Source: an optimization exercise on an open RTL-to-GDS flow (aim: small area and a short achievable clock period). Production flows keep margins and buffers that such runs may drop.
RTL that was checked went through simulation tests only; none was proved equivalent to the original.
Some runs may be left out. An edit can pass the tests and still lose a function that they never use.
The RTL of runs 7 and 8 was laid out without a check of its function.
No activity file was given, so power comes from the tool's default toggle rates.

`design/flow/config.mk`:
```
export PLATFORM = sky130hd
export DESIGN_NAME = map_data_structure
export DESIGN_NICKNAME = map_data_structure
export VERILOG_FILES = /design/flow/design.v
export SDC_FILE = /design/flow/constraint.sdc
export NUM_CORES = 4
export LEC_CHECK = 0
export CAP_MARGIN = 20
export CORE_MARGIN = 2
export CORE_UTILIZATION = 45
export SLEW_MARGIN = 20
```
`design/flow/constraint.sdc`:
```
create_clock -name core_clock -period 10.0 [get_ports {clk}]
set_input_delay 2.0000 -clock core_clock [delete_from_list [all_inputs] [get_ports {clk}]]
set_output_delay 2.0000 -clock core_clock [all_outputs]
set_load 0.01 [all_outputs]
```
`design/flow/design.v`:
```
module map_data_structure_non_pipelined #(
    parameter KEY_WIDTH = 8,
    parameter VALUE_WIDTH = 16,
    parameter MAP_SIZE = 16,
    parameter MAP_INDEX_WIDTH = $clog2(MAP_SIZE)
)(
        input wire [KEY_WIDTH*MAP_SIZE-1:0] keys,
        input wire [VALUE_WIDTH*MAP_SIZE-1:0] values,
        input wire [MAP_SIZE-1:0] valid_vector,
        input wire [KEY_WIDTH-1:0] key_in,
        input wire [VALUE_WIDTH-1:0] value_in,
        output wire [MAP_INDEX_WIDTH-1:0] index_out,
        output wire [VALUE_WIDTH-1:0] value_out,
        output wire valid_out
);
    generate
        if(MAP_SIZE == 2) begin
                assign index_out = ((keys[KEY_WIDTH*2-1:KEY_WIDTH] == key_in) && valid_vector[1]) ? 1'b1 : 1'b0;
                assign valid_out = ((keys[KEY_WIDTH*2-1:KEY_WIDTH] == key_in) && valid_vector[1]) ? 1'b1 : 
                                        (((keys[KEY_WIDTH-1:0] == key_in) && valid_vector[0]) ? 1'b1 : 1'b0);
                assign value_out = ((keys[KEY_WIDTH*2-1:KEY_WIDTH] == key_in) && valid_vector[1]) ? values[VALUE_WIDTH*2-1:VALUE_WIDTH] : 
                                        (((keys[KEY_WIDTH-1:0] == key_in) && valid_vector[0]) ? values[VALUE_WIDTH-1:0] : 'd0);
        end
        else begin
            localparam HALF = MAP_SIZE / 2;
            wire [MAP_INDEX_WIDTH-2:0] low_index_out;
            wire [VALUE_WIDTH-1:0] low_value_out;
            wire low_valid_out;
            wire [MAP_INDEX_WIDTH-2:0] high_index_out;
            wire [VALUE_WIDTH-1:0] high_value_out;
            wire high_valid_out;
            map_data_structure_non_pipelined #(
                .KEY_WIDTH(KEY_WIDTH),
                .VALUE_WIDTH(VALUE_WIDTH),
                .MAP_SIZE(HALF),
                .MAP_INDEX_WIDTH(MAP_INDEX_WIDTH-1)
            ) upper_half (
                .keys(keys[KEY_WIDTH*MAP_SIZE-1:KEY_WIDTH*HALF]),
                .values(values[VALUE_WIDTH*MAP_SIZE-1:VALUE_WIDTH*HALF]),
                .valid_vector(valid_vector[MAP_SIZE-1:HALF]),
                .key_in(key_in),
                .value_in(value_in),
                .index_out(high_index_out),
                .value_out(high_value_out),
                .valid_out(high_valid_out)
            );
            map_data_structure_non_pipelined #(
                .KEY_WIDTH(KEY_WIDTH),
                .VALUE_WIDTH(VALUE_WIDTH),
                .MAP_SIZE(HALF),
                .MAP_INDEX_WIDTH(MAP_INDEX_WIDTH-1)
            ) lower_half (
                .keys(keys[KEY_WIDTH*HALF-1:0]),
                .values(values[VALUE_WIDTH*HALF-1:0]),
                .valid_vector(valid_vector[HALF-1:0]),
                .key_in(key_in),
                .value_in(value_in),
                .index_out(low_index_out),
                .value_out(low_value_out),
                .valid_out(low_valid_out)
            );
            assign index_out = (high_valid_out) ? {1'b1, high_index_out} : 
                                    ((low_valid_out) ? {1'b0, low_index_out} : 'd0);
            assign valid_out = high_valid_out | low_valid_out;
            assign value_out = high_valid_out ? high_value_out : 
                                    ((low_valid_out ? low_value_out : 'd0));
        end
    endgenerate
endmodule
module map_data_structure #(
    parameter KEY_WIDTH = 16,
    parameter VALUE_WIDTH = 16,
    parameter MAP_SIZE = 32
)(
    input wire clk,
    input wire reset,
    input wire [KEY_WIDTH-1:0] key_in,
    input wire [VALUE_WIDTH-1:0] value_in,
    input wire [1:0] op,  
    input wire valid_in,
    output wire ready_out,
    output wire [VALUE_WIDTH-1:0] value_out,
    output wire valid_out,
    input wire ready_in
);
    reg [KEY_WIDTH*MAP_SIZE-1:0] keys;
    reg [VALUE_WIDTH*MAP_SIZE-1:0] values;
    reg [MAP_SIZE-1:0] map_valid_vector;
    localparam FL_INDEX_WIDTH = $clog2(MAP_SIZE);
    reg [FL_INDEX_WIDTH-1:0] free_list [0:MAP_SIZE-1];
    reg [FL_INDEX_WIDTH-1:0] fl_rd_ptr, fl_wr_ptr;
    wire [FL_INDEX_WIDTH-1:0] map_key_index;
    wire valid_out_internal;
    localparam NOP = 2'b00,
               INSERT = 2'b01,
               DELETE = 2'b10,
               LOOKUP = 2'b11;
    always@(posedge clk) begin
        if(reset) begin  
            fl_rd_ptr <= 'd0;  
            fl_wr_ptr <= 'd0;  
            map_valid_vector <= 'd0;  
            for(integer i = 0; i < MAP_SIZE; i = i + 1) begin  
                free_list[i] <= i;
            end
            keys <= 'd0;  
            values <= 'd0;  
        end
        else begin  
            case(op)
                INSERT: begin  
                    if(valid_in && ready_out && ~valid_out_internal) begin  
                        keys[KEY_WIDTH*free_list[fl_rd_ptr] +: KEY_WIDTH] <= key_in;  
                        values[VALUE_WIDTH*free_list[fl_rd_ptr] +: VALUE_WIDTH] <= value_in;  
                        map_valid_vector[free_list[fl_rd_ptr]] <= 1'b1;  
                        fl_rd_ptr <= fl_rd_ptr + 1;  
                    end
                    else if(valid_in && ready_out && valid_out_internal) begin  
                        values[VALUE_WIDTH*map_key_index +: VALUE_WIDTH] <= value_in;  
                    end
                end
                DELETE: begin  
                    if(valid_in && valid_out_internal) begin  
                        map_valid_vector[map_key_index] <= 1'b0;  
                        free_list[fl_wr_ptr] <= map_key_index;  
                        fl_wr_ptr <= fl_wr_ptr + 1;  
                    end
                end
                default: begin  
                end
            endcase
        end
    end
    map_data_structure_non_pipelined #(
        .KEY_WIDTH(KEY_WIDTH),
        .VALUE_WIDTH(VALUE_WIDTH),
        .MAP_SIZE(MAP_SIZE)
    ) map_inst (
        .keys(keys),  
        .values(values),  
        .valid_vector(map_valid_vector),  
        .key_in(key_in),  
        .value_in(value_in),  
        .index_out(map_key_index),  
        .value_out(value_out),  
        .valid_out(valid_out_internal)  
    );
    assign valid_out = (op == LOOKUP) && valid_out_internal;
    assign ready_out = ~&map_valid_vector;
endmodule
```
`design/flow/run.sh`:
```
#!/bin/bash
# synth_recipe.tcl (not shown) runs the flow's synth.tcl, then flattens the netlist and writes it again
# the make line also repeats each setting of config.mk as NAME=value (left out here)
make -C /OpenROAD-flow-scripts/flow DESIGN_CONFIG=/design/flow/config.mk WORK_HOME=/design/flow/orfs CLKGATE_MAP_FILE= SYNTH_SCRIPT=/design/flow/synth_recipe.tcl finish
```
Run 1, PDN straps and rails:
Bar = 100 um. Pins as bars on the die edge.
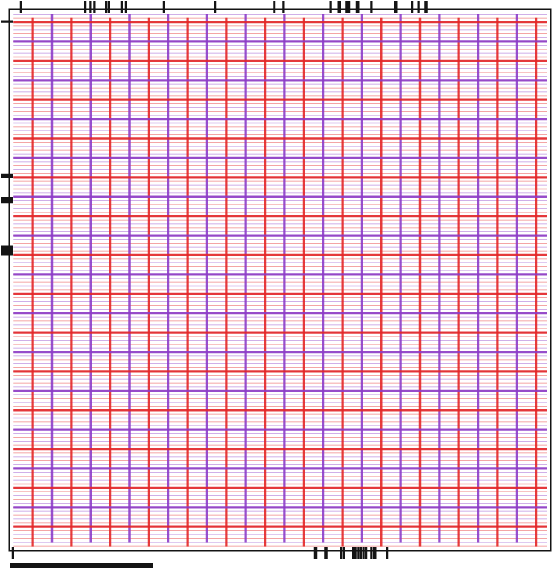
legend:
  VSS:
    colour: red
  VDD:
    colour: purple
met5 straps: 27
signal pins: 56

Run 1, cells coloured by class:
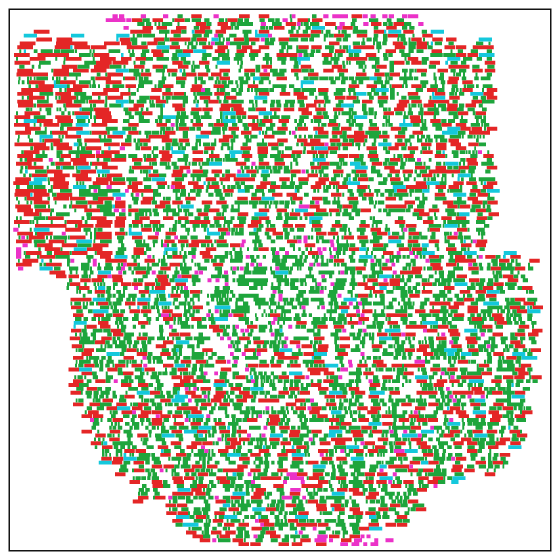
legend:
  remaining logic cells:
    colour: green
    cells: 5010
  remaining buffers and delay cells:
    colour: magenta
    cells: 271
  clock drivers and dummy loads:
    colour: cyan
    cells: 257
  sequential cells:
    colour: red
    cells: 1231

==> results.txt, run 1 <==
status=timing/DRC/antenna clean; met2 Use GR=45.9%; sequential power=5.08 mW; n_diodes=1; CTS H-Tree Depth=4; EDFF count, synth=160; CP peak stage delay=0.63 ns; hold buffer count at CTS=0; end of the critical path=value_out[9]; simple-gate share of the synthesized area=18.3%; type of the most critical hold path=flip-flop to flip-flop; cts bufs inserted=141; hold path depth=2; I/O Pins=56; DRC=0; Yosys cell types=115; routed length on met1=89.7 mm; Worst Hold End=values[509]$_SDFFE_PP0P_; CTS resizes=0; register share of the cell area=37.7%; Clock buf/inv share=6.70%; worst-margin pin slew=1.22 ns; Area-dominant class=multi-input gates; fin crit period=8.86 ns; multi-input logic area=34100 um2; crit path kind=primary input to primary output; Setup-failing EPs final=0; critical-path cell with the highest stage delay=clkdlybuf4s50_1; Fmax achieved=113 MHz; most heavily used metal layer in global routing=met2; Final ANT Viol Nets=0; r2r endpoint=keys[83]$_SDFFE_PP0P_; DRT iter0 DRCs=5536; type of origin of the critical path=primary input; max layer used=met5; FF+latch count=1231; Net Sw Power=2.75 mW; Fillers=12902; Post CTS Setup Buffer Count=0; num rows=137; Worst Skew=0.0392 ns; Slew Viols, Final=0; FF/Latch Area=26200 um2; Comb power=0.688 mW; syn_nets=6897; antenna violations before repair=3; Top power group=the clock network; core area=139000 um2; WL met2=96.0 mm; maximum clock path buffer count=3; mux cell area share after synthesis=15.7%; RSZ-0062 raised after global routing=no; Area Overhead vs Synth=10.5%; die area=143000 um2; die span in x=378 um; GRT Total Usage=28.5%; Final HPWL DP=142 mm; Seq pwr share=46.0%; critical path arrival=6.86 ns; Root Buffer=clkbuf_16; later-pin clock latency in the skew report=0.81 ns; die height=378 um; Rel. slew slack=17.8%; MaxCap Viol Count=0; buffer share of cell area=3.21%; register-to-register setup slack=2.63 ns; peak supply drop=0.139 mV; Well Taps=1876; Post-synth top flop=dfxtp_1; CTS clk-pin slew, worst paths=0.06 ns; grt met1 use=38.0%; Syn Inst Count=6848; vias in the first global route=48806; Synth Area in Adders=0.218%; CTS tree=built; inverter count=25; final period utilization=88.6%; met3 Resource Use GR=5.22%; largest family of logic cells by synthesized area=simple AND/OR/NAND/NOR gates; start point of the critical path=key_in[12]; Clock net power=5.27 mW; LEAKAGE=26.1 nW
Run 1, routed clock nets over the placement:
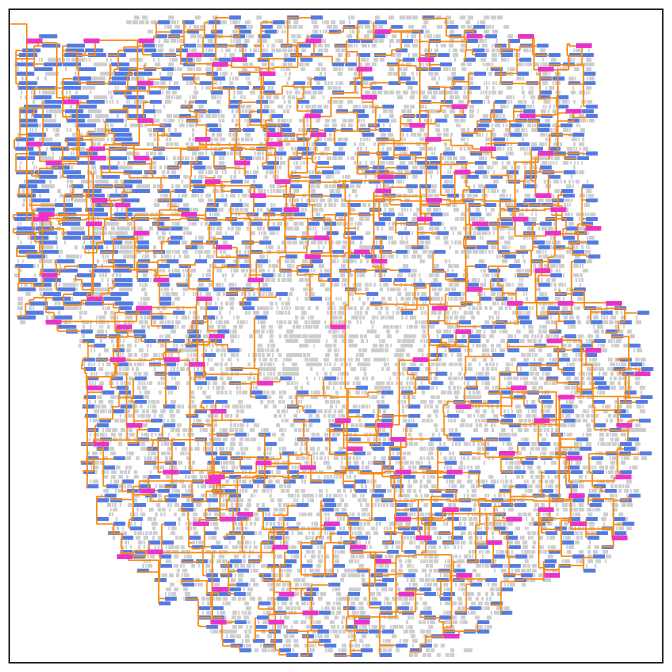
legend:
  clock wires:
    colour: orange
    length: 16700 um
  clock-net drivers:
    colour: magenta
    count: 141
  flip-flops:
    colour: blue
    count: 1231
flops lie: spread over the die

==> run 1: per-stage QoR <==
stage / instances / power [mW] / worst slack (ns) / utilization (%) / instance area (um2)
finish: 8646 / 11.0 / 1.14 / 50.0 / 69700
CTS: 8645 / 11.1 / 1.16 / 50.0 / 69700
detailed placement: 8388 / 5.86 / 1.09 / 46.6 / 65000
global placement: 8388 / 5.86 / 1.15 / 46.6 / 65000
global route: 8645 / 11.4 / 1.06 / 50.0 / 69700
floorplan: 6848 / 5.64 / 2.41 / - / 63100
==> run 1: cells by family (layout without fill, tap and decap cells) <==
| kind of cell | Yosys count | count (layout) |
|---|---|---|
| fa+ha+maj | 11 | 11 |
| compound gates | 1096 | 1096 |
| mux | 925 | 925 |
| buf+inv | 632 | 553 |
| xor+xnor | 526 | 526 |
| other cells | 0 | 1 |
| flops | 1231 | 1231 |
| simple gates | 2427 | 2427 |
==> run 1: worst max-delay path, delay by kind of cell <==
kind / cells / cell delay [ns]
AOI/OAI and AO/OA: 5 / 1.60
xor gates and xnor gates: 1 / 0.22
buffers and inverters: 3 / 1.45
and+or+nand+nor: 4 / 1.56
==> run 1: cells in the mapped netlist (22+ instances only) <==
master / instances / area (um2)
a32oi_1: 93 / 815
nand3_1: 161 / 806
buf_2: 64 / 320
or2_2: 35 / 219
nor3_1: 79 / 395
xor2_1: 154 / 1350
nand4_1: 168 / 1050
nor4_1: 38 / 238
or4_1: 73 / 548
o21ai_0: 203 / 1020
mux4_2: 50 / 1130
o221ai_1: 56 / 490
a21bo_2: 32 / 320
buf_4: 58 / 435
o22ai_1: 25 / 156
buf_6: 28 / 315
nand2_1: 816 / 3060
a21oi_1: 321 / 1610
edfxtp_1: 160 / 4800
o211ai_1: 27 / 203
o311ai_0: 65 / 569
mux2i_1: 862 / 8630
nor2_1: 771 / 2890
xnor2_1: 372 / 3260
and3_1: 22 / 138
a31oi_1: 51 / 319
nand4b_1: 106 / 928
dfxtp_1: 1071 / 21400
o311ai_1: 32 / 280
a211oi_1: 45 / 338
buf_1: 50 / 188
clkbuf_1: 406 / 1520
nor3b_1: 25 / 188
==> run 1: flip-flops by register name, summed over array words and instances, names as in the netlist, named ones only <==
| signal | cells |
|---|---|
| keys | 512 |
| values | 512 |
| free_list | 160 |
| map_valid_vector | 32 |
| fl_rd_ptr | 5 |
| fl_wr_ptr | 5 |
==> inputs of run 2 (changes only) <==
==> design/flow/design.v (replaced) <==
module map_data_structure #(
    parameter KEY_WIDTH = 16,
    parameter VALUE_WIDTH = 16,
    parameter MAP_SIZE = 32
)(
    input wire clk,
    input wire reset,
    input wire [KEY_WIDTH-1:0] key_in,
    input wire [VALUE_WIDTH-1:0] value_in,
    input wire [1:0] op,  
    input wire valid_in,
    output wire ready_out,
    output wire [VALUE_WIDTH-1:0] value_out,
    output wire valid_out,
    input wire ready_in
);
    localparam NOP = 2'b00,
               INSERT = 2'b01,
               DELETE = 2'b10,
               LOOKUP = 2'b11;
    reg [KEY_WIDTH-1:0] keys [0:MAP_SIZE-1];
    reg [VALUE_WIDTH-1:0] values [0:MAP_SIZE-1];
    reg [MAP_SIZE-1:0] valid;
    wire [MAP_SIZE-1:0] match;
    genvar g;
    generate
        for (g = 0; g < MAP_SIZE; g = g + 1) begin : m
            assign match[g] = valid[g] && (keys[g] == key_in);
        end
    endgenerate
    wire hit = |match;
    reg [VALUE_WIDTH-1:0] sel_value;
    integer i;
    always @(*) begin
        sel_value = {VALUE_WIDTH{1'b0}};
        for (i = 0; i < MAP_SIZE; i = i + 1)
            sel_value = sel_value | (values[i] & {VALUE_WIDTH{match[i]}});
    end
    wire [MAP_SIZE-1:0] first_free = ~valid & (valid + 1'b1);
    wire full = &valid;
    wire do_insert = (op == INSERT) && valid_in && !full;
    wire do_delete = (op == DELETE) && valid_in;
    always @(posedge clk) begin
        if (reset)
            valid <= {MAP_SIZE{1'b0}};
        else
            valid <= (valid & ~(match & {MAP_SIZE{do_insert | do_delete}}))
                   | (first_free & {MAP_SIZE{do_insert}});
    end
    always @(posedge clk) begin
        for (i = 0; i < MAP_SIZE; i = i + 1)
            if (!valid[i]) begin
                keys[i] <= key_in;
                values[i] <= value_in;
            end
    end
    assign value_out = sel_value;
    assign valid_out = (op == LOOKUP) && hit;
    assign ready_out = !full;
endmodule
--- a/design/flow/config.mk
+++ b/design/flow/config.mk
@@ -7,5 +7,8 @@
 export LEC_CHECK = 0
+export ABC_CLOCK_PERIOD_IN_PS = 4000
 export CAP_MARGIN = 20
 export CORE_MARGIN = 2
-export CORE_UTILIZATION = 45
+export CORE_UTILIZATION = 60
+export CTS_BUF_LIST = sky130_fd_sc_hd__clkbuf_8
+export SETUP_SLACK_MARGIN = 4
 export SLEW_MARGIN = 20
Run 2, IR drop over the die:
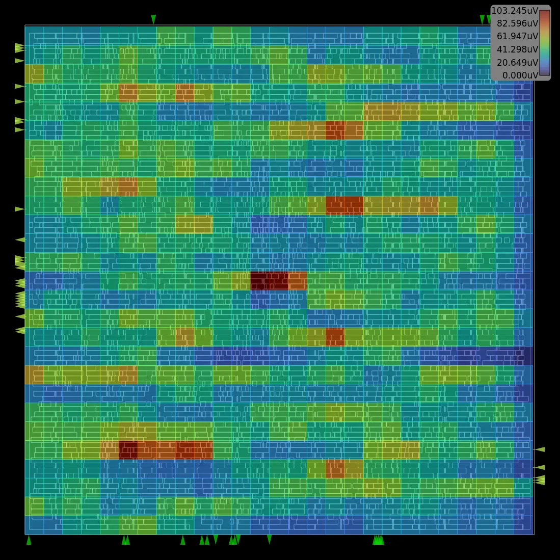
Pint: 6.94 mW
Net Sw Power: 2.05 mW
overall power: 8.99 mW
PwrDens: 170 nW/um2

Run 2, signal wires by layer:
Only two layers are drawn.
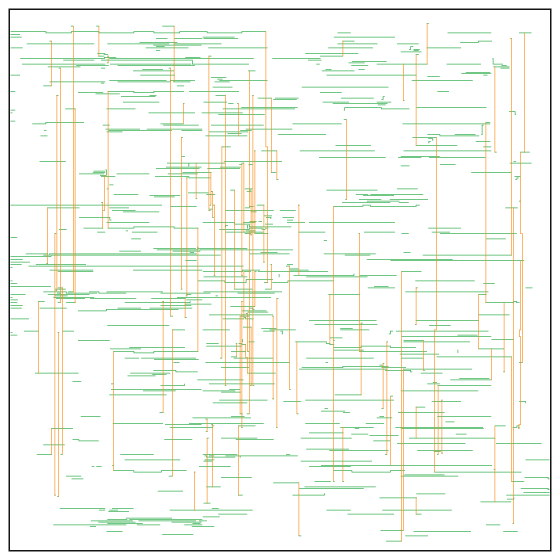
legend:
  M4:
    colour: orange
    wire_length: 5150 um
  M3:
    colour: green
    wire_length: 9330 um
GRT Total Usage: 32.8%
final WL: 121 mm

==> results.txt, run 2 <==
Rel. slew slack=39.6% (+22 points); post-synthesis async set-or-reset flop share=0%; die span in x=271 um (-28%); vias in the first global route=25534 (-48%); CTS clk-pin slew, worst paths=0.06 ns (about the same); most frequent cell after synthesis=edfxtp_1; CTS resizes=423 (+423); placed cell count=3664 (-56%); Nets=3180; maximum clock path buffer count=3 (unchanged); core area=70300 um2 (-50%); syn avg cell area=16.1 um2; LEAKAGE=20.0 nW (-23%); syn_nets=2691 (-61%); largest family of logic cells by synthesized area=XOR/XNOR gates; worst-margin pin slew=0.905 ns (-0.319 ns); hold buffer count at CTS=0 (unchanged); synth warn=3; Critical Path End Type=primary output; Synth Area in Adders=0% (-0.22 points); maximum fanout along the worst path=8; Seq/Total Area, Yosys=73.4%; mux cell area share after synthesis=0% (-16 points); fin cells=4212 (-51%); Synth Area in XOR/XNOR=10.5%; final hold violation count=0; count of input and output buffers=54; die height=271 um (-28%); antenna violations before repair=3 (unchanged); Largest regs=keys (512), values (512), valid (32); Yosys top cell area share=71.9% (+38 points); RSZ-0062 raised after global routing=yes; FF-to-FF path depth=8; most common cell after layout, fill and taps aside=edfxtp_1; RePlAce Congestion=0.883; MaxCap Viol Count=0 (unchanged); simple-gate share of the synthesized area=8.41% (-9.9 points); Fillers=4211 (-67%); GR Overflow Total=0; register-to-register setup slack=7.18 ns (+4.55 ns); r2r endpoint=valid[0]$_SDFF_PP0_; final period utilization=64.2% (-24 points); CTS tree=built; EDFF count, synth=1024 (+540%); status=timing/DRC/antenna clean; Area Overhead vs Synth=23.7%; cts bufs inserted=167 (+18%); synthesized area=42800 um2; CTS sink count=1056; CP Data Required Time=8.00 ns; Synth top cells by count=1024 x edfxtp_1, 352 x xnor2_1, 263 x nand3_1; peak supply drop=0.171 mV (+23%); die area=73400 um2 (-49%); DRT iter0 DRCs=2805 (-49%); later-pin clock latency in the skew report=0.83 ns (+0.02 ns); synth top area cells=edfxtp_1 72%, xnor2_1 7.2%, xor2_1 3.3%; total number of vias=25889; Fmax achieved=156 MHz (+38%); placed inst area=44600 um2 (-31%); Final ANT Viol Nets=0 (unchanged); share of layout cells above drive strength 1=24.7%; Worst Hold End=valid[31]$_SDFF_PP0_; DRC=0 (unchanged); Slew Viols, Final=0 (unchanged); drt wl/cell=28.7 um; CTS H-Tree Depth=4 (unchanged); post-layout util=75.2% (+25 points); Post CTS Setup Buffer Count=153 (+153); setup_tns=0 ns; fin crit period=6.42 ns (-2.45 ns); Final Cell Area=52900 um2 (-24%); hold_ws=0.479 ns; drt pass-1 iters=5; critical path arrival=4.42 ns (-2.44 ns); worst setup margin=3.58 ns (+2.45 ns); Root Buffer=clkbuf_8; global-route wire length before repair=172 mm; Final HPWL DP=58.2 mm (-59%); hold_sp=valid[30]$_SDFF_PP0_; type of the most critical hold path=flip-flop to flip-flop; hold path depth=2 (unchanged); most frequent cells in the layout=1024 x edfxtp_1, 339 x xnor2_1, 261 x nand3_1; #FFs+latches synth=1056; I/O Pins=56 (unchanged); Vias/cell=6.15; Setup-failing EPs final=0 (unchanged); Reg2Reg Launch Point=valid[30]$_SDFF_PP0_; Post-synth top flop=edfxtp_1; pre-CTS setup slack=2.07 ns (+0.984 ns); largest net degree at the start of global routing=36; Synth Area in Compound Gates=4.14%; type of origin of the critical path=primary input; Yosys cell types=53 (-54%); crit path kind=primary input to primary output; Yosys top cell by area=edfxtp_1; Syn Inst Count=2653 (-61%); Worst Skew=0.0382 ns (-0.000989 ns); num rows=97 (-29%); initial core utilization=60.8%
run 2: changes by cell type after synthesis, sizes merged, moves of 93 or more:
cell    delta
o21ai    -203
o311ai    -97
nor2     -724
nand4b   -106
mux2i    -862
inv      +126
edfxtp   +864
clkbuf   -379
a32oi     -93
nand3    +106
a21oi    -309
nand2    -801
dfxtp   -1039
buf      -113
run 2: final cells by class:
type | count | area [um2] | area share [%]
sequential | 1056 | 31400 | 59.4
multi-input combinational | 1333 | 11400 | 21.6
timing repair buffer | 433 | 5390 | 10.2
clock buffer | 169 | 2330 | 4.40
tap | 940 | 1180 | 2.22
inverter | 150 | 577 | 1.09
clock inverter | 127 | 564 | 1.07
antenna | 3 | 7.51 | 0.0142
timing repair inverter | 1 | 6.26 | 0.0118
run 2: kinds of logic (layout without fill, tap and decap cells):
| logic type | count (synthesis) | count (layout) |
|---|---|---|
| flops | 1056 | 1056 |
| compound gates | 211 | 211 |
| xor+xnor | 512 | 512 |
| buf+inv | 265 | 880 |
| other cells | 0 | 3 |
| simple gates | 609 | 610 |
run 2: power by group:
group,switching (mW),leakage (nW),internal [mW]
logic,0.310,7.18,0.289
clock network,1.65,1.71,1.57
registers,0.0845,11.1,5.08
run 2: worst max path at each step:
stage / from / endpoint / slack (ns) / depth (start not counted)
floorplan: key_in[6] / valid_out / 4.16 / 11
global placement: key_in[1] / valid_out / 2.09 / 10
detailed placement: key_in[11] / value_out[2] / 2.07 / 10
CTS: key_in[6] / valid_out / 3.66 / 12
global route: key_in[11] / value_out[5] / 3.56 / 11
finish: key_in[2] / value_out[0] / 3.58 / 13
run 2: worst max-delay path, stage by stage:
cell and delay (ns):
buf_16 0.13, buf_16 0.15, buf_8 0.13, xnor2_2 0.12, nand4_1 0.16, nor4_4 0.47, nand3_4 0.20, buf_12 0.20
buf_8 0.12, o2111ai_4 0.23, a2111oi_4 0.05, nand4_1 0.22, buf_2 0.18
run 2: routing by layer:
| metal | part of all wire, % | vias up | GRT usage (%) | wire, um |
|---|---|---|---|---|
| met2 | 49 | 1254 | 53.2 | 59200 |
| met5 | 0 | - | 0 | 0 |
| met3 | 7.7 | 228 | 5.62 | 9330 |
| met1 | 39 | 13263 | 44.2 | 47300 |
| li1 | - | 11144 | - | - |
| met4 | 4.3 | 0 | 14.1 | 5150 |
==> inputs of run 3 (changes only) <==
--- a/design/flow/config.mk
+++ b/design/flow/config.mk
@@ -7,7 +7,6 @@
 export LEC_CHECK = 0
-export ABC_CLOCK_PERIOD_IN_PS = 4000
 export CAP_MARGIN = 20
 export CORE_MARGIN = 2
-export CORE_UTILIZATION = 60
-export CTS_BUF_LIST = sky130_fd_sc_hd__clkbuf_8
+export CORE_UTILIZATION = 45
+export CTS_BUF_LIST = sky130_fd_sc_hd__clkbuf_4 sky130_fd_sc_hd__clkbuf_8
 export SETUP_SLACK_MARGIN = 4
Run 3, routed clock nets over the placement:
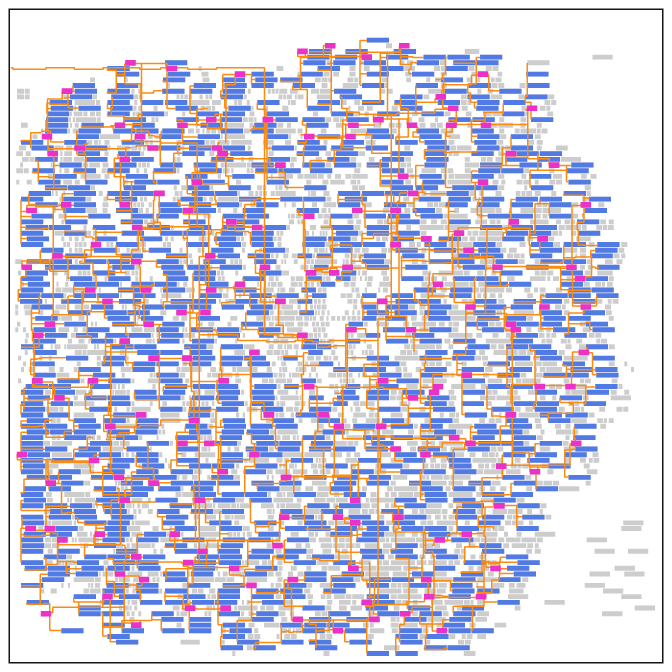
legend:
  clock wires:
    colour: orange
    length: 12700 um
  clock-net drivers:
    colour: magenta
    count: 171
  flip-flops:
    colour: blue
    count: 1056
routed clock nets: 172
flops lie: spread over the die
Clock net power: 3.60 mW
Worst Skew: 0.0472 ns
later-pin clock latency in the skew report: 0.86 ns
Clock power frac: 38.3%

Run 3, track usage over the die:
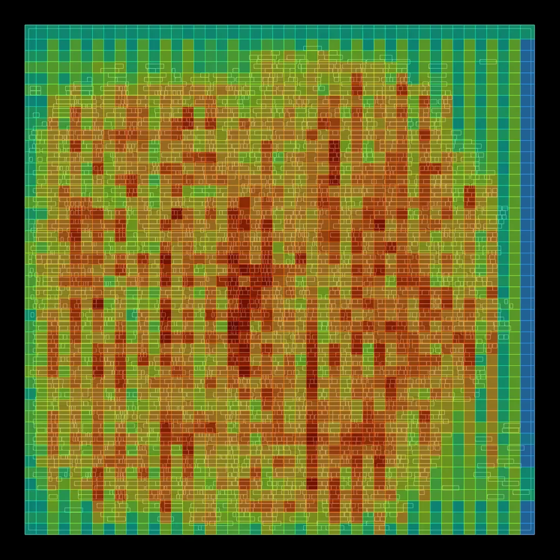
met3 Resource Use GR: 4.03%
most heavily used metal layer in global routing: met2
post-layout util: 57.3%
GRT Total Usage: 25.5%

==> results.txt, run 3 <==
status=timing/DRC/antenna clean; Seq/Total Area, Yosys=73.4% (unchanged); core area=94600 um2 (+35%); CP peak stage delay=0.56 ns (+0.09 ns); Yosys top cell area share=71.9% (unchanged); Critical Path End Type=primary output; EDFF count, synth=1024 (unchanged); most frequent cells in the layout=1024 x edfxtp_1, 343 x xnor2_1, 251 x nand3_1; Root Buffer=clkbuf_8; Setup-failing EPs final=0 (unchanged); drt pass-1 iters=6 (+1); CP most frequent cell=buf_16; DRT iter0 DRCs=2929 (+4.4%); syn avg cell area=16.1 um2 (unchanged); CTS tree=built; max layer used=met4; Rel. slew slack=29.3% (-10 points); fin crit period=6.50 ns (+0.0815 ns); most frequent cell after synthesis=edfxtp_1; die area=97500 um2 (+33%); setup_tns=0 ns (unchanged); Seq pwr share=55.1% (-2.3 points); antenna violations before repair=3 (unchanged); critical path arrival=4.50 ns (+0.08 ns); cts bufs inserted=171 (+2.4%); most common cell after layout, fill and taps aside=edfxtp_1; WL met2=62.0 mm (+4.8%); synthesized area=42800 um2 (unchanged); final period utilization=65.0% (+0.82 points); syn_nets=2691 (unchanged); routed wl met3=9.92 mm (+6.4%); synth warn=3 (unchanged); sw frac=22.6% (-0.18 points); LEAKAGE=20.2 nW (+1.1%); final hold violation count=0 (unchanged); CTS H-Tree Depth=4 (unchanged); Post-synth top flop=edfxtp_1; die span in x=312 um (+15%); CP Data Required Time=8.00 ns (about the same); post-synthesis async set-or-reset flop share=0% (unchanged); Slew Viols, Final=0 (unchanged); CTS sink count=1056 (unchanged); GR Overflow Total=0 (unchanged); Area Overhead vs Synth=26.8%; Yosys cell types=53 (unchanged); peak supply drop=0.146 mV (-15%); RSZ-0062 raised after global routing=yes; share of layout cells above drive strength 1=27.3% (+2.7 points); maximum fanout along the worst path=6 (-2); Comb power frac=6.6% (about the same); count of input and output buffers=54 (unchanged); MaxCap Viol Count=0 (unchanged); num rows=113 (+16%); Pint=7.26 mW (+4.6%); Largest regs=keys (512), values (512), valid (32); worst-margin pin slew=1.06 ns (+0.152 ns); Vias/cell=5.76 (-6.3%); synth top area cells=edfxtp_1 72%, xnor2_1 7.2%, xor2_1 3.3%; Nets=3187 (+0.22%); critical path cell sequence=buf_16 -> buf_16 -> xor2_4 -> nor4_2 -> nand4_1 -> nor3_2 -> buf_6 -> or4bb_4 -> nor4bb_4 -> a41oi_2 -> buf_2; Syn Inst Count=2653 (unchanged); largest net degree at the start of global routing=36 (unchanged); total number of vias=26191 (+1.2%); I/O Pins=56 (unchanged); type of origin of the critical path=primary input; Net Sw Power=2.12 mW (+3.5%); Synth top cells by count=1024 x edfxtp_1, 352 x xnor2_1, 263 x nand3_1; initial core utilization=45.2% (-16 points); routed length on met1=53.0 mm (+12%); Yosys top cell by area=edfxtp_1; CTS clk-pin slew, worst paths=0.06 ns (about the same); final WL=129 mm (+6.5%); crit path kind=primary input to primary output; critical-path cell with the highest stage delay=or4bb_4; Final ANT Viol Nets=0 (unchanged); die height=312 um (+15%)
==> run 3: final timing paths <==
kind,startpoint,endpoint,slack (ns),depth (start not counted)
max,key_in[8],valid_out,3.50,11
min,valid[30]$_SDFF_PP0_,valid[31]$_SDFF_PP0_,0.48,2
max reg2reg,valid[30]$_SDFF_PP0_,valid[24]$_SDFF_PP0_,7.38,8
min reg2reg,valid[30]$_SDFF_PP0_,valid[31]$_SDFF_PP0_,0.48,2
==> run 3: layout make-up <==
cell class | instances | area (um2)
Sequential cell | 1056 | 31400
Clock inverter | 68 | 398
Antenna cell | 3 | 7.51
Fill cell | 7114 | 40400
Timing Repair Buffer | 437 | 5720
Clock buffer | 235 | 2850
Inverter | 150 | 589
Multi-Input combinational cell | 1333 | 11700
Tap cell | 1265 | 1580
==> run 3: critical path: cells and delay by family <==
family	cells	cell delay, ns
AOI/OAI and AO/OA	1	0.30
xor gates and xnor gates	1	0.16
buffers and inverters	4	0.68
and+or+nand+nor	5	1.33
==> run 3: per-layer routing <==
metal	vias to the layer above	global-route usage, %
li1	11141	-
met1	13454	35.3
met2	1365	41.2
met3	231	4.03
met4	0	8.80
met5	-	0
==> run 3: power by group through the flow <==
stage	clock network, mW	registers (mW)	logic [mW]
floorplan	0	5.23	0.267
global placement	0	5.23	0.394
detailed placement	0	5.25	0.405
CTS	3.64	5.16	0.574
global route	3.83	5.18	0.650
finish	3.60	5.16	0.621
==> run 3: repair_timing <==
action | CTS | global route
cloned | 42 | 12
setup endpoints to repair | 17 | 17
buffers inserted | 140 | 69
pin swaps | 65 | 79
gates resized for setup | 409 | 132
hold buffers | 0 | 0
==> run 3: cell families (layout without fill, tap and decap cells) <==
group           Yosys count  after routing  share of synthesized area (%)
xor+xnor                512            512                           10.5
simple gates            609            610                           8.41
flops                  1056           1056                           73.4
other cells               0              3                              0
compound gates          211            211                           4.14
buf+inv                 265            890                           3.53
==> run 3: per-stage QoR <==
stage	instance area, um2	worst slack [ns]	std cells	util [%]	hold slack [ns]
floorplan	42800	4.16	2653	-	0.448
global route	54200	3.49	4545	57.3	0.510
detailed placement	44900	1.93	3977	47.5	0.485
finish	54200	3.50	4547	57.3	0.480
global placement	44900	1.98	3977	47.5	0.486
CTS	52500	3.58	4462	55.5	0.471
==> inputs of run 4 (changes only) <==
--- a/design/flow/config.mk
+++ b/design/flow/config.mk
@@ -10,4 +10,2 @@
 export CORE_UTILIZATION = 45
-export CTS_BUF_LIST = sky130_fd_sc_hd__clkbuf_4 sky130_fd_sc_hd__clkbuf_8
-export SETUP_SLACK_MARGIN = 4
 export SLEW_MARGIN = 20
Run 4, cells coloured by class:
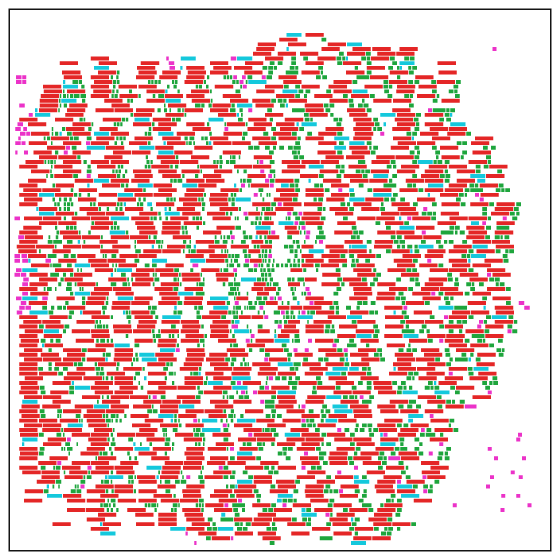
legend:
  remaining buffers and delay cells:
    colour: magenta
    cells: 175
  sequential cells:
    colour: red
    cells: 1056
  remaining logic cells:
    colour: green
    cells: 1482
  clock drivers and dummy loads:
    colour: cyan
    cells: 192
core area: 94600 um2
register share of the cell area: 64.9%

Run 4, routed clock nets over the placement:
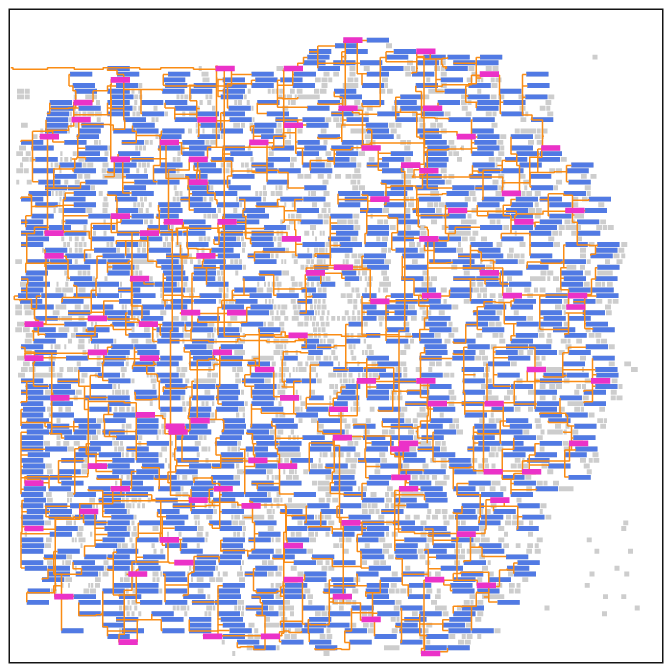
legend:
  clock wires:
    colour: orange
    length: 11600 um
  clock-net drivers:
    colour: magenta
    count: 105
  flip-flops:
    colour: blue
    count: 1056
flops lie: spread over the die

==> results.txt, run 4 <==
Yosys top cell area share=71.9% (unchanged); status=timing/DRC/antenna clean; count of input and output buffers=54 (unchanged); drt wl/cell=24.6 um; Setup-failing EPs final=0 (unchanged); die area=97500 um2 (unchanged); Nets=2858 (-10%); die span in x=312 um (unchanged); final hold violation count=0 (unchanged); critical-path cell with the highest stage delay=nand3_1; Vias/cell=5.62 (-2.5%); setup_tns=0 ns (unchanged); largest net degree at the start of global routing=45 (+25%); CP most frequent cell=buf_4; global-route wire length before repair=153 mm; CP Data Required Time=8.00 ns (about the same); crit path kind=primary input to primary output; Root Buffer=clkbuf_16; post-synthesis async set-or-reset flop share=0% (unchanged); Yosys top cell by area=edfxtp_1; Worst path top cell family by delay=simple AND/OR/NAND/NOR gates; CTS clk-pin slew, worst paths=0.06 ns (about the same); type of origin of the critical path=primary input; RePlAce Congestion=0.900; peak supply drop=0.145 mV (-0.38%); critical path cell sequence=buf_4 -> buf_4 -> xnor2_1 -> nand4_1 -> nor4_1 -> nand3_1 -> or4bb_1 -> nor4bb_1 -> a41oi_1 -> clkdlybuf4s50_1; DRC=0; total number of vias=23417 (-11%); fin cells=4170 (-8.3%); Synth top cells by count=1024 x edfxtp_1, 352 x xnor2_1, 263 x nand3_1; vias in the first global route=23736; Seq pwr share=54.3% (-0.8 points); Post-synth top flop=edfxtp_1; Net Sw Power=1.95 mW (-8.1%); most frequent cell after synthesis=edfxtp_1; Post CTS Setup Buffer Count=0 (-100%); multi-input logic area=9940 um2 (-15%); Rel. slew slack=13.2% (-16 points); Slew Viols, Final=0 (unchanged); num rows=113 (unchanged); syn avg cell area=16.1 um2 (unchanged); CTS resizes=0 (-100%); Worst Hold End=valid[31]$_SDFF_PP0_; sw frac=20.5% (-2.1 points); drt pass-1 iters=5 (-1); maximum fanout along the worst path=39 (+33); GR Overflow Total=0 (unchanged); maximum clock path buffer count=3; synth top area cells=edfxtp_1 72%, xnor2_1 7.2%, xor2_1 3.3%; type of the most critical hold path=flip-flop to flip-flop; most frequent cells in the layout=1024 x edfxtp_1, 352 x xnor2_1, 263 x nand3_1; Buf/Inv on CP=3 (-1); EDFF count, synth=1024 (unchanged); FF/Latch Area=31400 um2 (unchanged); PwrDens=196 nW/um2; FF-to-FF path depth=8 (unchanged); final WL=103 mm (-20%); Pint=7.54 mW (+3.9%); register-to-register setup slack=7.39 ns (about the same); die height=312 um (unchanged); DRT iter0 DRCs=2329 (-20%); antenna violations before repair=2 (-1); hold buffer count at CTS=0 (unchanged); hold_sp=valid[30]$_SDFF_PP0_; Clock power frac=41.5% (+3.2 points); most common cell after layout, fill and taps aside=edfxtp_1; worst-margin pin slew=1.27 ns (+0.213 ns); Reg2Reg Launch Point=valid[30]$_SDFF_PP0_; I/O Pins=56 (unchanged); critical path arrival=6.11 ns (+1.61 ns); placed cell count=3977 (unchanged); synthesized area=42800 um2 (unchanged); MaxCap Viol Count=0 (unchanged); Critical Path End Type=primary output; Final ANT Viol Nets=0 (unchanged); r2r endpoint=valid[6]$_SDFF_PP0_; LEAKAGE=17.2 nW (-15%); Seq/Total Area, Yosys=73.4% (unchanged); initial core utilization=45.2% (unchanged); CTS sink count=1056 (unchanged); Area Overhead vs Synth=13.0%; n_diodes=0 (-3); Comb power frac=4.2% (-2.4 points); Syn Inst Count=2653 (unchanged); Final HPWL DP=59.8 mm; synth warn=3 (unchanged); CP peak stage delay=0.82 ns (+0.26 ns); GRT Total Usage=20.9% (-4.6 points); Worst Skew=0.0291 ns (-0.0182 ns); RSZ-0062 raised after global routing=no; CTS H-Tree Depth=3 (-1); fin crit period=8.11 ns (+1.61 ns); hold path depth=2 (unchanged); syn_nets=2691 (unchanged); #FFs+latches synth=1056; Fmax achieved=123 MHz; final period utilization=81.1% (+16 points); CTS tree=built; Fillers=7684 (+8.0%); cts bufs inserted=105 (-39%); Largest regs=keys (512), values (512), valid (32); Yosys cell types=53 (unchanged); later-pin clock latency in the skew report=0.67 ns (-0.19 ns); share of layout cells above drive strength 1=11.8% (-16 points)
-- run 4: worst max path at each step --
stage          startpoint  slack [ns]        end  cells past startpoint
5_1_grt         key_in[8]        1.65  valid_out                     10
3_5_place_dp   key_in[15]        1.93  valid_out                      9
3_3_place_gp    key_in[8]        1.98  valid_out                     10
6_report        key_in[1]        1.89  valid_out                     10
4_1_cts        key_in[15]        1.91  valid_out                      9
2_1_floorplan   key_in[6]        4.16  valid_out                     11
-- run 4: cells by family (layout without fill, tap and decap cells) --
logic type | Yosys count | in the layout | share of synthesized area (%)
XOR/XNOR | 512 | 512 | 10.5
AO/OA/AOI/OAI | 211 | 211 | 4.14
AND/OR/NAND/NOR | 609 | 609 | 8.41
buffers and inverters | 265 | 517 | 3.53
flip-flops | 1056 | 1056 | 73.4
-- run 4: tightest hold or removal path, cell delays in order (launching register included) --
cell and delay, ns:
dfxtp_1 0.32, nand3_1 0.06, a21oi_1 0.07
-- run 4: per-stage QoR --
step                      hold slack, ns  util [%]  area (um2)  setup WS [ns]  power (mW)
after detailed placement           0.485      47.5       44900           1.93        5.65
after CTS                          0.493      51.1       48300           1.91        9.58
final                              0.499      51.1       48300           1.89        9.49
after global routing               0.521      51.1       48300           1.65        9.81
after global placement             0.486      47.5       44900           1.98        5.63
after floorplan                    0.448         -       42800           4.16        5.49
-- run 4: layout make-up --
| cell class | count | share of cell area [%] |
|---|---|---|
| repair buffers | 175 | 2.91 |
| clock buffers | 139 | 5.81 |
| inverters | 150 | 1.16 |
| clock inverters | 53 | 1.33 |
| multi-input cells | 1332 | 20.6 |
| flip-flops and latches | 1056 | 64.9 |
| well taps | 1265 | 3.27 |
-- run 4: power groups by stage --
| stage | combinational [mW] | sequential, mW | clock (mW) |
|---|---|---|---|
| after floorplan | 0.267 | 5.23 | 0 |
| after global placement | 0.394 | 5.23 | 0 |
| after detailed placement | 0.405 | 5.25 | 0 |
| after CTS | 0.408 | 5.15 | 4.02 |
| after global routing | 0.438 | 5.17 | 4.20 |
| final | 0.398 | 5.15 | 3.94 |
-- run 4: metal layers --
metal | track usage, % | vias up | wire length (um)
li1 | - | 10430 | -
met1 | 29.7 | 11976 | 45100
met2 | 33.2 | 855 | 48000
met3 | 2.99 | 154 | 6460
met4 | 7.24 | 2 | 3000
met5 | 0 | - | 13
==> inputs of run 5 (changes only) <==
--- a/design/flow/config.mk
+++ b/design/flow/config.mk
@@ -7,5 +7,10 @@
 export LEC_CHECK = 0
+export ABC_AREA = 1
 export CAP_MARGIN = 20
 export CORE_MARGIN = 2
-export CORE_UTILIZATION = 45
+export CORE_UTILIZATION = 60
+export CTS_BUF_LIST = sky130_fd_sc_hd__clkbuf_8
+export CTS_CLUSTER_DIAMETER = 60
+export CTS_CLUSTER_SIZE = 18
+export SETUP_SLACK_MARGIN = 4.5
 export SLEW_MARGIN = 20
Run 5, IR drop over the die:
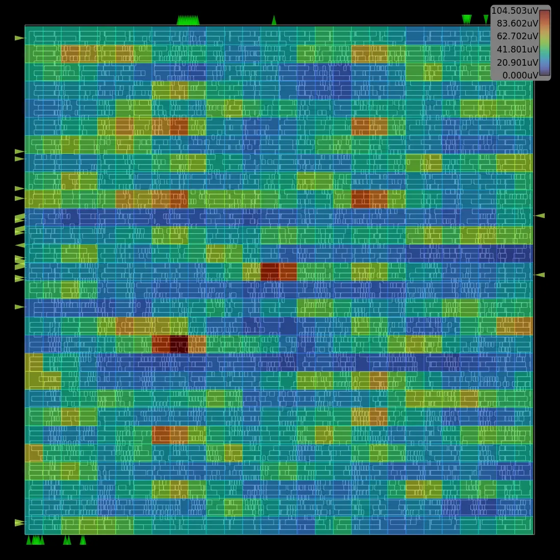
PwrDens: 150 nW/um2
overall power: 8.11 mW

Run 5, cells coloured by class:
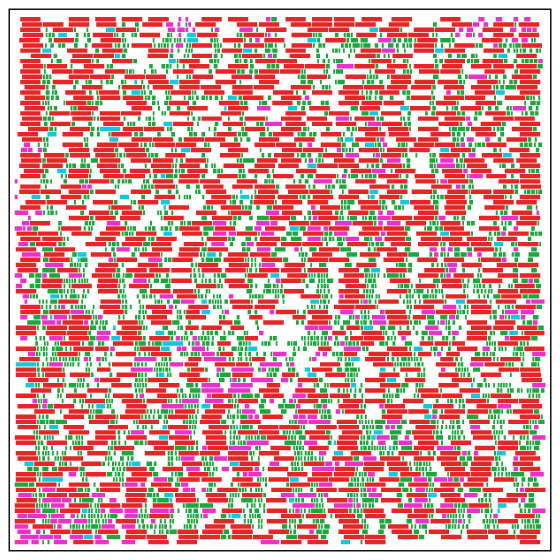
core area: 75900 um2
register share of the cell area: 58.1%
Final Cell Area: 54000 um2

==> results.txt, run 5 <==
status=timing/DRC/antenna clean; Final ANT Viol Nets=0 (unchanged); EDFF count, synth=1024 (unchanged); critical path cell sequence=buf_12 -> buf_12 -> inv_16 -> buf_16 -> buf_12 -> buf_12 -> o21ai_0 -> nor2_1 -> nand2_1 -> nor2_4 -> buf_12 -> nand4_1 -> o21ai_0 -> nor2_1 -> nand2_1 -> nor2_2 -> nand2_4 -> buf_6; Comb power frac=8.9% (+4.7 points); critical path arrival=4.17 ns (-1.94 ns); CTS tree=built; die area=78900 um2 (-19%); synth warn=3 (unchanged); num rows=101 (-11%); type of the most critical hold path=flip-flop to flip-flop; syn_nets=4136 (+54%); RePlAce Congestion=0.913 (+1.5%); multi-input logic area=12700 um2 (+28%); syn avg cell area=11.2 um2 (-30%); DRC=0 (unchanged); Vias/cell=6.05 (+7.7%); drt wl/cell=26.4 um (+7.3%); Yosys top cell by area=edfxtp_1; most frequent cells in the layout=1024 x edfxtp_1, 854 x nand2_1, 449 x inv_1; MaxCap Viol Count=0 (unchanged); total number of vias=33046 (+41%); DRT iter0 DRCs=4364 (+87%); later-pin clock latency in the skew report=0.72 ns (+0.05 ns); Synth top cells by count=1024 x edfxtp_1, 892 x nand2_1, 441 x inv_1; type of origin of the critical path=primary input; placed inst area=47300 um2 (+5.3%); drt pass-1 iters=8 (+3); Setup-failing EPs final=0 (unchanged); share of layout cells above drive strength 1=16.8% (+5.0 points); register-to-register setup slack=6.71 ns (-0.68 ns); GRT Total Usage=36.4% (+15 points); Net Sw Power=1.96 mW (+0.64%); FF/Latch Area=31400 um2 (unchanged); initial core utilization=60.6% (+15 points); fin crit period=6.17 ns (-1.94 ns); Final HPWL DP=75.5 mm (+26%); Post-synth top flop=edfxtp_1; Rel. slew slack=36.5% (+23 points); post-synthesis async set-or-reset flop share=0% (unchanged); I/O Pins=56 (unchanged); Worst Skew=0.0214 ns (-0.00766 ns); Pint=6.15 mW (-18%); CP peak stage delay=0.26 ns (-0.56 ns); critical-path cell with the highest stage delay=o21ai_0; Seq/Total Area, Yosys=68.2% (-5.2 points); hold_ws=0.513 ns (+0.0134 ns); crit path kind=primary input to primary output; antenna violations before repair=6 (+4); CTS sink count=1056 (unchanged); Yosys top cell area share=66.8% (-5.1 points); Worst path top cell family by delay=buffers and inverters; Seq pwr share=63.4% (+9.1 points); maximum fanout along the worst path=16 (-59%); most frequent cell after synthesis=edfxtp_1; Area Overhead vs Synth=17.4%; peak supply drop=0.140 mV (-3.8%); global-route wire length before repair=205 mm (+34%); #FFs+latches synth=1056 (unchanged); synthesized area=46000 um2 (+7.6%); final WL=144 mm (+41%); most common cell after layout, fill and taps aside=edfxtp_1; Critical Path End Type=primary output; Yosys cell types=39 (-26%); final hold violation count=0 (unchanged); CP most frequent cell=buf_12; CTS clk-pin slew, worst paths=0.11 ns (+0.05 ns); Nets=4433 (+55%); count of input and output buffers=54 (unchanged); vias in the first global route=31631 (+33%); Fillers=5333 (-31%); Largest regs=keys (512), values (512), valid (32); Buf/Inv on CP=8 (+5); GR Overflow Total=0 (unchanged); maximum clock path buffer count=3 (unchanged); largest net degree at the start of global routing=48 (+6.7%); Syn Inst Count=4098 (+54%); Fmax achieved=162 MHz (+32%); Root Buffer=clkbuf_8; RSZ-0062 raised after global routing=yes; die span in x=281 um (-10%); final period utilization=61.7% (-19 points); hold buffer count at CTS=0 (unchanged); sw frac=24.2% (+3.6 points); setup_tns=0 ns (unchanged); die height=281 um (-10%); worst-margin pin slew=0.945 ns (-0.325 ns); Clock power frac=27.7% (-14 points); CTS H-Tree Depth=3 (unchanged); CP Data Required Time=8.00 ns (about the same); LEAKAGE=22.0 nW (+28%); Slew Viols, Final=0 (unchanged); synth top area cells=edfxtp_1 67%, nand2_1 7.3%, o21ai_0 3.9%; cts bufs inserted=74 (-30%)
## run 5: what timing repair did
item,in CTS,in global routing
pin swaps,111,100
resized for setup,483,164
setup buffers,184,22
endpoints found under the setup margin,17,17
cloned,27,8
## run 5: worst paths after layout
kind              cells past startpoint                 start              endpoint
setup / recovery                     18             key_in[6]          value_out[0]
hold / removal                        2  valid[31]$_SDFF_PP0_  valid[31]$_SDFF_PP0_
setup reg to reg                     11  valid[17]$_SDFF_PP0_  valid[24]$_SDFF_PP0_
hold reg to reg                       2  valid[31]$_SDFF_PP0_  valid[31]$_SDFF_PP0_
## run 5: tightest hold or removal path: cells and delay by family, from the launching register on
| family | cells | cell delay, ns |
|---|---|---|
| flops | 1 | 0.34 |
| compound gates | 2 | 0.14 |
## run 5: cell type report
class / instances / share of cell area [%]
timing repair buffer: 378 / 9.73
sequential: 1056 / 58.1
timing repair inverter: 3 / 0.0556
multi-input combinational: 2425 / 23.6
clock buffer: 76 / 1.94
inverter: 457 / 3.55
tap: 1030 / 2.39
antenna: 2 / 0.00927
clock inverter: 39 / 0.632
## run 5: cell families (layout without fill, tap and decap cells)
logic type	count (synthesis)	count (layout)	share of synthesized area, %
flip-flops	1056	1056	68.2
AO/OA/AOI/OAI	530	530	5.89
other	0	2	0
buffers and inverters	620	953	6.40
AND/OR/NAND/NOR	1769	1772	17.1
XOR/XNOR	123	123	2.34
## run 5: metal layers
layer  vias up  GRT usage, %  part of all wire [%]
met5         -             0                0.0062
met4         2          15.2                   4.1
met3       348          7.76                    12
met2      1935          56.3                    46
met1     16095          50.5                    38
li1      14666             -                     -
## run 5: metrics by stage
step	std cells	power (mW)	setup WS [ns]	util [%]
floorplan	4098	5.53	4.52	-
global placement	5108	5.72	2.14	62.2
detailed placement	5108	5.74	2.07	62.2
CTS	5434	8.08	3.79	70.0
global route	5465	8.34	3.74	71.1
finish	5466	8.11	3.83	71.1
## run 5: power groups by stage
stage / clock network, mW / logic, mW / registers, mW
global route: 2.41 / 0.760 / 5.17
floorplan: 0 / 0.302 / 5.22
detailed placement: 0 / 0.497 / 5.25
global placement: 0 / 0.483 / 5.23
finish: 2.25 / 0.720 / 5.15
CTS: 2.27 / 0.673 / 5.14
==> inputs of run 6 (changes only) <==
--- a/design/flow/config.mk
+++ b/design/flow/config.mk
@@ -11,6 +11,6 @@
 export CORE_UTILIZATION = 60
-export CTS_BUF_LIST = sky130_fd_sc_hd__clkbuf_8
+export CTS_BUF_LIST = sky130_fd_sc_hd__clkbuf_16
 export CTS_CLUSTER_DIAMETER = 60
-export CTS_CLUSTER_SIZE = 18
-export SETUP_SLACK_MARGIN = 4.5
+export CTS_CLUSTER_SIZE = 30
+export SETUP_SLACK_MARGIN = 4
 export SLEW_MARGIN = 20
Run 6, cells coloured by class:
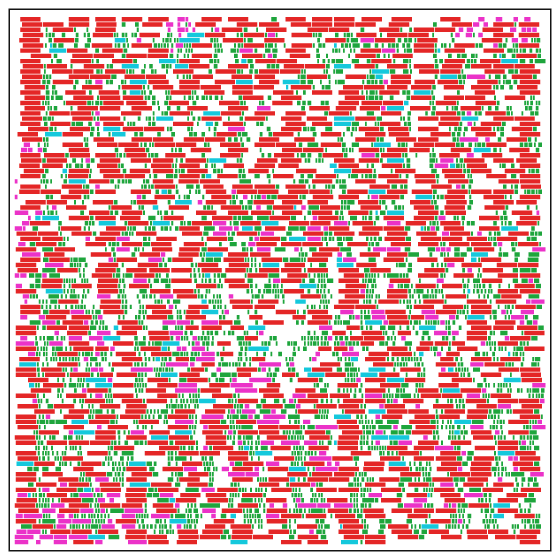
num rows: 101
post-layout util: 72.1%
Final Cell Area: 54700 um2
register share of the cell area: 57.4%

Run 6, track usage over the die:
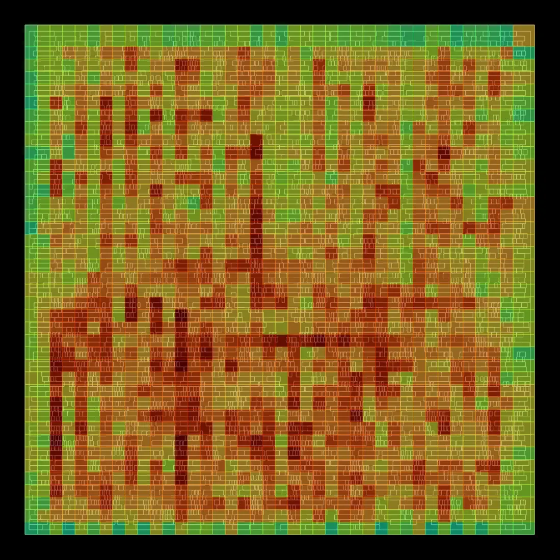
grt met1 use: 50.5%
drt wl/cell: 26.4 um
met2 Use GR: 56.1%

==> results.txt, run 6 <==
synth warn=3 (unchanged); RePlAce Congestion=0.913 (unchanged); Nets=4399 (-0.77%); global-route wire length before repair=204 mm (-0.78%); Yosys top cell by area=edfxtp_1; fin cells=5452 (-0.26%); CTS tree=built; synthesized area=46000 um2 (unchanged); start point of the critical path=key_in[0]; hold_ws=0.519 ns (+0.00578 ns); largest net degree at the start of global routing=48 (unchanged); Final HPWL DP=75.5 mm (unchanged); Critical Path End Type=primary output; PwrDens=167 nW/um2 (+11%); synth top area cells=edfxtp_1 67%, nand2_1 7.3%, o21ai_0 3.9%; #FFs+latches synth=1056 (unchanged); Worst path top cell family by delay=buffers and inverters; vias in the first global route=31264 (-1.2%); Yosys top cell area share=66.8% (unchanged); crit path kind=primary input to primary output; later-pin clock latency in the skew report=0.66 ns (-0.06 ns); Root Buffer=clkbuf_16; Syn Inst Count=4098 (unchanged); drt pass-1 iters=8 (unchanged); initial core utilization=60.6% (unchanged); peak supply drop=0.188 mV (+35%); Final ANT Viol Nets=0 (unchanged); LEAKAGE=22.2 nW (+1.2%); Fmax achieved=165 MHz (+1.5%); critical-path cell with the highest stage delay=buf_6; critical path arrival=4.07 ns (-0.10 ns); most frequent cell after synthesis=edfxtp_1; maximum fanout along the worst path=13 (-3); Buf/Inv on CP=6 (-2); maximum clock path buffer count=3 (unchanged); Worst Skew=0.0387 ns (+0.0173 ns); Setup-failing EPs final=0 (unchanged); Reg2Reg Launch Point=valid[0]$_SDFF_PP0_; critical path cell sequence=buf_12 -> buf_16 -> buf_6 -> nand2_1 -> o21ai_0 -> nor2_1 -> nand2_1 -> nor2_4 -> buf_12 -> buf_12 -> nand4_1 -> o21ai_0 -> nor2_1 -> nand2_1 -> nor2_4 -> nand2_1 -> buf_2; CP peak stage delay=0.25 ns (about the same); core area=75900 um2 (unchanged); Synth top cells by count=1024 x edfxtp_1, 892 x nand2_1, 441 x inv_1; share of layout cells above drive strength 1=17.1% (+0.30 points); most frequent cells in the layout=1024 x edfxtp_1, 859 x nand2_1, 442 x inv_1; I/O Pins=56 (unchanged); DRC=0 (unchanged); fin crit period=6.07 ns (-0.0938 ns); Area Overhead vs Synth=19.0%; final period utilization=60.7% (-0.94 points); CP Data Required Time=8.00 ns (about the same); worst-margin pin slew=1.05 ns (+0.102 ns); hold buffer count at CTS=0 (unchanged); final hold violation count=0 (unchanged); GR Overflow Total=0 (unchanged); final WL=144 mm (-0.11%); cts bufs inserted=72 (-2.7%); DRT iter0 DRCs=4485 (+2.8%); CTS sink count=1056 (unchanged); die area=78900 um2 (unchanged); die span in x=281 um (unchanged); Largest regs=keys (512), values (512), valid (32); placed cell count=5108 (unchanged); CP most frequent cell=nand2_1; Yosys cell types=39 (unchanged); count of input and output buffers=54 (unchanged); antenna violations before repair=7 (+1); Slew Viols, Final=0 (unchanged); Vias/cell=6.08 (+0.58%); most common cell after layout, fill and taps aside=edfxtp_1; status=timing/DRC/antenna clean; Post-synth top flop=edfxtp_1; type of the most critical hold path=flip-flop to flip-flop; MaxCap Viol Count=0 (unchanged); setup_tns=0 ns (unchanged); die height=281 um (unchanged); GRT Total Usage=36.1% (-0.35 points); syn avg cell area=11.2 um2 (unchanged); total number of vias=33153 (+0.32%); Seq/Total Area, Yosys=68.2% (unchanged); hold_sp=valid[5]$_SDFF_PP0_; CTS clk-pin slew, worst paths=0.08 ns (-0.03 ns); RSZ-0062 raised after global routing=yes; Rel. slew slack=29.7% (-6.9 points); syn_nets=4136 (unchanged); EDFF count, synth=1024 (unchanged); post-synthesis async set-or-reset flop share=0% (unchanged); CTS H-Tree Depth=3 (unchanged); type of origin of the critical path=primary input
## run 6: cell counts after synthesis
No cell type changed its count.
## run 6: cell type report
class / instances / area, um2
Clock inverter: 57 / 654
Inverter: 457 / 1940
Timing Repair Buffer: 342 / 4650
Tap cell: 1030 / 1290
Antenna cell: 1 / 2.50
Multi-Input combinational cell: 2425 / 12800
Fill cell: 5220 / 21200
Timing Repair inverter: 7 / 60.1
Clock buffer: 77 / 1930
Sequential cell: 1056 / 31400
## run 6: final timing paths
| kind | to | slack [ns] | cells past startpoint |
|---|---|---|---|
| worst max register to register | valid[24]$_SDFF_PP0_ | 6.69 | 11 |
| worst min register to register | valid[5]$_SDFF_PP0_ | 0.52 | 2 |
| worst max-delay path | value_out[6] | 3.93 | 17 |
| worst min-delay path | valid[5]$_SDFF_PP0_ | 0.52 | 2 |
## run 6: metal layers
layer	part of all wire (%)	routed length, um	global-route usage [%]	up-vias
met2	46	66300	56.1	1963
li1	-	-	-	14627
met3	11	16500	6.92	345
met4	3.9	5570	14.4	2
met5	0.0062	9	0	-
met1	39	55700	50.5	16216
## run 6: cell families (layout without fill, tap and decap cells)
family | after synthesis | count (layout) | share of synthesized area [%]
AND/OR/NAND/NOR | 1769 | 1772 | 17.1
flip-flops | 1056 | 1056 | 68.2
buffers and inverters | 620 | 940 | 6.40
AO/OA/AOI/OAI | 530 | 530 | 5.89
XOR/XNOR | 123 | 123 | 2.34
other | 0 | 1 | 0
## run 6: what timing repair did
action,CTS,global route
cloned,28,7
pin swaps,97,79
setup buffers,139,35
setup endpoints to repair,17,17
resized for setup,497,169
## run 6: power by group
part,total (mW),internal (mW),switching (mW)
clock,3.30,1.63,1.66
sequential,5.15,5.07,0.0812
combinational,0.706,0.241,0.465
## run 6: metrics by stage
stage | cell area, um2 | util (%) | setup WS, ns | total power [mW]
floorplan | 46000 | - | 4.52 | 5.53
global placement | 47300 | 62.2 | 2.14 | 5.72
detailed placement | 47300 | 62.2 | 2.07 | 5.74
CTS | 53800 | 70.9 | 3.99 | 9.11
global route | 54700 | 72.1 | 3.86 | 9.38
finish | 54700 | 72.1 | 3.93 | 9.15
==> inputs of run 7 (changes only) <==
==> design/flow/design.v (replaced) <==
module kv_slot_match (
    input wire [15:0] key_in,
    input wire [15:0] key,
    input wire free,
    output wire match
);
    assign match = !free && (key == key_in);
endmodule
module kv_sel_bit (
    input wire [31:0] match,
    input wire [31:0] bits,
    output wire out
);
    assign out = |(match & bits);
endmodule
module map_data_structure #(
    parameter KEY_WIDTH = 16,
    parameter VALUE_WIDTH = 16,
    parameter MAP_SIZE = 32
)(
    input wire clk,
    input wire reset,
    input wire [KEY_WIDTH-1:0] key_in,
    input wire [VALUE_WIDTH-1:0] value_in,
    input wire [1:0] op,  
    input wire valid_in,
    output wire ready_out,
    output wire [VALUE_WIDTH-1:0] value_out,
    output wire valid_out,
    input wire ready_in
);
    localparam NOP = 2'b00,
               INSERT = 2'b01,
               DELETE = 2'b10,
               LOOKUP = 2'b11;
    reg [KEY_WIDTH-1:0] keys [0:MAP_SIZE-1];
    reg [VALUE_WIDTH-1:0] values [0:MAP_SIZE-1];
    reg [MAP_SIZE-1:0] free;
    wire [MAP_SIZE-1:0] match;
    genvar g, b;
    generate
        for (g = 0; g < MAP_SIZE; g = g + 1) begin : m
            kv_slot_match u_match (
                .key_in(key_in), .key(keys[g]), .free(free[g]), .match(match[g])
            );
        end
        for (b = 0; b < VALUE_WIDTH; b = b + 1) begin : s
            wire [MAP_SIZE-1:0] column;
            for (g = 0; g < MAP_SIZE; g = g + 1) begin : c
                assign column[g] = values[g][b];
            end
            kv_sel_bit u_sel (.match(match), .bits(column), .out(value_out[b]));
        end
    endgenerate
    wire hit = |match;
    reg [MAP_SIZE-1:0] first_free;
    reg seen;
    integer i;
    always @(*) begin
        seen = 1'b0;
        for (i = 0; i < MAP_SIZE; i = i + 1) begin
            first_free[i] = free[i] && !seen;
            seen = seen | free[i];
        end
    end
    wire do_insert = (op == INSERT) && valid_in && ready_out;
    wire do_delete = (op == DELETE) && valid_in;
    always @(posedge clk) begin
        if (reset)
            free <= {MAP_SIZE{1'b1}};
        else
            free <= (free | (match & {MAP_SIZE{do_insert | do_delete}}))
                  & ~(first_free & {MAP_SIZE{do_insert}});
    end
    always @(posedge clk) begin
        for (i = 0; i < MAP_SIZE; i = i + 1)
            if (free[i]) begin
                keys[i] <= key_in;
                values[i] <= value_in;
            end
    end
    assign valid_out = (op == LOOKUP) && hit;
    assign ready_out = |free;
endmodule
--- a/design/flow/config.mk
+++ b/design/flow/config.mk
@@ -11,6 +11,8 @@
 export CORE_UTILIZATION = 60
-export CTS_BUF_LIST = sky130_fd_sc_hd__clkbuf_16
+export CTS_BUF_LIST = sky130_fd_sc_hd__clkbuf_8
 export CTS_CLUSTER_DIAMETER = 60
-export CTS_CLUSTER_SIZE = 30
+export CTS_CLUSTER_SIZE = 16
 export SETUP_SLACK_MARGIN = 4
 export SLEW_MARGIN = 20
+export SYNTH_HIERARCHICAL = 1
+export SYNTH_MINIMUM_KEEP_SIZE = 0
Run 7, track usage over the die:
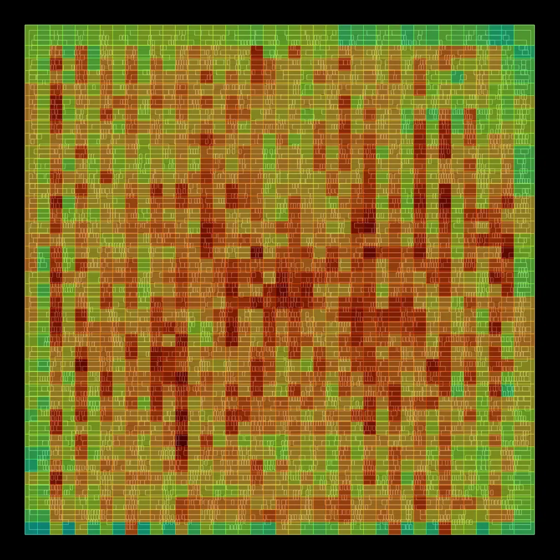
GRT Total Usage: 33.8%
post-layout util: 72.3%
met2 Use GR: 53.3%
grt met1 use: 48.3%
drt wl/cell: 23.0 um

Run 7, IR drop over the die:
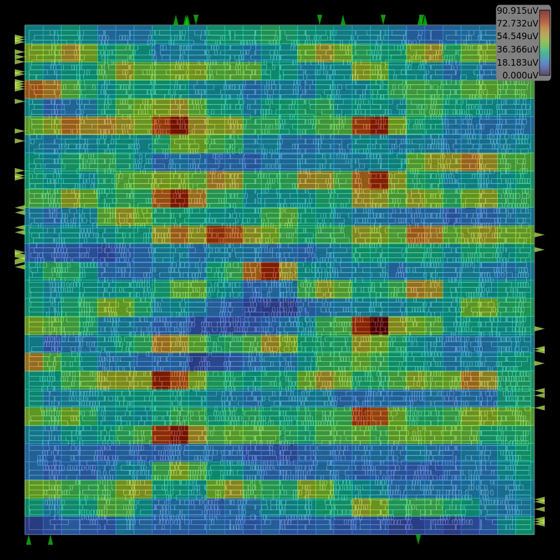
Net Sw Power: 1.91 mW
PwrDens: 147 nW/um2
Pint: 6.16 mW
overall power: 8.07 mW

==> results.txt, run 7 <==
hold buffer count at CTS=0 (unchanged); Critical Path End Type=primary output; DRT iter0 DRCs=4124 (-8.0%); Yosys cell types=28 (-28%); Final Cell Area=54800 um2 (+0.10%); Seq pwr share=63.7% (+7.4 points); cts bufs inserted=81 (+13%); CP peak stage delay=0.27 ns (+0.02 ns); Final HPWL DP=64.5 mm (-15%); Seq/Total Area, Yosys=68.5% (+0.26 points); fin cells=6010 (+10%); hold_ws=0.768 ns (+0.249 ns); final hold violation count=0 (unchanged); FF-to-FF path depth=9 (-2); drt pass-1 iters=6 (-2); setup_tns=0 ns (unchanged); hold_sp=free[0]$_SDFF_PP1_; peak supply drop=0.152 mV (-19%); Final ANT Viol Nets=0 (unchanged); vias in the first global route=29375 (-6.0%); LEAKAGE=25.4 nW (+14%); MaxCap Viol Count=0 (unchanged); Vias/cell=5.43 (-11%); num rows=101 (unchanged); worst-margin pin slew=1.06 ns (+0.0178 ns); initial core utilization=60.4% (-0.13 points); Post-synth top flop=edfxtp_1; placed cell count=5638 (+10%); critical path cell sequence=buf_16 -> buf_6 -> inv_1 -> or2_2 -> nand4_1 -> nor2_4 -> buf_6 -> buf_12 -> buf_4 -> nor4_4 -> nand4_1 -> nor2_4 -> nor3_2 -> buf_2; most frequent cells in the layout=1786 x nand2_1, 1024 x edfxtp_1, 626 x inv_1; Rel. slew slack=28.8% (-0.87 points); pre-CTS setup slack=2.24 ns (+0.176 ns); Crit. path cell count=14 (-3); r2r endpoint=free[13]$_SDFF_PP1_; CP Data Required Time=8.00 ns (about the same); register-to-register setup slack=7.23 ns (+0.54 ns); crit path kind=primary input to primary output; synthesized area=45800 um2 (-0.39%); Worst Skew=0.0450 ns (+0.00626 ns); Buf/Inv on CP=7 (+1); die area=78600 um2 (-0.38%); Root Buffer=clkbuf_8; Syn Inst Count=4503 (+9.9%); maximum clock path buffer count=3 (unchanged); CTS tree=built; critical path arrival=4.14 ns (+0.07 ns); antenna violations before repair=5 (-2); die height=280 um (-0.19%); Worst Hold End=free[2]$_SDFF_PP1_; post-synthesis async set-or-reset flop share=0% (unchanged); sw frac=23.7% (-0.49 points); maximum fanout along the worst path=7 (-6); RePlAce Congestion=0.797 (-13%); Nets=5021 (+14%); CTS sink count=1056 (unchanged); type of the most critical hold path=flip-flop to flip-flop; global-route wire length before repair=190 mm (-6.7%); CTS H-Tree Depth=3 (unchanged); final period utilization=61.4% (+0.63 points); Yosys top cell by area=edfxtp_1; critical-path cell with the highest stage delay=or2_2; GR Overflow Total=0 (unchanged); largest net degree at the start of global routing=38 (-21%); Area Overhead vs Synth=19.5%; type of origin of the critical path=primary input; count of input and output buffers=54 (unchanged); Reg2Reg Launch Point=free[5]$_SDFF_PP1_; final WL=138 mm (-4.2%); EDFF count, synth=1024 (unchanged); share of layout cells above drive strength 1=16.1% (-1.0 points); later-pin clock latency in the skew report=0.74 ns (+0.08 ns); FF/Latch Area=31400 um2 (+0.12%); most common cell after layout, fill and taps aside=nand2_1; Setup-failing EPs final=0 (unchanged); fin crit period=6.14 ns (+0.0632 ns); Worst path top cell family by delay=simple AND/OR/NAND/NOR gates; Slew Viols, Final=0 (unchanged); Comb power frac=8.1% (+0.4 points); Fillers=5357 (+2.6%); CTS clk-pin slew, worst paths=0.10 ns (+0.02 ns); placed inst area=48400 um2 (+2.5%); multi-input logic area=12700 um2 (-0.91%); Yosys top cell area share=67.1% (+0.26 points); RSZ-0062 raised after global routing=yes; synth top area cells=edfxtp_1 67%, nand2_1 15%, inv_1 4.9%; most frequent cell after synthesis=nand2_1; synth warn=11 (+8); syn_nets=4541 (+9.8%); total number of vias=32654 (-1.5%); Fmax achieved=163 MHz (-1.0%); I/O Pins=56 (unchanged); die span in x=280 um (-0.19%); worst setup margin=3.86 ns (-0.0632 ns); syn avg cell area=10.2 um2 (-9.3%); CTS resizes=346 (-30%); Clock power frac=28.2% (-7.8 points); Largest regs=keys (512), values (512), free (32); DRC=0 (unchanged); hold path depth=4 (+2); core area=75800 um2 (-0.17%); #FFs+latches synth=1056 (unchanged); Synth top cells by count=1838 x nand2_1, 1024 x edfxtp_1, 604 x inv_1; Post CTS Setup Buffer Count=139 (unchanged); status=timing/DRC/antenna clean
==> run 7: cell types whose count changed in the layout (fill, tap and decap cells not counted), moves of 66 or more <==
cell / delta
nand2_1: +927
o21ai_0: -274
nand4_1: -244
inv_1: +184
o21ai_1: -140
nor2_1: +129
clkbuf_8: +84
xnor2_1: +78
clkbuf_16: -66
==> run 7: worst register-to-register path: cells and delay by family (launching register included) <==
kind / cells / cell delay [ns]
flops: 1 / 1.03
simple gates: 8 / 1.47
compound gates: 1 / 0.17
==> run 7: worst max-delay path by stage <==
stage	slack (ns)	startpoint	end
CTS	3.92	key_in[5]	valid_out
finish	3.86	key_in[9]	valid_out
floorplan	4.49	key_in[9]	valid_out
global route	3.74	key_in[5]	valid_out
detailed placement	2.24	key_in[9]	value_out[8]
global placement	2.22	key_in[9]	value_out[8]
==> run 7: cells by family (layout without fill, tap and decap cells) <==
kind of cell / Yosys count / in the layout / share of synthesized area, %
buffers and inverters: 614 / 1142 / 5.07
AND/OR/NAND/NOR: 2655 / 2655 / 23.2
AO/OA/AOI/OAI: 18 / 18 / 0.207
flip-flops: 1056 / 1056 / 68.5
XOR/XNOR: 160 / 160 / 3.06
other: 0 / 1 / 0
==> run 7: routing by layer <==
| layer | share of wire [%] | wire length (um) | track usage, % | vias up |
|---|---|---|---|---|
| li1 | - | - | - | 15209 |
| met1 | 40 | 55300 | 48.3 | 15611 |
| met2 | 46 | 63200 | 53.3 | 1577 |
| met3 | 10 | 14500 | 5.35 | 255 |
| met4 | 3.6 | 4990 | 11.7 | 2 |
| met5 | 0.0087 | 12 | 0 | - |
==> run 7: area by class of cell <==
class                   count  share of cell area [%]
well taps                 978                    2.23
diodes                      1                 0.00457
inverters                 607                    4.17
clock buffers              84                    2.11
flip-flops and latches   1056                    57.4
multi-input cells        2833                    23.2
repair buffers            404                    10.4
clock inverters            47                   0.534
==> run 7: power by group through the flow <==
stage / Combinational (mW) / Clock, mW / Sequential (mW)
2_1_floorplan: 0.250 / 0 / 5.23
6_report: 0.655 / 2.27 / 5.14
3_3_place_gp: 0.451 / 0 / 5.23
5_1_grt: 0.707 / 2.43 / 5.16
3_5_place_dp: 0.462 / 0 / 5.24
4_1_cts: 0.599 / 2.29 / 5.14
==> run 7: Yosys stat by module, one instance, submodules excluded <==
module | flops+latches | cells | times used
map_data_structure | 1056 | 1287 | 1
kv_slot_match | 0 | 69 | 32
kv_sel_bit | 0 | 63 | 16
==> inputs of run 8 (changes only) <==
--- a/design/flow/config.mk
+++ b/design/flow/config.mk
@@ -7,3 +7,2 @@
 export LEC_CHECK = 0
-export ABC_AREA = 1
 export CAP_MARGIN = 20
Run 8, signal wires by layer:
Only two layers are drawn.
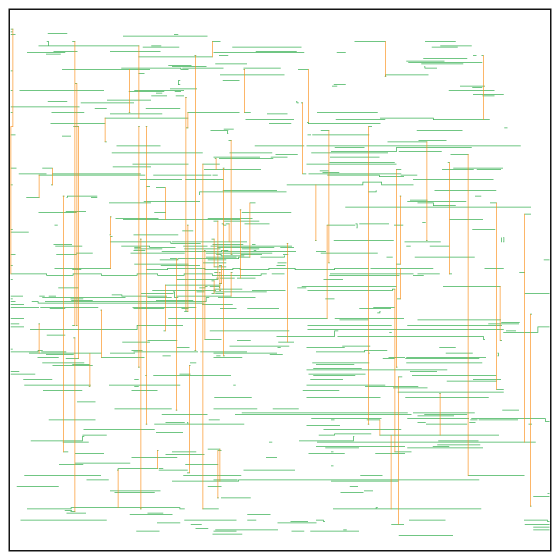
legend:
  M3:
    colour: green
    wire_length: 9420 um
  M4:
    colour: orange
    wire_length: 3710 um
drt wl/cell: 30.9 um
final WL: 110 mm

Run 8, IR drop over the die:
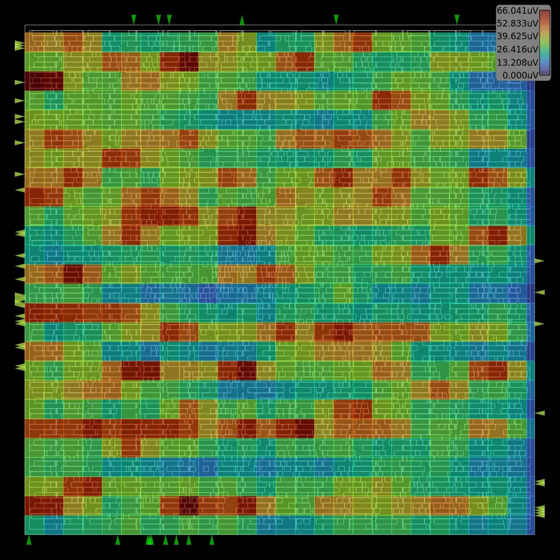
Pint: 6.12 mW
overall power: 7.88 mW
PwrDens: 164 nW/um2

==> results.txt, run 8 <==
status=timing/DRC/antenna clean; cts bufs inserted=76 (-6.2%); most frequent cells in the layout=1024 x edfxtp_1, 486 x xor2_1, 194 x a22oi_1; GRT Total Usage=31.8% (-2.0 points); CTS clk-pin slew, worst paths=0.10 ns (about the same); Post-synth top flop=edfxtp_1; die area=69700 um2 (-11%); placed cell count=3258 (-42%); #FFs+latches synth=1056 (unchanged); n_diodes=2 (+1); die span in x=264 um (-5.8%); Clock buf/inv share=2.69% (+0.042 points); max layer used=met4; Yosys cell types=34 (+21%); final hold violation count=0 (unchanged); syn_nets=2287 (-50%); register share of the cell area=65.2% (+7.8 points); FF-to-FF path depth=7 (-2); largest net degree at the start of global routing=40 (+5.3%); routed wl met3=9.42 mm (-35%); Yosys top cell area share=75.8% (+8.7 points); Fillers=4267 (-20%); RePlAce Congestion=0.878 (+10%); grt met1 use=44.5% (-3.8 points); vias in the first global route=22411 (-24%); MaxCap Viol Count=0 (unchanged); I/O Pins=56 (unchanged); LEAKAGE=17.5 nW (-31%); antenna violations before repair=2 (-3); critical path arrival=4.49 ns (+0.35 ns); register-to-register setup slack=6.59 ns (-0.64 ns); maximum clock path buffer count=3 (unchanged); Largest regs=keys (512), values (512), free (32); fin cells=3564 (-41%); global-route wire length before repair=157 mm (-17%); Slew Viols, Final=0 (unchanged); Setup-failing EPs final=0 (unchanged); maximum fanout along the worst path=15 (+8); DRT iter0 DRCs=2605 (-37%); multi-input logic cell count=1183 (-58%); Fmax achieved=154 MHz (-5.5%); RSZ-0062 raised after global routing=yes; DRC=0 (unchanged); CTS sink count=1056 (unchanged); post-synthesis async set-or-reset flop share=0% (unchanged); most common cell after layout, fill and taps aside=edfxtp_1; crit path kind=primary input to primary output; num rows=95 (-5.9%); die height=264 um (-5.8%); Worst Skew=0.0354 ns (-0.00958 ns); Well Taps=873 (-11%); CP peak stage delay=0.64 ns (+0.37 ns); synth top area cells=edfxtp_1 76%, xor2_1 11%, a22oi_1 4.4%; Synth top cells by count=1024 x edfxtp_1, 512 x xor2_1, 240 x a22oi_1; drt pass-1 iters=5 (-1); Final HPWL DP=53.5 mm (-17%); Final ANT Viol Nets=0 (unchanged); Vias/cell=6.39 (+18%); most heavily used metal layer in global routing=met2; met3 Resource Use GR=4.44% (-0.91 points); synth warn=11 (unchanged); Signal buffers=325 (-20%); start point of the critical path=key_in[10]; fin crit period=6.49 ns (+0.357 ns); setup_tns=0 ns (unchanged); FF/Latch Area=31400 um2 (about the same); multi-input logic area=9840 um2 (-23%); worst-margin pin slew=1.11 ns (+0.0490 ns); type of origin of the critical path=primary input; Seq/Total Area, Yosys=77.4% (+8.9 points); critical path cell sequence=buf_16 -> buf_12 -> xor2_1 -> nor4_1 -> nand4_1 -> nor3_2 -> buf_6 -> buf_4 -> a22oi_2 -> nand4_1 -> or4_4 -> buf_6; Area Overhead vs Synth=18.9%; CP Data Required Time=8.00 ns (about the same); later-pin clock latency in the skew report=0.70 ns (-0.04 ns); hold buffer count at CTS=0 (unchanged); r2r endpoint=free[26]$_SDFF_PP1_; Nets=2682 (-47%); # clk buffers=78 (-7.1%)
[run 8: how the worst min path moves through the flow]
| stage | from | endpoint | slack, ns | cells past startpoint |
|---|---|---|---|---|
| detailed placement | free[22]$_SDFF_PP1_ | keys[22][7]$_DFFE_PP_ | 0.65 | 0 |
| global placement | free[22]$_SDFF_PP1_ | keys[22][12]$_DFFE_PP_ | 0.65 | 0 |
| CTS | free[22]$_SDFF_PP1_ | keys[22][9]$_DFFE_PP_ | 0.66 | 0 |
| finish | free[22]$_SDFF_PP1_ | keys[22][8]$_DFFE_PP_ | 0.67 | 0 |
| global route | free[22]$_SDFF_PP1_ | keys[22][15]$_DFFE_PP_ | 0.70 | 0 |
| floorplan | keys[22][13]$_DFFE_PP_ | free[22]$_SDFF_PP1_ | 0.79 | 4 |
[run 8: per-stage QoR]
stage               setup WS, ns  util [%]  cell area (um2)  total power [mW]  hold WS, ns
global placement            2.20      63.9            42900              5.70        0.652
finish                      3.51      71.9            48200              7.88        0.668
detailed placement          2.23      63.9            42800              5.73        0.655
global route                3.54      71.9            48200              8.13        0.696
floorplan                   4.04         -            40600              5.50        0.790
CTS                         3.56      71.0            47600              7.90        0.655
[run 8: per-module statistics from Yosys (local to each module, per instance)]
module | cell area (um2) | copies in the design
kv_sel_bit | 158 | 16
map_data_structure | 32300 | 1
kv_slot_match | 180 | 32
[run 8: critical path, delay by kind of cell]
family	cells	cell delay (ns)
xor gates and xnor gates	1	0.14
AOI/OAI and AO/OA	1	0.14
and+or+nand+nor	5	1.42
buffers and inverters	5	0.76
[run 8: what timing repair did]
action | CTS | global route
gates cloned | 36 | 3
resized for setup | 355 | 56
setup endpoints to repair | 17 | 17
setup buffers | 116 | 25
pin swaps | 104 | 54
[run 8: logic make-up after synthesis]
kind of cell,count (synthesis),share of synthesized area (%)
AND/OR/NAND/NOR,341,5.33
XOR/XNOR,512,11.1
buffers and inverters,10,0.102
AO/OA/AOI/OAI,330,6.12
flip-flops,1056,77.4
[run 8: where the power goes]
| group | leakage [nW] | total [mW] | switching [mW] | internal, mW |
|---|---|---|---|---|
| clock network | 0.780 | 2.09 | 1.34 | 0.755 |
| registers | 11.0 | 5.23 | 0.105 | 5.13 |
| logic | 5.70 | 0.561 | 0.323 | 0.238 |
==> inputs of run 9 (changes only) <==
--- a/design/flow/design.v
+++ b/design/flow/design.v
@@ -1 +1,13 @@
+module kv_nor2 (input wire a, input wire b, output wire y);
+    assign y = !(a | b);
+endmodule
+module kv_nand2 (input wire a, input wire b, output wire y);
+    assign y = !(a & b);
+endmodule
+module kv_nor4 (input wire a, input wire b, input wire c, input wire d, output wire y);
+    assign y = !(a | b | c | d);
+endmodule
+module kv_nand4 (input wire a, input wire b, input wire c, input wire d, output wire y);
+    assign y = !(a & b & c & d);
+endmodule
 module kv_slot_match (
@@ -8,2 +20,9 @@
 endmodule
+module kv_sel_oct (
+    input wire [7:0] match,
+    input wire [7:0] bits,
+    output wire out
+);
+    assign out = |(match & bits);
+endmodule
 module kv_sel_bit (
@@ -13,3 +32,31 @@
 );
-    assign out = |(match & bits);
+    wire [3:0] oct;        
+    wire [1:0] half_n;     
+    genvar n;
+    generate
+        for (n = 0; n < 4; n = n + 1) begin : o
+            kv_sel_oct u_oct (.match(match[8*n+7:8*n]), .bits(bits[8*n+7:8*n]), .out(oct[n]));
+        end
+        for (n = 0; n < 2; n = n + 1) begin : h
+            kv_nor2 u_nor (.a(oct[2*n]), .b(oct[2*n+1]), .y(half_n[n]));
+        end
+    endgenerate
+    kv_nand2 u_out (.a(half_n[0]), .b(half_n[1]), .y(out));
+endmodule
+module kv_miss (
+    input wire [31:0] match,
+    output wire miss
+);
+    wire [7:0] none4;
+    wire [1:0] any16;
+    genvar n;
+    generate
+        for (n = 0; n < 8; n = n + 1) begin : q
+            kv_nor4 u_nor (.a(match[4*n]), .b(match[4*n+1]), .c(match[4*n+2]), .d(match[4*n+3]), .y(none4[n]));
+        end
+        for (n = 0; n < 2; n = n + 1) begin : h
+            kv_nand4 u_nand (.a(none4[4*n]), .b(none4[4*n+1]), .c(none4[4*n+2]), .d(none4[4*n+3]), .y(any16[n]));
+        end
+    endgenerate
+    kv_nor2 u_out (.a(any16[0]), .b(any16[1]), .y(miss));
 endmodule
@@ -54,3 +101,5 @@
     endgenerate
-    wire hit = |match;
+    wire miss;
+    kv_miss u_miss (.match(match), .miss(miss));
+    wire hit = !miss;
     reg [MAP_SIZE-1:0] first_free;
--- a/design/flow/config.mk
+++ b/design/flow/config.mk
@@ -13,3 +13,3 @@
 export CTS_CLUSTER_SIZE = 16
-export SETUP_SLACK_MARGIN = 4
+export SETUP_SLACK_MARGIN = 4.5
 export SLEW_MARGIN = 20
Run 9, cells coloured by class:
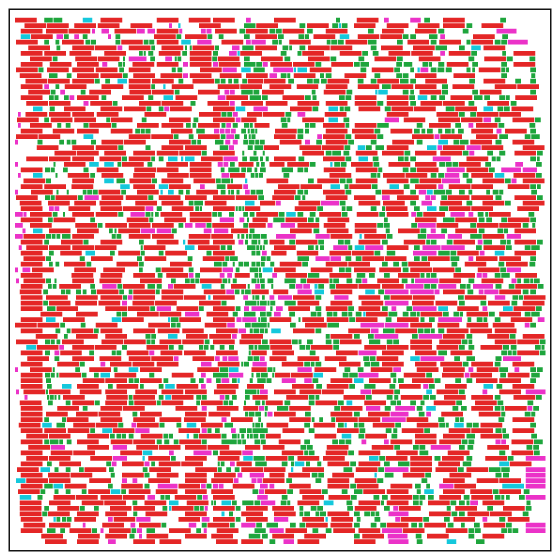
legend:
  remaining logic cells:
    colour: green
    cells: 1233
  clock drivers and dummy loads:
    colour: cyan
    cells: 114
  sequential cells:
    colour: red
    cells: 1056
  remaining buffers and delay cells:
    colour: magenta
    cells: 314

Run 9, IR drop over the die:
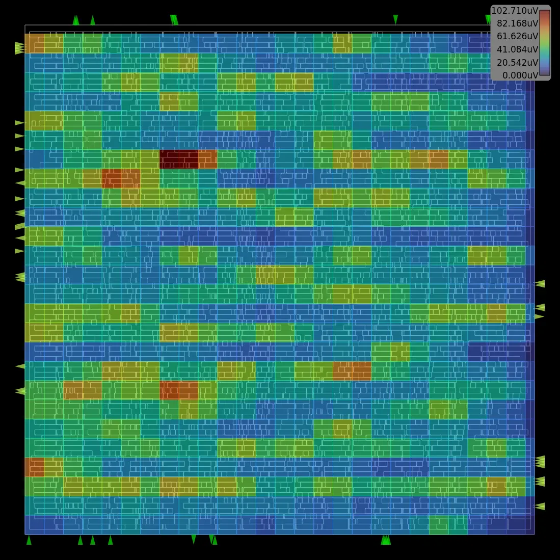
PwrDens: 161 nW/um2
Pint: 6.02 mW
Net Sw Power: 1.70 mW

==> results.txt, run 9 <==
LEAKAGE=17.6 nW (+0.70%); FF-to-FF path depth=6 (-1); Nets=2720 (+1.4%); CP Data Required Time=8.00 ns (about the same); type of the most critical hold path=flip-flop to flip-flop; Reg2Reg Launch Point=free[22]$_SDFF_PP1_; peak supply drop=0.181 mV; Final ANT Viol Nets=0 (unchanged); die height=265 um (+0.26%); Seq pwr share=66.7% (+0.3 points); final WL=108 mm (-2.0%); overall power=7.72 mW (-2.1%); Vias/cell=6.46 (+1.0%); Yosys cell types=45 (+32%); CTS tree=built; Fillers=4284 (+0.40%); final period utilization=63.7%; MaxCap Viol Count=0 (unchanged); core area=67300 um2; EDFF count, synth=1024; syn avg cell area=17.7 um2; syn_nets=2335 (+2.1%); Largest regs=keys (512), values (512), free (32); total number of vias=23212; hold buffer count at CTS=0 (unchanged); Worst Skew=0.0270 ns (-0.00840 ns); Syn Inst Count=2297; antenna violations before repair=4 (+2); Clock power frac=27.3% (+0.8 points); Slew Viols, Final=0 (unchanged); placed inst area=42900 um2 (about the same); Setup-failing EPs final=0 (unchanged); final hold violation count=0 (unchanged); post-synthesis async set-or-reset flop share=0% (unchanged); critical path arrival=4.37 ns (-0.12 ns); #FFs+latches synth=1056 (unchanged); most frequent cell after synthesis=edfxtp_1; DRT iter0 DRCs=2584 (-0.81%); die area=70100 um2 (+0.52%); CTS H-Tree Depth=3; type of origin of the critical path=primary input; hold path depth=2 (+2); Fmax achieved=157 MHz (+2.0%); hold_sp=free[4]$_SDFF_PP1_; worst-margin pin slew=1.15 ns (+0.0396 ns); drt pass-1 iters=7 (+2); RePlAce Congestion=0.805 (-8.4%); Critical Path End Type=primary output; initial core utilization=60.6%; die span in x=265 um (+0.26%); Final Cell Area=48100 um2 (-0.31%); synth top area cells=edfxtp_1 75%, xor2_1 11%, a22oi_1 4.7%; CTS clk-pin slew, worst paths=0.11 ns (about the same); I/O Pins=56 (unchanged); setup_tns=0 ns (unchanged); start point of the critical path=key_in[2]; drt wl/cell=30.1 um (-2.8%); Root Buffer=clkbuf_8; crit path kind=primary input to primary output; largest net degree at the start of global routing=51 (+28%); vias in the first global route=22273 (-0.62%); GRT Total Usage=29.4% (-2.4 points); count of input and output buffers=54; later-pin clock latency in the skew report=0.72 ns (+0.02 ns); status=timing/DRC/antenna clean; fin crit period=6.37 ns (-0.126 ns); most common cell after layout, fill and taps aside=edfxtp_1; Synth top cells by count=1024 x edfxtp_1, 512 x xor2_1, 256 x a22oi_1; post-layout util=71.4% (-0.47 points); most frequent cells in the layout=1024 x edfxtp_1, 508 x xor2_1, 243 x a22oi_1; Seq/Total Area, Yosys=77.0% (-0.40 points); maximum clock path buffer count=3 (unchanged); Yosys top cell area share=75.4% (-0.40 points); Rel. slew slack=23.1%; CTS sink count=1056 (unchanged); synth warn=11 (unchanged); Area Overhead vs Synth=17.9%; Post-synth top flop=edfxtp_1; synthesized area=40800 um2; RSZ-0062 raised after global routing=yes; Final HPWL DP=51.1 mm (-4.4%); DRC=0 (unchanged); cts bufs inserted=77 (+1.3%); Comb power frac=6.0% (-1.1 points); Yosys top cell by area=edfxtp_1; global-route wire length before repair=149 mm (-5.0%); GR Overflow Total=0; num rows=95 (unchanged); sw frac=22.0% (-0.38 points); maximum fanout along the worst path=28 (+13); share of layout cells above drive strength 1=20.6%
run 9: area by class of cell:
class	count	area, um2	share of cell area, %
inverter	3	11.3	0.0234
clock inverter	35	205	0.427
clock buffer	79	1090	2.26
antenna	3	7.51	0.0156
multi-input combinational	1230	9970	20.7
tap	873	1090	2.27
timing repair buffer	314	4240	8.83
sequential	1056	31400	65.4
run 9: critical path: stages:
cell and delay (ns):
buf_16 0.18, xor2_1 0.20, nor4_2 0.29, nand4_1 0.37, nor3_4 0.31, buf_6 0.14
buf_12 0.13, nor4_4 0.05, nand4_1 0.15, nor2_1 0.07, nor2_2 0.25, buf_2 0.19
run 9: path summary, 6_finish.rpt:
check / end / slack, ns
worst min-delay path: free[4]$_SDFF_PP1_ / 0.50
worst max register to register: free[28]$_SDFF_PP1_ / 6.88
worst max-delay path: valid_out / 3.63
worst min register to register: free[4]$_SDFF_PP1_ / 0.50
run 9: modules after synthesis (local to each module, per instance), a selection:
module              cell area [um2]  cells inside  times used  flip-flops and latches
kv_nor2                        3.75             1          33                       0
kv_nand4                       6.26             1           2                       0
kv_sel_oct                     36.3             5          64                       0
map_data_structure            32400          1214           1                    1056
kv_nor4                        12.5             1           8                       0
kv_nand2                       3.75             1          16                       0
kv_slot_match                   180            22          32                       0
run 9: what timing repair did:
item,in CTS,in global routing
pin swaps,129,93
setup buffers,134,48
resized for setup,265,63
gates cloned,17,15
setup endpoints to repair,18,18
run 9: logic make-up after synthesis:
logic type      synth area share [%]
flops                           77.0
compound gates                  5.84
buf+inv                        0.150
xor+xnor                        11.0
simple gates                    6.02
run 9: power groups by stage:
stage / Clock, mW / Sequential (mW) / Combinational (mW)
6_report: 2.11 / 5.15 / 0.462
5_1_grt: 2.29 / 5.17 / 0.491
4_1_cts: 2.14 / 5.15 / 0.416
3_5_place_dp: 0 / 5.25 / 0.336
3_3_place_gp: 0 / 5.24 / 0.322
2_1_floorplan: 0 / 5.23 / 0.163
run 9: metal layers:
metal	wire length, um	global-route usage, %	vias up
met3	7500	3.51	167
li1	-	-	9936
met1	43400	41.0	12115
met4	3000	8.00	2
met5	7	0	-
met2	54100	49.8	992
run 9: through the flow:
step | hold WS (ns) | cells | setup WS (ns)
finish | 0.504 | 3593 | 3.63
global route | 0.536 | 3591 | 3.58
CTS | 0.502 | 3526 | 3.61
detailed placement | 0.478 | 3261 | 1.93
global placement | 0.474 | 3260 | 1.96
floorplan | 0.793 | 2297 | 4.49
==> inputs of run 10 (changes only) <==
--- a/design/flow/config.mk
+++ b/design/flow/config.mk
@@ -13,3 +13,3 @@
 export CTS_CLUSTER_SIZE = 16
-export SETUP_SLACK_MARGIN = 4.5
+export SETUP_SLACK_MARGIN = 3
 export SLEW_MARGIN = 20
Run 10, cells coloured by class:
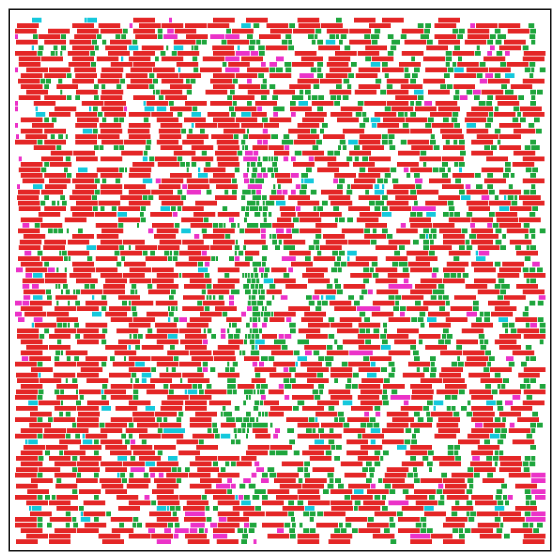
post-layout util: 67.3%
register share of the cell area: 69.4%
core area: 67300 um2

Run 10, signal wires by layer:
Only two layers are drawn.
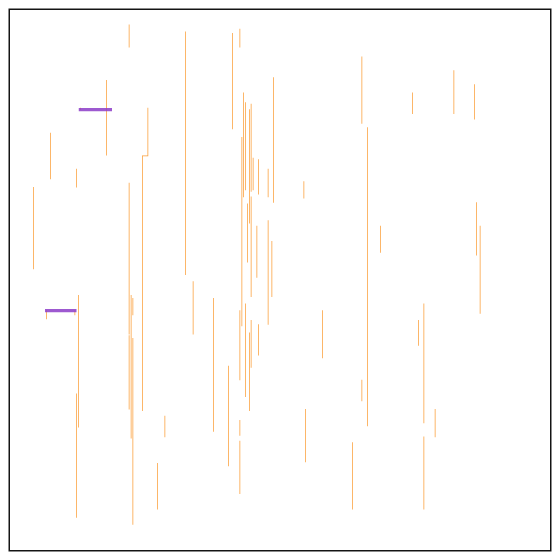
drt wl/cell: 27.2 um
total number of vias: 21868
GRT Total Usage: 27.3%
final WL: 94.4 mm

==> results.txt, run 10 <==
status=timing/DRC/antenna clean; CP Data Required Time=8.00 ns (about the same); Seq pwr share=68.1% (+1.4 points); Slew Viols, Final=0 (unchanged); later-pin clock latency in the skew report=0.69 ns (-0.03 ns); Yosys top cell by area=edfxtp_1; Yosys cell types=45 (unchanged); Vias/cell=6.30 (-2.5%); Net Sw Power=1.61 mW (-5.3%); die area=70100 um2 (unchanged); num rows=95 (unchanged); FF/Latch Area=31400 um2 (about the same); Post-synth top flop=edfxtp_1; share of layout cells above drive strength 1=13.0% (-7.6 points); cts bufs inserted=76 (-1.3%); Rel. slew slack=26.7% (+3.6 points); Clock power frac=27.1% (-0.2 points); Fmax achieved=144 MHz (-8.2%); type of the most critical hold path=flip-flop to flip-flop; maximum fanout along the worst path=23 (-18%); final period utilization=69.4% (+5.7 points); CTS H-Tree Depth=3 (unchanged); #FFs+latches synth=1056 (unchanged); EDFF count, synth=1024 (unchanged); sw frac=21.3% (-0.70 points); count of input and output buffers=54 (unchanged); fin crit period=6.94 ns (+0.571 ns); die height=265 um (unchanged); peak supply drop=0.143 mV (-21%); LEAKAGE=16.2 nW (-8.4%); worst-margin pin slew=1.10 ns (-0.0578 ns); crit path kind=primary input to primary output; setup_tns=0 ns (unchanged); Final HPWL DP=52.3 mm (+2.4%); RSZ-0062 raised after global routing=yes; hold_sp=free[25]$_SDFF_PP1_; vias in the first global route=21784 (-2.2%); multi-input logic area=9460 um2 (-5.1%); drt pass-1 iters=5 (-2); Setup-failing EPs final=0 (unchanged); critical path cell sequence=buf_16 -> buf_6 -> xor2_1 -> nor4_2 -> nand4_1 -> nor3_2 -> buf_4 -> nor4_2 -> nand4_1 -> nor2_1 -> nor2_4 -> clkdlybuf4s50_1; critical path arrival=4.94 ns (+0.57 ns); Area Overhead vs Synth=11.1%; PwrDens=167 nW/um2 (+3.9%); I/O Pins=56 (unchanged); critical-path cell with the highest stage delay=clkdlybuf4s50_1; most frequent cells in the layout=1024 x edfxtp_1, 512 x xor2_1, 256 x a22oi_1; most frequent cell after synthesis=edfxtp_1; synth warn=11 (unchanged); Comb power frac=4.8% (-1.2 points); Worst Skew=0.0261 ns (-0.000848 ns); Reg2Reg Launch Point=free[9]$_SDFF_PP1_; Synth top cells by count=1024 x edfxtp_1, 512 x xor2_1, 256 x a22oi_1; CTS tree=built; Largest regs=keys (512), values (512), free (32); Pint=5.95 mW (-1.3%); Syn Inst Count=2297 (unchanged); GR Overflow Total=0 (unchanged); antenna violations before repair=4 (unchanged); synth top area cells=edfxtp_1 75%, xor2_1 11%, a22oi_1 4.7%; Buf/Inv on CP=4 (unchanged); CTS sink count=1056 (unchanged); Nets=2590 (-4.8%); synthesized area=40800 um2 (unchanged); global-route wire length before repair=140 mm (-6.1%); overall power=7.56 mW (-2.2%); Final ANT Viol Nets=0 (unchanged); MaxCap Viol Count=0 (unchanged); CTS clk-pin slew, worst paths=0.10 ns (about the same); DRT iter0 DRCs=2235 (-14%); maximum clock path buffer count=3 (unchanged); die span in x=265 um (unchanged); post-synthesis async set-or-reset flop share=0% (unchanged); final hold violation count=0 (unchanged); Fillers=4620 (+7.8%); Seq/Total Area, Yosys=77.0% (unchanged); initial core utilization=60.6% (unchanged); Worst path top cell family by delay=simple AND/OR/NAND/NOR gates; Critical Path End Type=primary output; syn_nets=2335 (unchanged); largest net degree at the start of global routing=55 (+7.8%); most common cell after layout, fill and taps aside=edfxtp_1; DRC=0 (unchanged); type of origin of the critical path=primary input; Root Buffer=clkbuf_8; Yosys top cell area share=75.4% (unchanged); start point of the critical path=key_in[15]; CP peak stage delay=0.57 ns (+0.20 ns); RePlAce Congestion=0.779 (-3.2%); syn avg cell area=17.7 um2 (unchanged)
==> run 10: cell counts after synthesis <==
No cell type changed its count.
==> run 10: path summary, 6_finish.rpt <==
path                       endpoint  slack, ns  cells after the start
min reg2reg  keys[25][14]$_DFFE_PP_       0.71                      0
min          keys[25][14]$_DFFE_PP_       0.71                      0
max reg2reg      free[8]$_SDFF_PP1_       7.03                      7
max                       valid_out       3.06                     12
==> run 10: per-layer routing <==
| metal | up-vias | wire [um] | GRT usage [%] |
|---|---|---|---|
| met2 | 780 | 45500 | 43.8 |
| li1 | 9661 | - | - |
| met5 | - | 28 | 0 |
| met3 | 144 | 5860 | 3.47 |
| met1 | 11279 | 40600 | 39.7 |
| met4 | 4 | 2320 | 8.46 |
==> run 10: cell type report <==
type | instances | area share, %
clock buffer | 77 | 2.34
sequential | 1056 | 69.4
clock inverter | 43 | 0.467
tap | 873 | 2.41
antenna | 5 | 0.0276
timing repair buffer | 185 | 4.42
inverter | 3 | 0.0249
multi-input combinational | 1230 | 20.9
==> run 10: logic make-up after synthesis <==
logic type	count (synthesis)	share of synthesized area [%]
simple gates	398	6.02
compound gates	320	5.84
flops	1056	77.0
buf+inv	11	0.150
xor+xnor	512	11.0
==> run 10: power groups by stage <==
stage	sequential, mW	clock [mW]	combinational (mW)
floorplan	5.23	0	0.158
finish	5.15	2.04	0.363
detailed placement	5.25	0	0.339
global placement	5.24	0	0.327
global route	5.17	2.26	0.398
CTS	5.15	2.11	0.367
==> run 10: repair_timing <==
action | 4_1_cts | 5_1_grt
setup endpoints to repair | 17 | 17
buffers inserted | 21 | 14
hold buffers | 0 | 0
gates resized for setup | 76 | 23
pin swaps | 14 | 13
gates cloned | 4 | 0
==> run 10: per-stage QoR <==
stage                     cells  cell area [um2]  setup slack (ns)  hold WS [ns]  utilization, %
after floorplan            2297            40800              4.41         0.793               -
after global placement     3308            43100              2.17         0.622            64.0
after detailed placement   3308            43100              2.16         0.625            64.0
after CTS                  3453            45000              3.00         0.713            66.9
after global routing       3468            45300              2.93         0.733            67.3
final                      3472            45300              3.06         0.715            67.3
==> run 10: per-module statistics from Yosys, one instance, submodules excluded, excerpt <==
module              cells  flops+latches
kv_nand2                1              0
kv_nand4                1              0
kv_nor2                 1              0
kv_nor4                 1              0
kv_sel_oct              5              0
kv_slot_match          22              0
map_data_structure   1214           1056
==> inputs of run 11 (changes only) <==
--- a/design/flow/config.mk
+++ b/design/flow/config.mk
@@ -13,3 +13,3 @@
 export CTS_CLUSTER_SIZE = 16
-export SETUP_SLACK_MARGIN = 3
+export SETUP_SLACK_MARGIN = 4
 export SLEW_MARGIN = 20
Run 11, cells coloured by class:
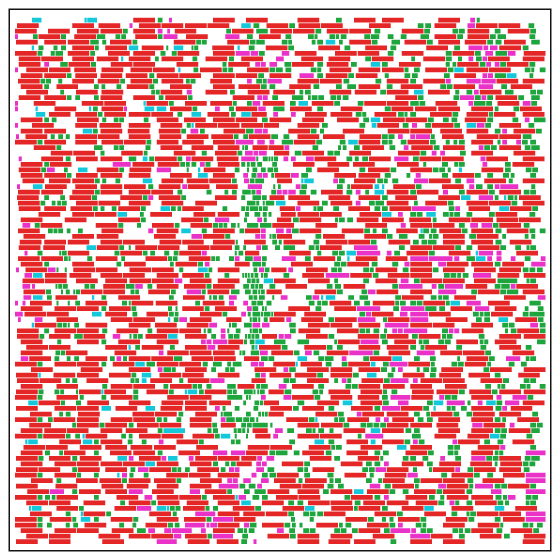
legend:
  clock drivers and dummy loads:
    colour: cyan
    cells: 120
  sequential cells:
    colour: red
    cells: 1056
  remaining logic cells:
    colour: green
    cells: 1233
  remaining buffers and delay cells:
    colour: magenta
    cells: 330
post-layout util: 70.9%
register share of the cell area: 65.9%
Final Cell Area: 47700 um2
num rows: 95

Run 11, PDN straps and rails:
Bar = 100 um. Pins as bars on the die edge.
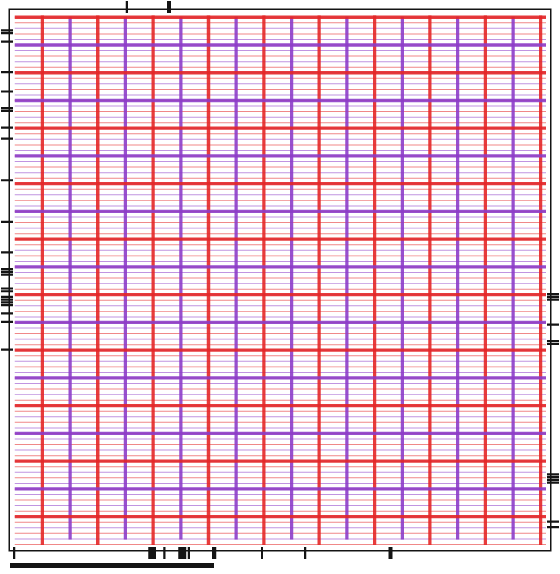
legend:
  VDD:
    colour: purple
  VSS:
    colour: red
met1 rails: 96
met5 straps: 19
signal pins: 56
die span in x: 265 um
peak supply drop: 0.143 mV
die height: 265 um

==> results.txt, run 11 <==
most frequent cell after synthesis=edfxtp_1; antenna violations before repair=4 (unchanged); n_diodes=4 (-1); Signal buffers=330 (+78%); register-to-register setup slack=7.01 ns (-0.02 ns); CP Data Required Time=8.00 ns (about the same); r2r endpoint=free[8]$_SDFF_PP1_; Rel. slew slack=25.7% (-1.1 points); status=timing/DRC/antenna clean; Buf/Inv on CP=5 (+1); share of layout cells above drive strength 1=20.3% (+7.3 points); Well Taps=873 (unchanged); Fmax achieved=156 MHz (+8.2%); final hold violation count=0 (unchanged); crit path kind=primary input to primary output; DRC=0 (unchanged); Yosys top cell area share=75.4% (unchanged); Worst Skew=0.0245 ns (-0.00164 ns); Vias/cell=6.37 (+1.2%); CTS clk-pin slew, worst paths=0.10 ns (about the same); inverter count=3 (unchanged); # clk buffers=77 (unchanged); worst-margin pin slew=1.11 ns (+0.0158 ns); vias in the first global route=22073 (+1.3%); syn_nets=2335 (unchanged); Seq/Total Area, Yosys=77.0% (unchanged); Area Overhead vs Synth=17.0%; hold_ws=0.718 ns (+0.00340 ns); DRT iter0 DRCs=2658 (+19%); multi-input logic cell count=1230 (unchanged); setup_tns=0 ns (unchanged); Synth top cells by count=1024 x edfxtp_1, 512 x xor2_1, 256 x a22oi_1; placed inst area=43100 um2 (unchanged); synth top area cells=edfxtp_1 75%, xor2_1 11%, a22oi_1 4.7%; Area-dominant class=sequential cells; Critical Path End Type=primary output; RePlAce Congestion=0.779 (unchanged); FF-to-FF path depth=7 (unchanged); later-pin clock latency in the skew report=0.69 ns (about the same); fraction of area in multi-input gates=20.5% (-0.38 points); buffer share of cell area=8.60% (+4.2 points); post-synthesis async set-or-reset flop share=0% (unchanged); final WL=108 mm (+14%); synthesized area=40800 um2 (unchanged); Post-synth top flop=edfxtp_1; Worst Hold End=free[13]$_SDFF_PP1_; Final ANT Viol Nets=0 (unchanged); maximum fanout along the worst path=17 (-26%); count of input and output buffers=54 (unchanged); MaxCap Viol Count=0 (unchanged); Clock buf/inv share=2.66% (-0.14 points); multi-input logic area=9790 um2 (+3.4%); FF/Latch Area=31400 um2 (unchanged); RSZ-0062 raised after global routing=yes; Final HPWL DP=52.3 mm (unchanged); largest net degree at the start of global routing=55 (unchanged); overall power=7.68 mW (+1.7%); GRT Total Usage=28.7% (+1.5 points); core area=67300 um2 (unchanged); Setup-failing EPs final=0 (unchanged); FF+latch count=1056 (unchanged); type of the most critical hold path=flip-flop to flip-flop; drt pass-1 iters=5 (unchanged); Syn Inst Count=2297 (unchanged); Fillers=4337 (-6.1%); cts bufs inserted=76 (unchanged); maximum clock path buffer count=3 (unchanged); final period utilization=64.1% (-5.3 points); Root Buffer=clkbuf_8; CTS sink count=1056 (unchanged); most frequent cells in the layout=1024 x edfxtp_1, 506 x xor2_1, 246 x a22oi_1; drt wl/cell=29.7 um (+9.5%); PwrDens=161 nW/um2 (-3.5%); hold_sp=free[13]$_SDFF_PP1_; Crit. path cell count=13 (+1); Yosys cell types=45 (unchanged); Largest regs=keys (512), values (512), free (32); Yosys top cell by area=edfxtp_1; fin crit period=6.41 ns (-0.529 ns); syn avg cell area=17.7 um2 (unchanged); #FFs+latches synth=1056 (unchanged); Nets=2735 (+5.6%); Worst path top cell family by delay=simple AND/OR/NAND/NOR gates; LEAKAGE=17.4 nW (+7.6%); critical path arrival=4.41 ns (-0.53 ns); critical path cell sequence=buf_16 -> buf_8 -> buf_4 -> xor2_1 -> nor4_2 -> nand4_1 -> nor3_2 -> buf_6 -> nor4_2 -> nand4_1 -> nor2_2 -> nor2_4 -> buf_6; most common cell after layout, fill and taps aside=edfxtp_1; initial core utilization=60.6% (unchanged); type of origin of the critical path=primary input; synth warn=11 (unchanged); GR Overflow Total=0 (unchanged); Reg2Reg Launch Point=free[9]$_SDFF_PP1_; EDFF count, synth=1024 (unchanged); I/O Pins=56 (unchanged); CTS H-Tree Depth=3 (unchanged); global-route wire length before repair=146 mm (+4.1%); hold path depth=4 (+4); die area=70100 um2 (unchanged); total number of vias=23038 (+5.4%); CTS tree=built; CP peak stage delay=0.35 ns (-0.22 ns); Slew Viols, Final=0 (unchanged); critical-path cell with the highest stage delay=nor4_2
-- run 11: cell counts after synthesis --
No cell type changed its count.
-- run 11: Yosys stat by module, one instance, submodules excluded, a selection --
module	copies in the design	cell area, um2	flip-flops and latches	cells inside
kv_nand2	16	3.75	0	1
kv_sel_oct	64	36.3	0	5
kv_nor4	8	12.5	0	1
kv_nand4	2	6.26	0	1
map_data_structure	1	32400	1056	1214
kv_nor2	33	3.75	0	1
kv_slot_match	32	180	0	22
-- run 11: power breakdown --
part / leakage (nW) / internal, mW / switching [mW] / total, mW
clock: 0.751 / 0.745 / 1.32 / 2.07
sequential: 11.1 / 5.07 / 0.0826 / 5.15
combinational: 5.56 / 0.197 / 0.268 / 0.465
-- run 11: routing by layer --
metal / global-route usage, % / vias up / wire length [um]
met3: 3.30 / 181 / 8920
met2: 46.8 / 1052 / 52300
met5: 0 / - / 13
met4: 8.29 / 2 / 2850
met1: 41.8 / 11826 / 43500
li1: - / 9977 / -
-- run 11: cell families after synthesis --
group                  share of synthesized area [%]
AND/OR/NAND/NOR                                 6.02
buffers and inverters                          0.150
AO/OA/AOI/OAI                                   5.84
XOR/XNOR                                        11.0
flip-flops                                      77.0
-- run 11: timing repair --
action | CTS | global route
cloned | 11 | 20
buffers inserted | 80 | 73
pin swaps | 70 | 81
resized for setup | 255 | 104
setup endpoints to repair | 17 | 17
hold buffers | 0 | 0
-- run 11: through the flow --
step,utilization [%],std cells,setup WS [ns]
2_1_floorplan,-,2297,4.41
3_5_place_dp,64.0,3308,2.16
3_3_place_gp,64.0,3308,2.17
5_1_grt,70.9,3613,3.54
6_report,70.9,3616,3.59
4_1_cts,68.7,3519,3.58
-- run 11: worst max path at each step --
stage               start       endpoint  slack [ns]
4_1_cts        key_in[12]   value_out[4]        3.58
2_1_floorplan  key_in[14]      valid_out        4.41
5_1_grt        key_in[12]      valid_out        3.54
3_3_place_gp   key_in[15]  value_out[14]        2.17
3_5_place_dp    key_in[3]  value_out[14]        2.16
6_report       key_in[15]      valid_out        3.59
-- run 11: tightest hold or removal path, delay by kind of cell, from the launching register on --
family          cells  cell delay [ns]
flops               1             0.34
buf+inv             1             0.17
simple gates        2             0.12
compound gates      1             0.06
==> inputs of run 12 (changes only) <==
--- a/design/flow/config.mk
+++ b/design/flow/config.mk
@@ -9,3 +9,3 @@
 export CORE_MARGIN = 2
-export CORE_UTILIZATION = 60
+export CORE_UTILIZATION = 72
 export CTS_BUF_LIST = sky130_fd_sc_hd__clkbuf_8
Run 12, signal wires by layer:
Only two layers are drawn.
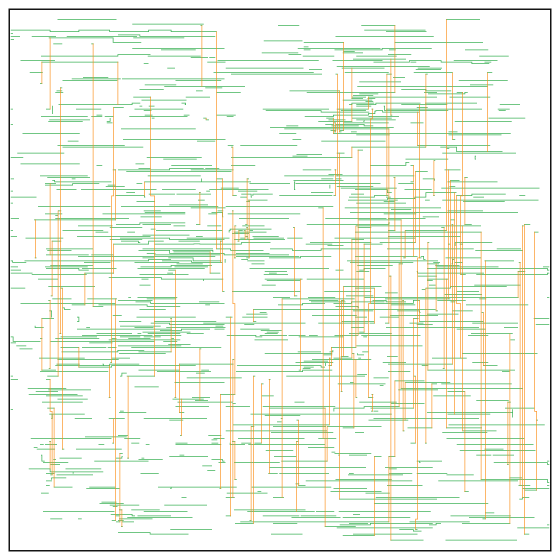
legend:
  M4:
    colour: orange
    wire_length: 6280 um
  M3:
    colour: green
    wire_length: 13800 um
total number of vias: 24612
drt wl/cell: 32.6 um
final WL: 114 mm
GRT Total Usage: 38.5%

Run 12, PDN straps and rails:
Bar = 50 um. Pins as bars on the die edge.
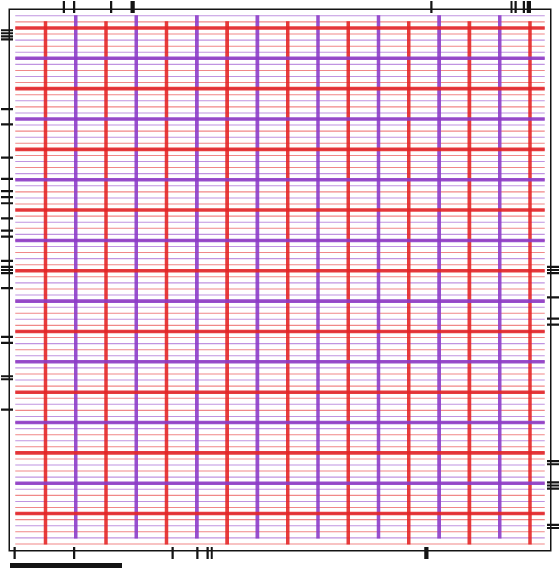
legend:
  VDD:
    colour: purple
  VSS:
    colour: red
rows: 87
signal pins: 56
met1 rails: 88
peak supply drop: 0.151 mV
die height: 242 um
core area: 56200 um2

==> results.txt, run 12 <==
Setup-failing EPs final=0 (unchanged); worst-margin pin slew=1.15 ns (+0.0390 ns); Synth Area in XOR/XNOR=11.0% (unchanged); cts bufs inserted=76 (unchanged); Worst Skew=0.0548 ns (+0.0303 ns); synth top area cells=edfxtp_1 75%, xor2_1 11%, a22oi_1 4.7%; critical path arrival=4.30 ns (-0.11 ns); Root Buffer=clkbuf_8; mux cell area share after synthesis=0% (unchanged); RSZ-0062 raised after global routing=yes; Yosys cell types=45 (unchanged); num rows=87 (-8.4%); global-route wire length before repair=161 mm (+10%); most frequent cell after synthesis=edfxtp_1; RePlAce Congestion=0.799 (+2.5%); CTS sink count=1056 (unchanged); largest net degree at the start of global routing=40 (-27%); final period utilization=63.0% (-1.1 points); setup_tns=0 ns (unchanged); Rel. slew slack=23.3% (-2.4 points); Seq/Total Area, Yosys=77.0% (unchanged); r2r endpoint=free[8]$_SDFF_PP1_; status=timing/DRC/antenna clean; worst setup margin=3.70 ns (+0.105 ns); Critical Path End Type=primary output; Synth Area in Adders=0% (unchanged); end of the critical path=valid_out; DRC=0 (unchanged); Slew Viols, Final=0 (unchanged); overall power=7.75 mW (+0.85%); synthesized area=40800 um2 (unchanged); post-layout util=85.5% (+15 points); syn_nets=2335 (unchanged); hold_sp=free[20]$_SDFF_PP1_; initial core utilization=72.6% (+12 points); LEAKAGE=17.7 nW (+1.8%); pre-CTS setup slack=2.20 ns (+0.0393 ns); simple-gate share of the synthesized area=6.02% (unchanged); synth warn=11 (unchanged); GR Overflow Total=0 (unchanged); CP Data Required Time=8.00 ns (about the same); CTS clk-pin slew, worst paths=0.12 ns (+0.02 ns); share of layout cells above drive strength 1=21.0% (+0.67 points); I/O Pins=56 (unchanged); start point of the critical path=key_in[8]; type of origin of the critical path=primary input; maximum fanout along the worst path=10 (-7); Final Cell Area=48000 um2 (+0.70%); count of input and output buffers=54 (unchanged); Synth top cells by count=1024 x edfxtp_1, 512 x xor2_1, 256 x a22oi_1; fin cells=3511 (-2.9%); Final HPWL DP=50.3 mm (-3.8%); Fmax achieved=159 MHz (+1.7%); DRT iter0 DRCs=3690 (+39%); post-synthesis async set-or-reset flop share=0% (unchanged); die span in x=242 um (-8.6%); die area=58500 um2 (-16%); crit path kind=primary input to primary output; Post-synth top flop=edfxtp_1; Reg2Reg Launch Point=free[12]$_SDFF_PP1_; critical path cell sequence=buf_16 -> buf_12 -> buf_8 -> xor2_1 -> nor4_2 -> nand4_1 -> nor3_4 -> buf_6 -> buf_6 -> buf_6 -> nor4_2 -> nand4_1 -> nor2_2 -> nor2_4 -> buf_6; EDFF count, synth=1024 (unchanged); final hold violation count=0 (unchanged); Syn Inst Count=2297 (unchanged); Final ANT Viol Nets=0 (unchanged); MaxCap Viol Count=0 (unchanged); Vias/cell=7.01 (+10%); most frequent cells in the layout=1024 x edfxtp_1, 508 x xor2_1, 242 x a22oi_1; placed cell count=3170 (-4.2%); CP peak stage delay=0.27 ns (-0.08 ns); fin crit period=6.30 ns (-0.105 ns); PwrDens=161 nW/um2 (+0.15%); Area Overhead vs Synth=17.8%; type of the most critical hold path=flip-flop to flip-flop; drt pass-1 iters=6 (+1); most common cell after layout, fill and taps aside=edfxtp_1; CTS tree=built; FF-to-FF path depth=6 (-1); Largest regs=keys (512), values (512), free (32); register-to-register setup slack=7.02 ns (about the same); largest family of logic cells by synthesized area=XOR/XNOR gates; hold_ws=0.660 ns (-0.0575 ns); maximum clock path buffer count=3 (unchanged); syn avg cell area=17.7 um2 (unchanged); later-pin clock latency in the skew report=0.73 ns (+0.04 ns); Nets=2744 (+0.33%); Synth Area in Compound Gates=5.84% (unchanged); CTS H-Tree Depth=3 (unchanged); Yosys top cell area share=75.4% (unchanged); vias in the first global route=23932 (+8.4%); CP most frequent cell=buf_6; placed inst area=42800 um2 (-0.60%); #FFs+latches synth=1056 (unchanged); Yosys top cell by area=edfxtp_1; critical-path cell with the highest stage delay=nor3_4; antenna violations before repair=0 (-4)
## run 12: cell counts after synthesis
Identical to the previous run, type by type.
## run 12: layout make-up
cell class,instances,area [um2]
timing repair buffer,339,4480
antenna,4,10.0
clock inverter,44,196
inverter,3,11.3
fill,2462,8130
clock buffer,79,1090
multi-input combinational,1230,9880
sequential,1056,31400
tap,756,946
## run 12: kinds of logic (layout without fill, tap and decap cells)
group                  after synthesis  count (layout)
AO/OA/AOI/OAI                      320             320
XOR/XNOR                           512             512
flip-flops                        1056            1056
buffers and inverters               11             465
other                                0               4
AND/OR/NAND/NOR                    398             398
## run 12: routing by layer
metal | GRT usage, % | share of wire, % | vias up | wire [um]
li1 | - | - | 10001 | -
met1 | 53.2 | 35 | 12470 | 40200
met2 | 60.5 | 47 | 1827 | 54100
met3 | 6.82 | 12 | 314 | 13800
met4 | 19.1 | 5.5 | 0 | 6280
met5 | 0 | 0 | - | 0
## run 12: worst min-delay path by stage
stage / slack [ns] / to / cells past startpoint
detailed placement: 0.61 / keys[20][7]$_DFFE_PP_ / 0
finish: 0.66 / keys[20][6]$_DFFE_PP_ / 0
global placement: 0.59 / keys[20][6]$_DFFE_PP_ / 0
CTS: 0.64 / keys[20][6]$_DFFE_PP_ / 0
floorplan: 0.79 / free[6]$_SDFF_PP1_ / 4
global route: 0.68 / keys[20][7]$_DFFE_PP_ / 0
## run 12: modules after synthesis (local to each module, per instance), a selection
module,times used,cells inside
map_data_structure,1,1214
kv_sel_oct,64,5
kv_nor4,8,1
kv_nand4,2,1
kv_nor2,33,1
kv_nand2,16,1
## run 12: critical path: cells and delay by family
| kind | cells | cell delay, ns |
|---|---|---|
| and+or+nand+nor | 7 | 1.13 |
| xor gates and xnor gates | 1 | 0.18 |
| buffers and inverters | 7 | 0.96 |
## run 12: what timing repair did
item,CTS,global route
hold endpoints to repair,0,0
endpoints found under the setup margin,17,17
gates cloned,33,6
resized for setup,283,98
hold buffers,0,0
pin swaps,83,76
buffers inserted,142,33
## run 12: where the power goes
group	switching, mW	leakage [nW]	internal, mW	total, mW
logic	0.296	5.84	0.210	0.506
clock network	1.35	0.791	0.739	2.09
registers	0.0891	11.1	5.07	5.16
==> inputs of run 13 (changes only) <==
--- a/design/flow/config.mk
+++ b/design/flow/config.mk
@@ -9,6 +9,6 @@
 export CORE_MARGIN = 2
-export CORE_UTILIZATION = 72
-export CTS_BUF_LIST = sky130_fd_sc_hd__clkbuf_8
-export CTS_CLUSTER_DIAMETER = 60
-export CTS_CLUSTER_SIZE = 16
+export CORE_UTILIZATION = 60
+export CTS_BUF_LIST = sky130_fd_sc_hd__clkbuf_16
+export CTS_CLUSTER_DIAMETER = 100
+export CTS_CLUSTER_SIZE = 30
 export SETUP_SLACK_MARGIN = 4
Run 13, routed clock nets over the placement:
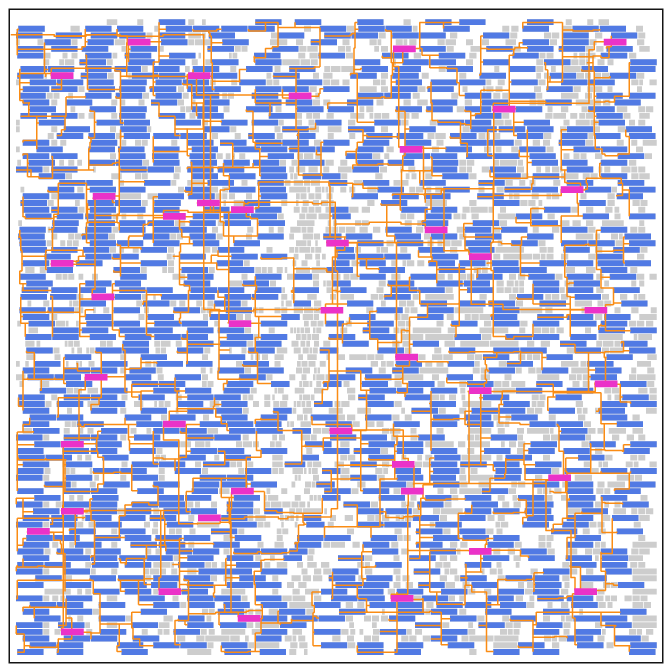
Worst Skew: 0.0317 ns
later-pin clock latency in the skew report: 0.63 ns
Clock net power: 2.08 mW
Clock power frac: 27.1%

Run 13, cells coloured by class:
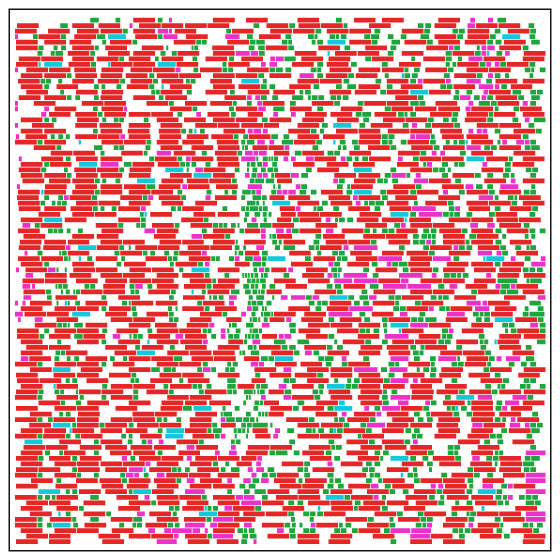
legend:
  sequential cells:
    colour: red
    cells: 1056
  remaining logic cells:
    colour: green
    cells: 1233
  clock drivers and dummy loads:
    colour: cyan
    cells: 76
  remaining buffers and delay cells:
    colour: magenta
    cells: 316
core area: 67300 um2
Final Cell Area: 47400 um2

==> results.txt, run 13 <==
final period utilization=64.1% (+1.0 points); synthesized area=40800 um2 (unchanged); CTS clk-pin slew, worst paths=0.11 ns (about the same); multi-input logic area=9800 um2 (-0.82%); Fmax achieved=156 MHz (-1.6%); Synth Area in Compound Gates=5.84% (unchanged); Synth top cells by count=1024 x edfxtp_1, 512 x xor2_1, 256 x a22oi_1; GRT Total Usage=28.9% (-9.6 points); MaxCap Viol Count=0 (unchanged); worst-margin pin slew=1.11 ns (-0.0409 ns); drt pass-1 iters=5 (-1); hold buffer count at CTS=0 (unchanged); Final HPWL DP=52.3 mm (+3.9%); Fillers=4354 (+77%); Post-synth top flop=edfxtp_1; RePlAce Congestion=0.779 (-2.4%); final WL=106 mm (-7.6%); status=timing/DRC/antenna clean; I/O Pins=56 (unchanged); Syn Inst Count=2297 (unchanged); worst setup margin=3.59 ns (-0.102 ns); Seq/Total Area, Yosys=77.0% (unchanged); CTS resizes=258 (-8.8%); antenna violations before repair=3 (+3); count of input and output buffers=54 (unchanged); FF/Latch Area=31400 um2 (about the same); Nets=2686 (-2.1%); Net Sw Power=1.63 mW (-5.8%); EDFF count, synth=1024 (unchanged); final hold violation count=0 (unchanged); die area=70100 um2 (+20%); largest net degree at the start of global routing=54 (+35%); #FFs+latches synth=1056 (unchanged); Largest regs=keys (512), values (512), free (32); most frequent cells in the layout=1024 x edfxtp_1, 506 x xor2_1, 242 x a22oi_1; Area Overhead vs Synth=16.3%; most common cell after layout, fill and taps aside=edfxtp_1; initial core utilization=60.6% (-12 points); placed cell count=3308 (+4.4%); Yosys cell types=45 (unchanged); CP Data Required Time=8.00 ns (about the same); Root Buffer=clkbuf_16; maximum clock path buffer count=3 (unchanged); synth warn=11 (unchanged); Critical Path End Type=primary output; Yosys top cell area share=75.4% (unchanged); die height=265 um (+9.4%); RSZ-0062 raised after global routing=yes; global-route wire length before repair=147 mm (-8.6%); maximum fanout along the worst path=12 (+2); die span in x=265 um (+9.4%); CTS H-Tree Depth=2 (-1); num rows=95 (+9.2%); Vias/cell=6.39 (-8.9%); pre-CTS setup slack=2.16 ns (-0.0393 ns); sequential power=5.15 mW (about the same); Final ANT Viol Nets=0 (unchanged); DRC=0 (unchanged); CTS sink count=1056 (unchanged); type of the most critical hold path=flip-flop to flip-flop; fin cells=3557 (+1.3%); Top power group=sequential cells; hold_ws=0.716 ns (+0.0560 ns); post-layout util=70.5% (-15 points); placed inst area=43100 um2 (+0.60%); type of origin of the critical path=primary input; share of layout cells above drive strength 1=19.0% (-2.0 points); Comb power=0.462 mW (-8.7%); DRT iter0 DRCs=2758 (-25%); Synth Area in XOR/XNOR=11.0% (unchanged); Post CTS Setup Buffer Count=94 (-34%); overall power=7.69 mW (-0.70%); syn_nets=2335 (unchanged); cts bufs inserted=41 (-46%); setup_tns=0 ns (unchanged); Comb power frac=6.0% (-0.5 points); sw frac=21.2% (-1.1 points); LEAKAGE=17.2 nW (-2.7%); most frequent cell after synthesis=edfxtp_1; synth top area cells=edfxtp_1 75%, xor2_1 11%, a22oi_1 4.7%; fin crit period=6.41 ns (+0.102 ns); Pint=6.06 mW (+0.76%); total number of vias=22727 (-7.7%); crit path kind=primary input to primary output; drt wl/cell=29.7 um (-8.8%); syn avg cell area=17.7 um2 (unchanged); Seq pwr share=66.9% (+0.4 points); peak supply drop=0.170 mV (+12%); largest family of logic cells by synthesized area=XOR/XNOR gates; PwrDens=162 nW/um2 (+0.63%); GR Overflow Total=0 (unchanged); CTS tree=built; Setup-failing EPs final=0 (unchanged); mux cell area share after synthesis=0% (unchanged); critical path arrival=4.41 ns (+0.11 ns); Slew Viols, Final=0 (unchanged); Rel. slew slack=25.8% (+2.5 points); post-synthesis async set-or-reset flop share=0% (unchanged); Synth Area in Adders=0% (unchanged); Yosys top cell by area=edfxtp_1; simple-gate share of the synthesized area=6.02% (unchanged); vias in the first global route=21910 (-8.4%)
run 13: cell count changes in the layout (fill, tap and decap cells not counted), moves of 4 or more:
cell | before | now
buf_12 | 43 | 25
buf_16 | 21 | 17
buf_2 | 25 | 20
buf_6 | 51 | 62
bufbuf_16 | 26 | 13
clkbuf_16 | 5 | 55
clkbuf_8 | 79 | 0
inv_1 | 41 | 33
nor4_1 | 65 | 77
nor4_2 | 46 | 34
run 13: critical path, cell delays in order:
cell,delay [ns]
buf_16,0.14
buf_12,0.18
xor2_1,0.16
nor4_1,0.21
nand4_1,0.36
nor3_2,0.31
buf_4,0.16
buf_6,0.10
buf_6,0.10
nor4_2,0.04
nand4_1,0.16
nor2_2,0.07
nor2_4,0.21
buf_6,0.14
run 13: layout make-up:
| type | instances | area share (%) |
|---|---|---|
| Tap cell | 873 | 2.30 |
| Inverter | 3 | 0.0238 |
| Multi-Input combinational cell | 1230 | 20.7 |
| Sequential cell | 1056 | 66.3 |
| Clock inverter | 33 | 0.330 |
| Antenna cell | 3 | 0.0158 |
| Timing Repair Buffer | 316 | 8.08 |
| Clock buffer | 43 | 2.27 |
run 13: path summary, 6_finish.rpt:
| kind | cells past startpoint | end | from | slack [ns] |
|---|---|---|---|---|
| worst max-delay path | 14 | valid_out | key_in[15] | 3.59 |
| worst min-delay path | 4 | free[13]$_SDFF_PP1_ | free[13]$_SDFF_PP1_ | 0.72 |
| worst max register to register | 7 | free[8]$_SDFF_PP1_ | free[9]$_SDFF_PP1_ | 7.03 |
| worst min register to register | 4 | free[13]$_SDFF_PP1_ | free[13]$_SDFF_PP1_ | 0.72 |
run 13: logic make-up after synthesis:
kind of cell	after synthesis
AO/OA/AOI/OAI	320
XOR/XNOR	512
buffers and inverters	11
flip-flops	1056
AND/OR/NAND/NOR	398
run 13: layer usage:
metal	track usage, %	wire [um]	up-vias	part of all wire, %
met3	3.52	7650	155	7.2
met1	41.5	43300	11772	41
met2	47.8	51700	930	49
li1	-	-	9868	-
met4	7.59	2990	2	2.8
met5	0	14	-	0.013
run 13: Yosys stat by module, one instance, submodules excluded, a selection:
module              cell area [um2]  flops+latches  copies in the design
kv_slot_match                   180              0                    32
kv_nor4                        12.5              0                     8
kv_nand4                       6.26              0                     2
kv_nor2                        3.75              0                    33
kv_sel_oct                     36.3              0                    64
map_data_structure            32400           1056                     1
kv_nand2                       3.75              0                    16

==> what the ideal ports hide <==
The flow's constraints put no driver on any port. The routed layouts listed below were extracted and timed again, unchanged, in two steps. Step 1: set_driving_cell puts a clkbuf_16 on clk and a buf_2 on each other input, an assumption about the parent block. Step 2, shift: input delay + t, output delay - t, t = (earliest + latest rising clock arrival at the registers) / 2. This alone moves slack from input paths to output paths. Slacks: ideal / step 1 / step 2; pairs: ideal / step 1.
run | t, ns | setup WS [ns] | worst hold slack (ns) | worst slew at a driven data input, ns
run 1 | 0.871 | 1.136 / 1.113 / 0.878 | 0.455 / 0.455 / 0.455 | 0.10
run 2 | 0.875 | 3.585 / 3.326 / 3.326 | 0.479 / 0.479 / 0.479 | 0.31
run 3 | 0.889 | 3.503 / 3.243 / 3.243 | 0.480 / 0.480 / 0.480 | 0.34
run 4 | 0.722 | 1.889 / 1.852 / 1.852 | 0.499 / 0.499 / 0.499 | 0.13
run 5 | 0.778 | 3.833 / 3.756 / 3.756 | 0.513 / 0.513 / 0.513 | 0.08
run 6 | 0.714 | 3.927 / 3.866 / 3.866 | 0.519 / 0.519 / 0.519 | 0.09
run 7 | 0.786 | 3.864 / 3.580 / 3.580 | 0.768 / 0.768 / 0.768 | 0.37
run 8 | 0.742 | 3.507 / 3.234 / 3.234 | 0.668 / 0.668 / 0.668 | 0.32
run 9 | 0.774 | 3.633 / 3.426 / 3.426 | 0.504 / 0.504 / 0.504 | 0.31
run 10 | 0.744 | 3.061 / 2.856 / 2.856 | 0.715 / 0.715 / 0.715 | 0.23
run 11 | 0.746 | 3.590 / 3.387 / 3.387 | 0.718 / 0.718 / 0.718 | 0.35
run 12 | 0.763 | 3.696 / 3.507 / 3.507 | 0.660 / 0.660 / 0.660 | 0.32
run 13 | 0.674 | 3.593 / 3.406 / 3.406 | 0.716 / 0.716 / 0.716 | 0.31
After both steps setup and hold are still met in every run listed. The setup slack of run 7, which loses most, moves by -0.284 ns with the drivers and by -0.284 ns with both steps.
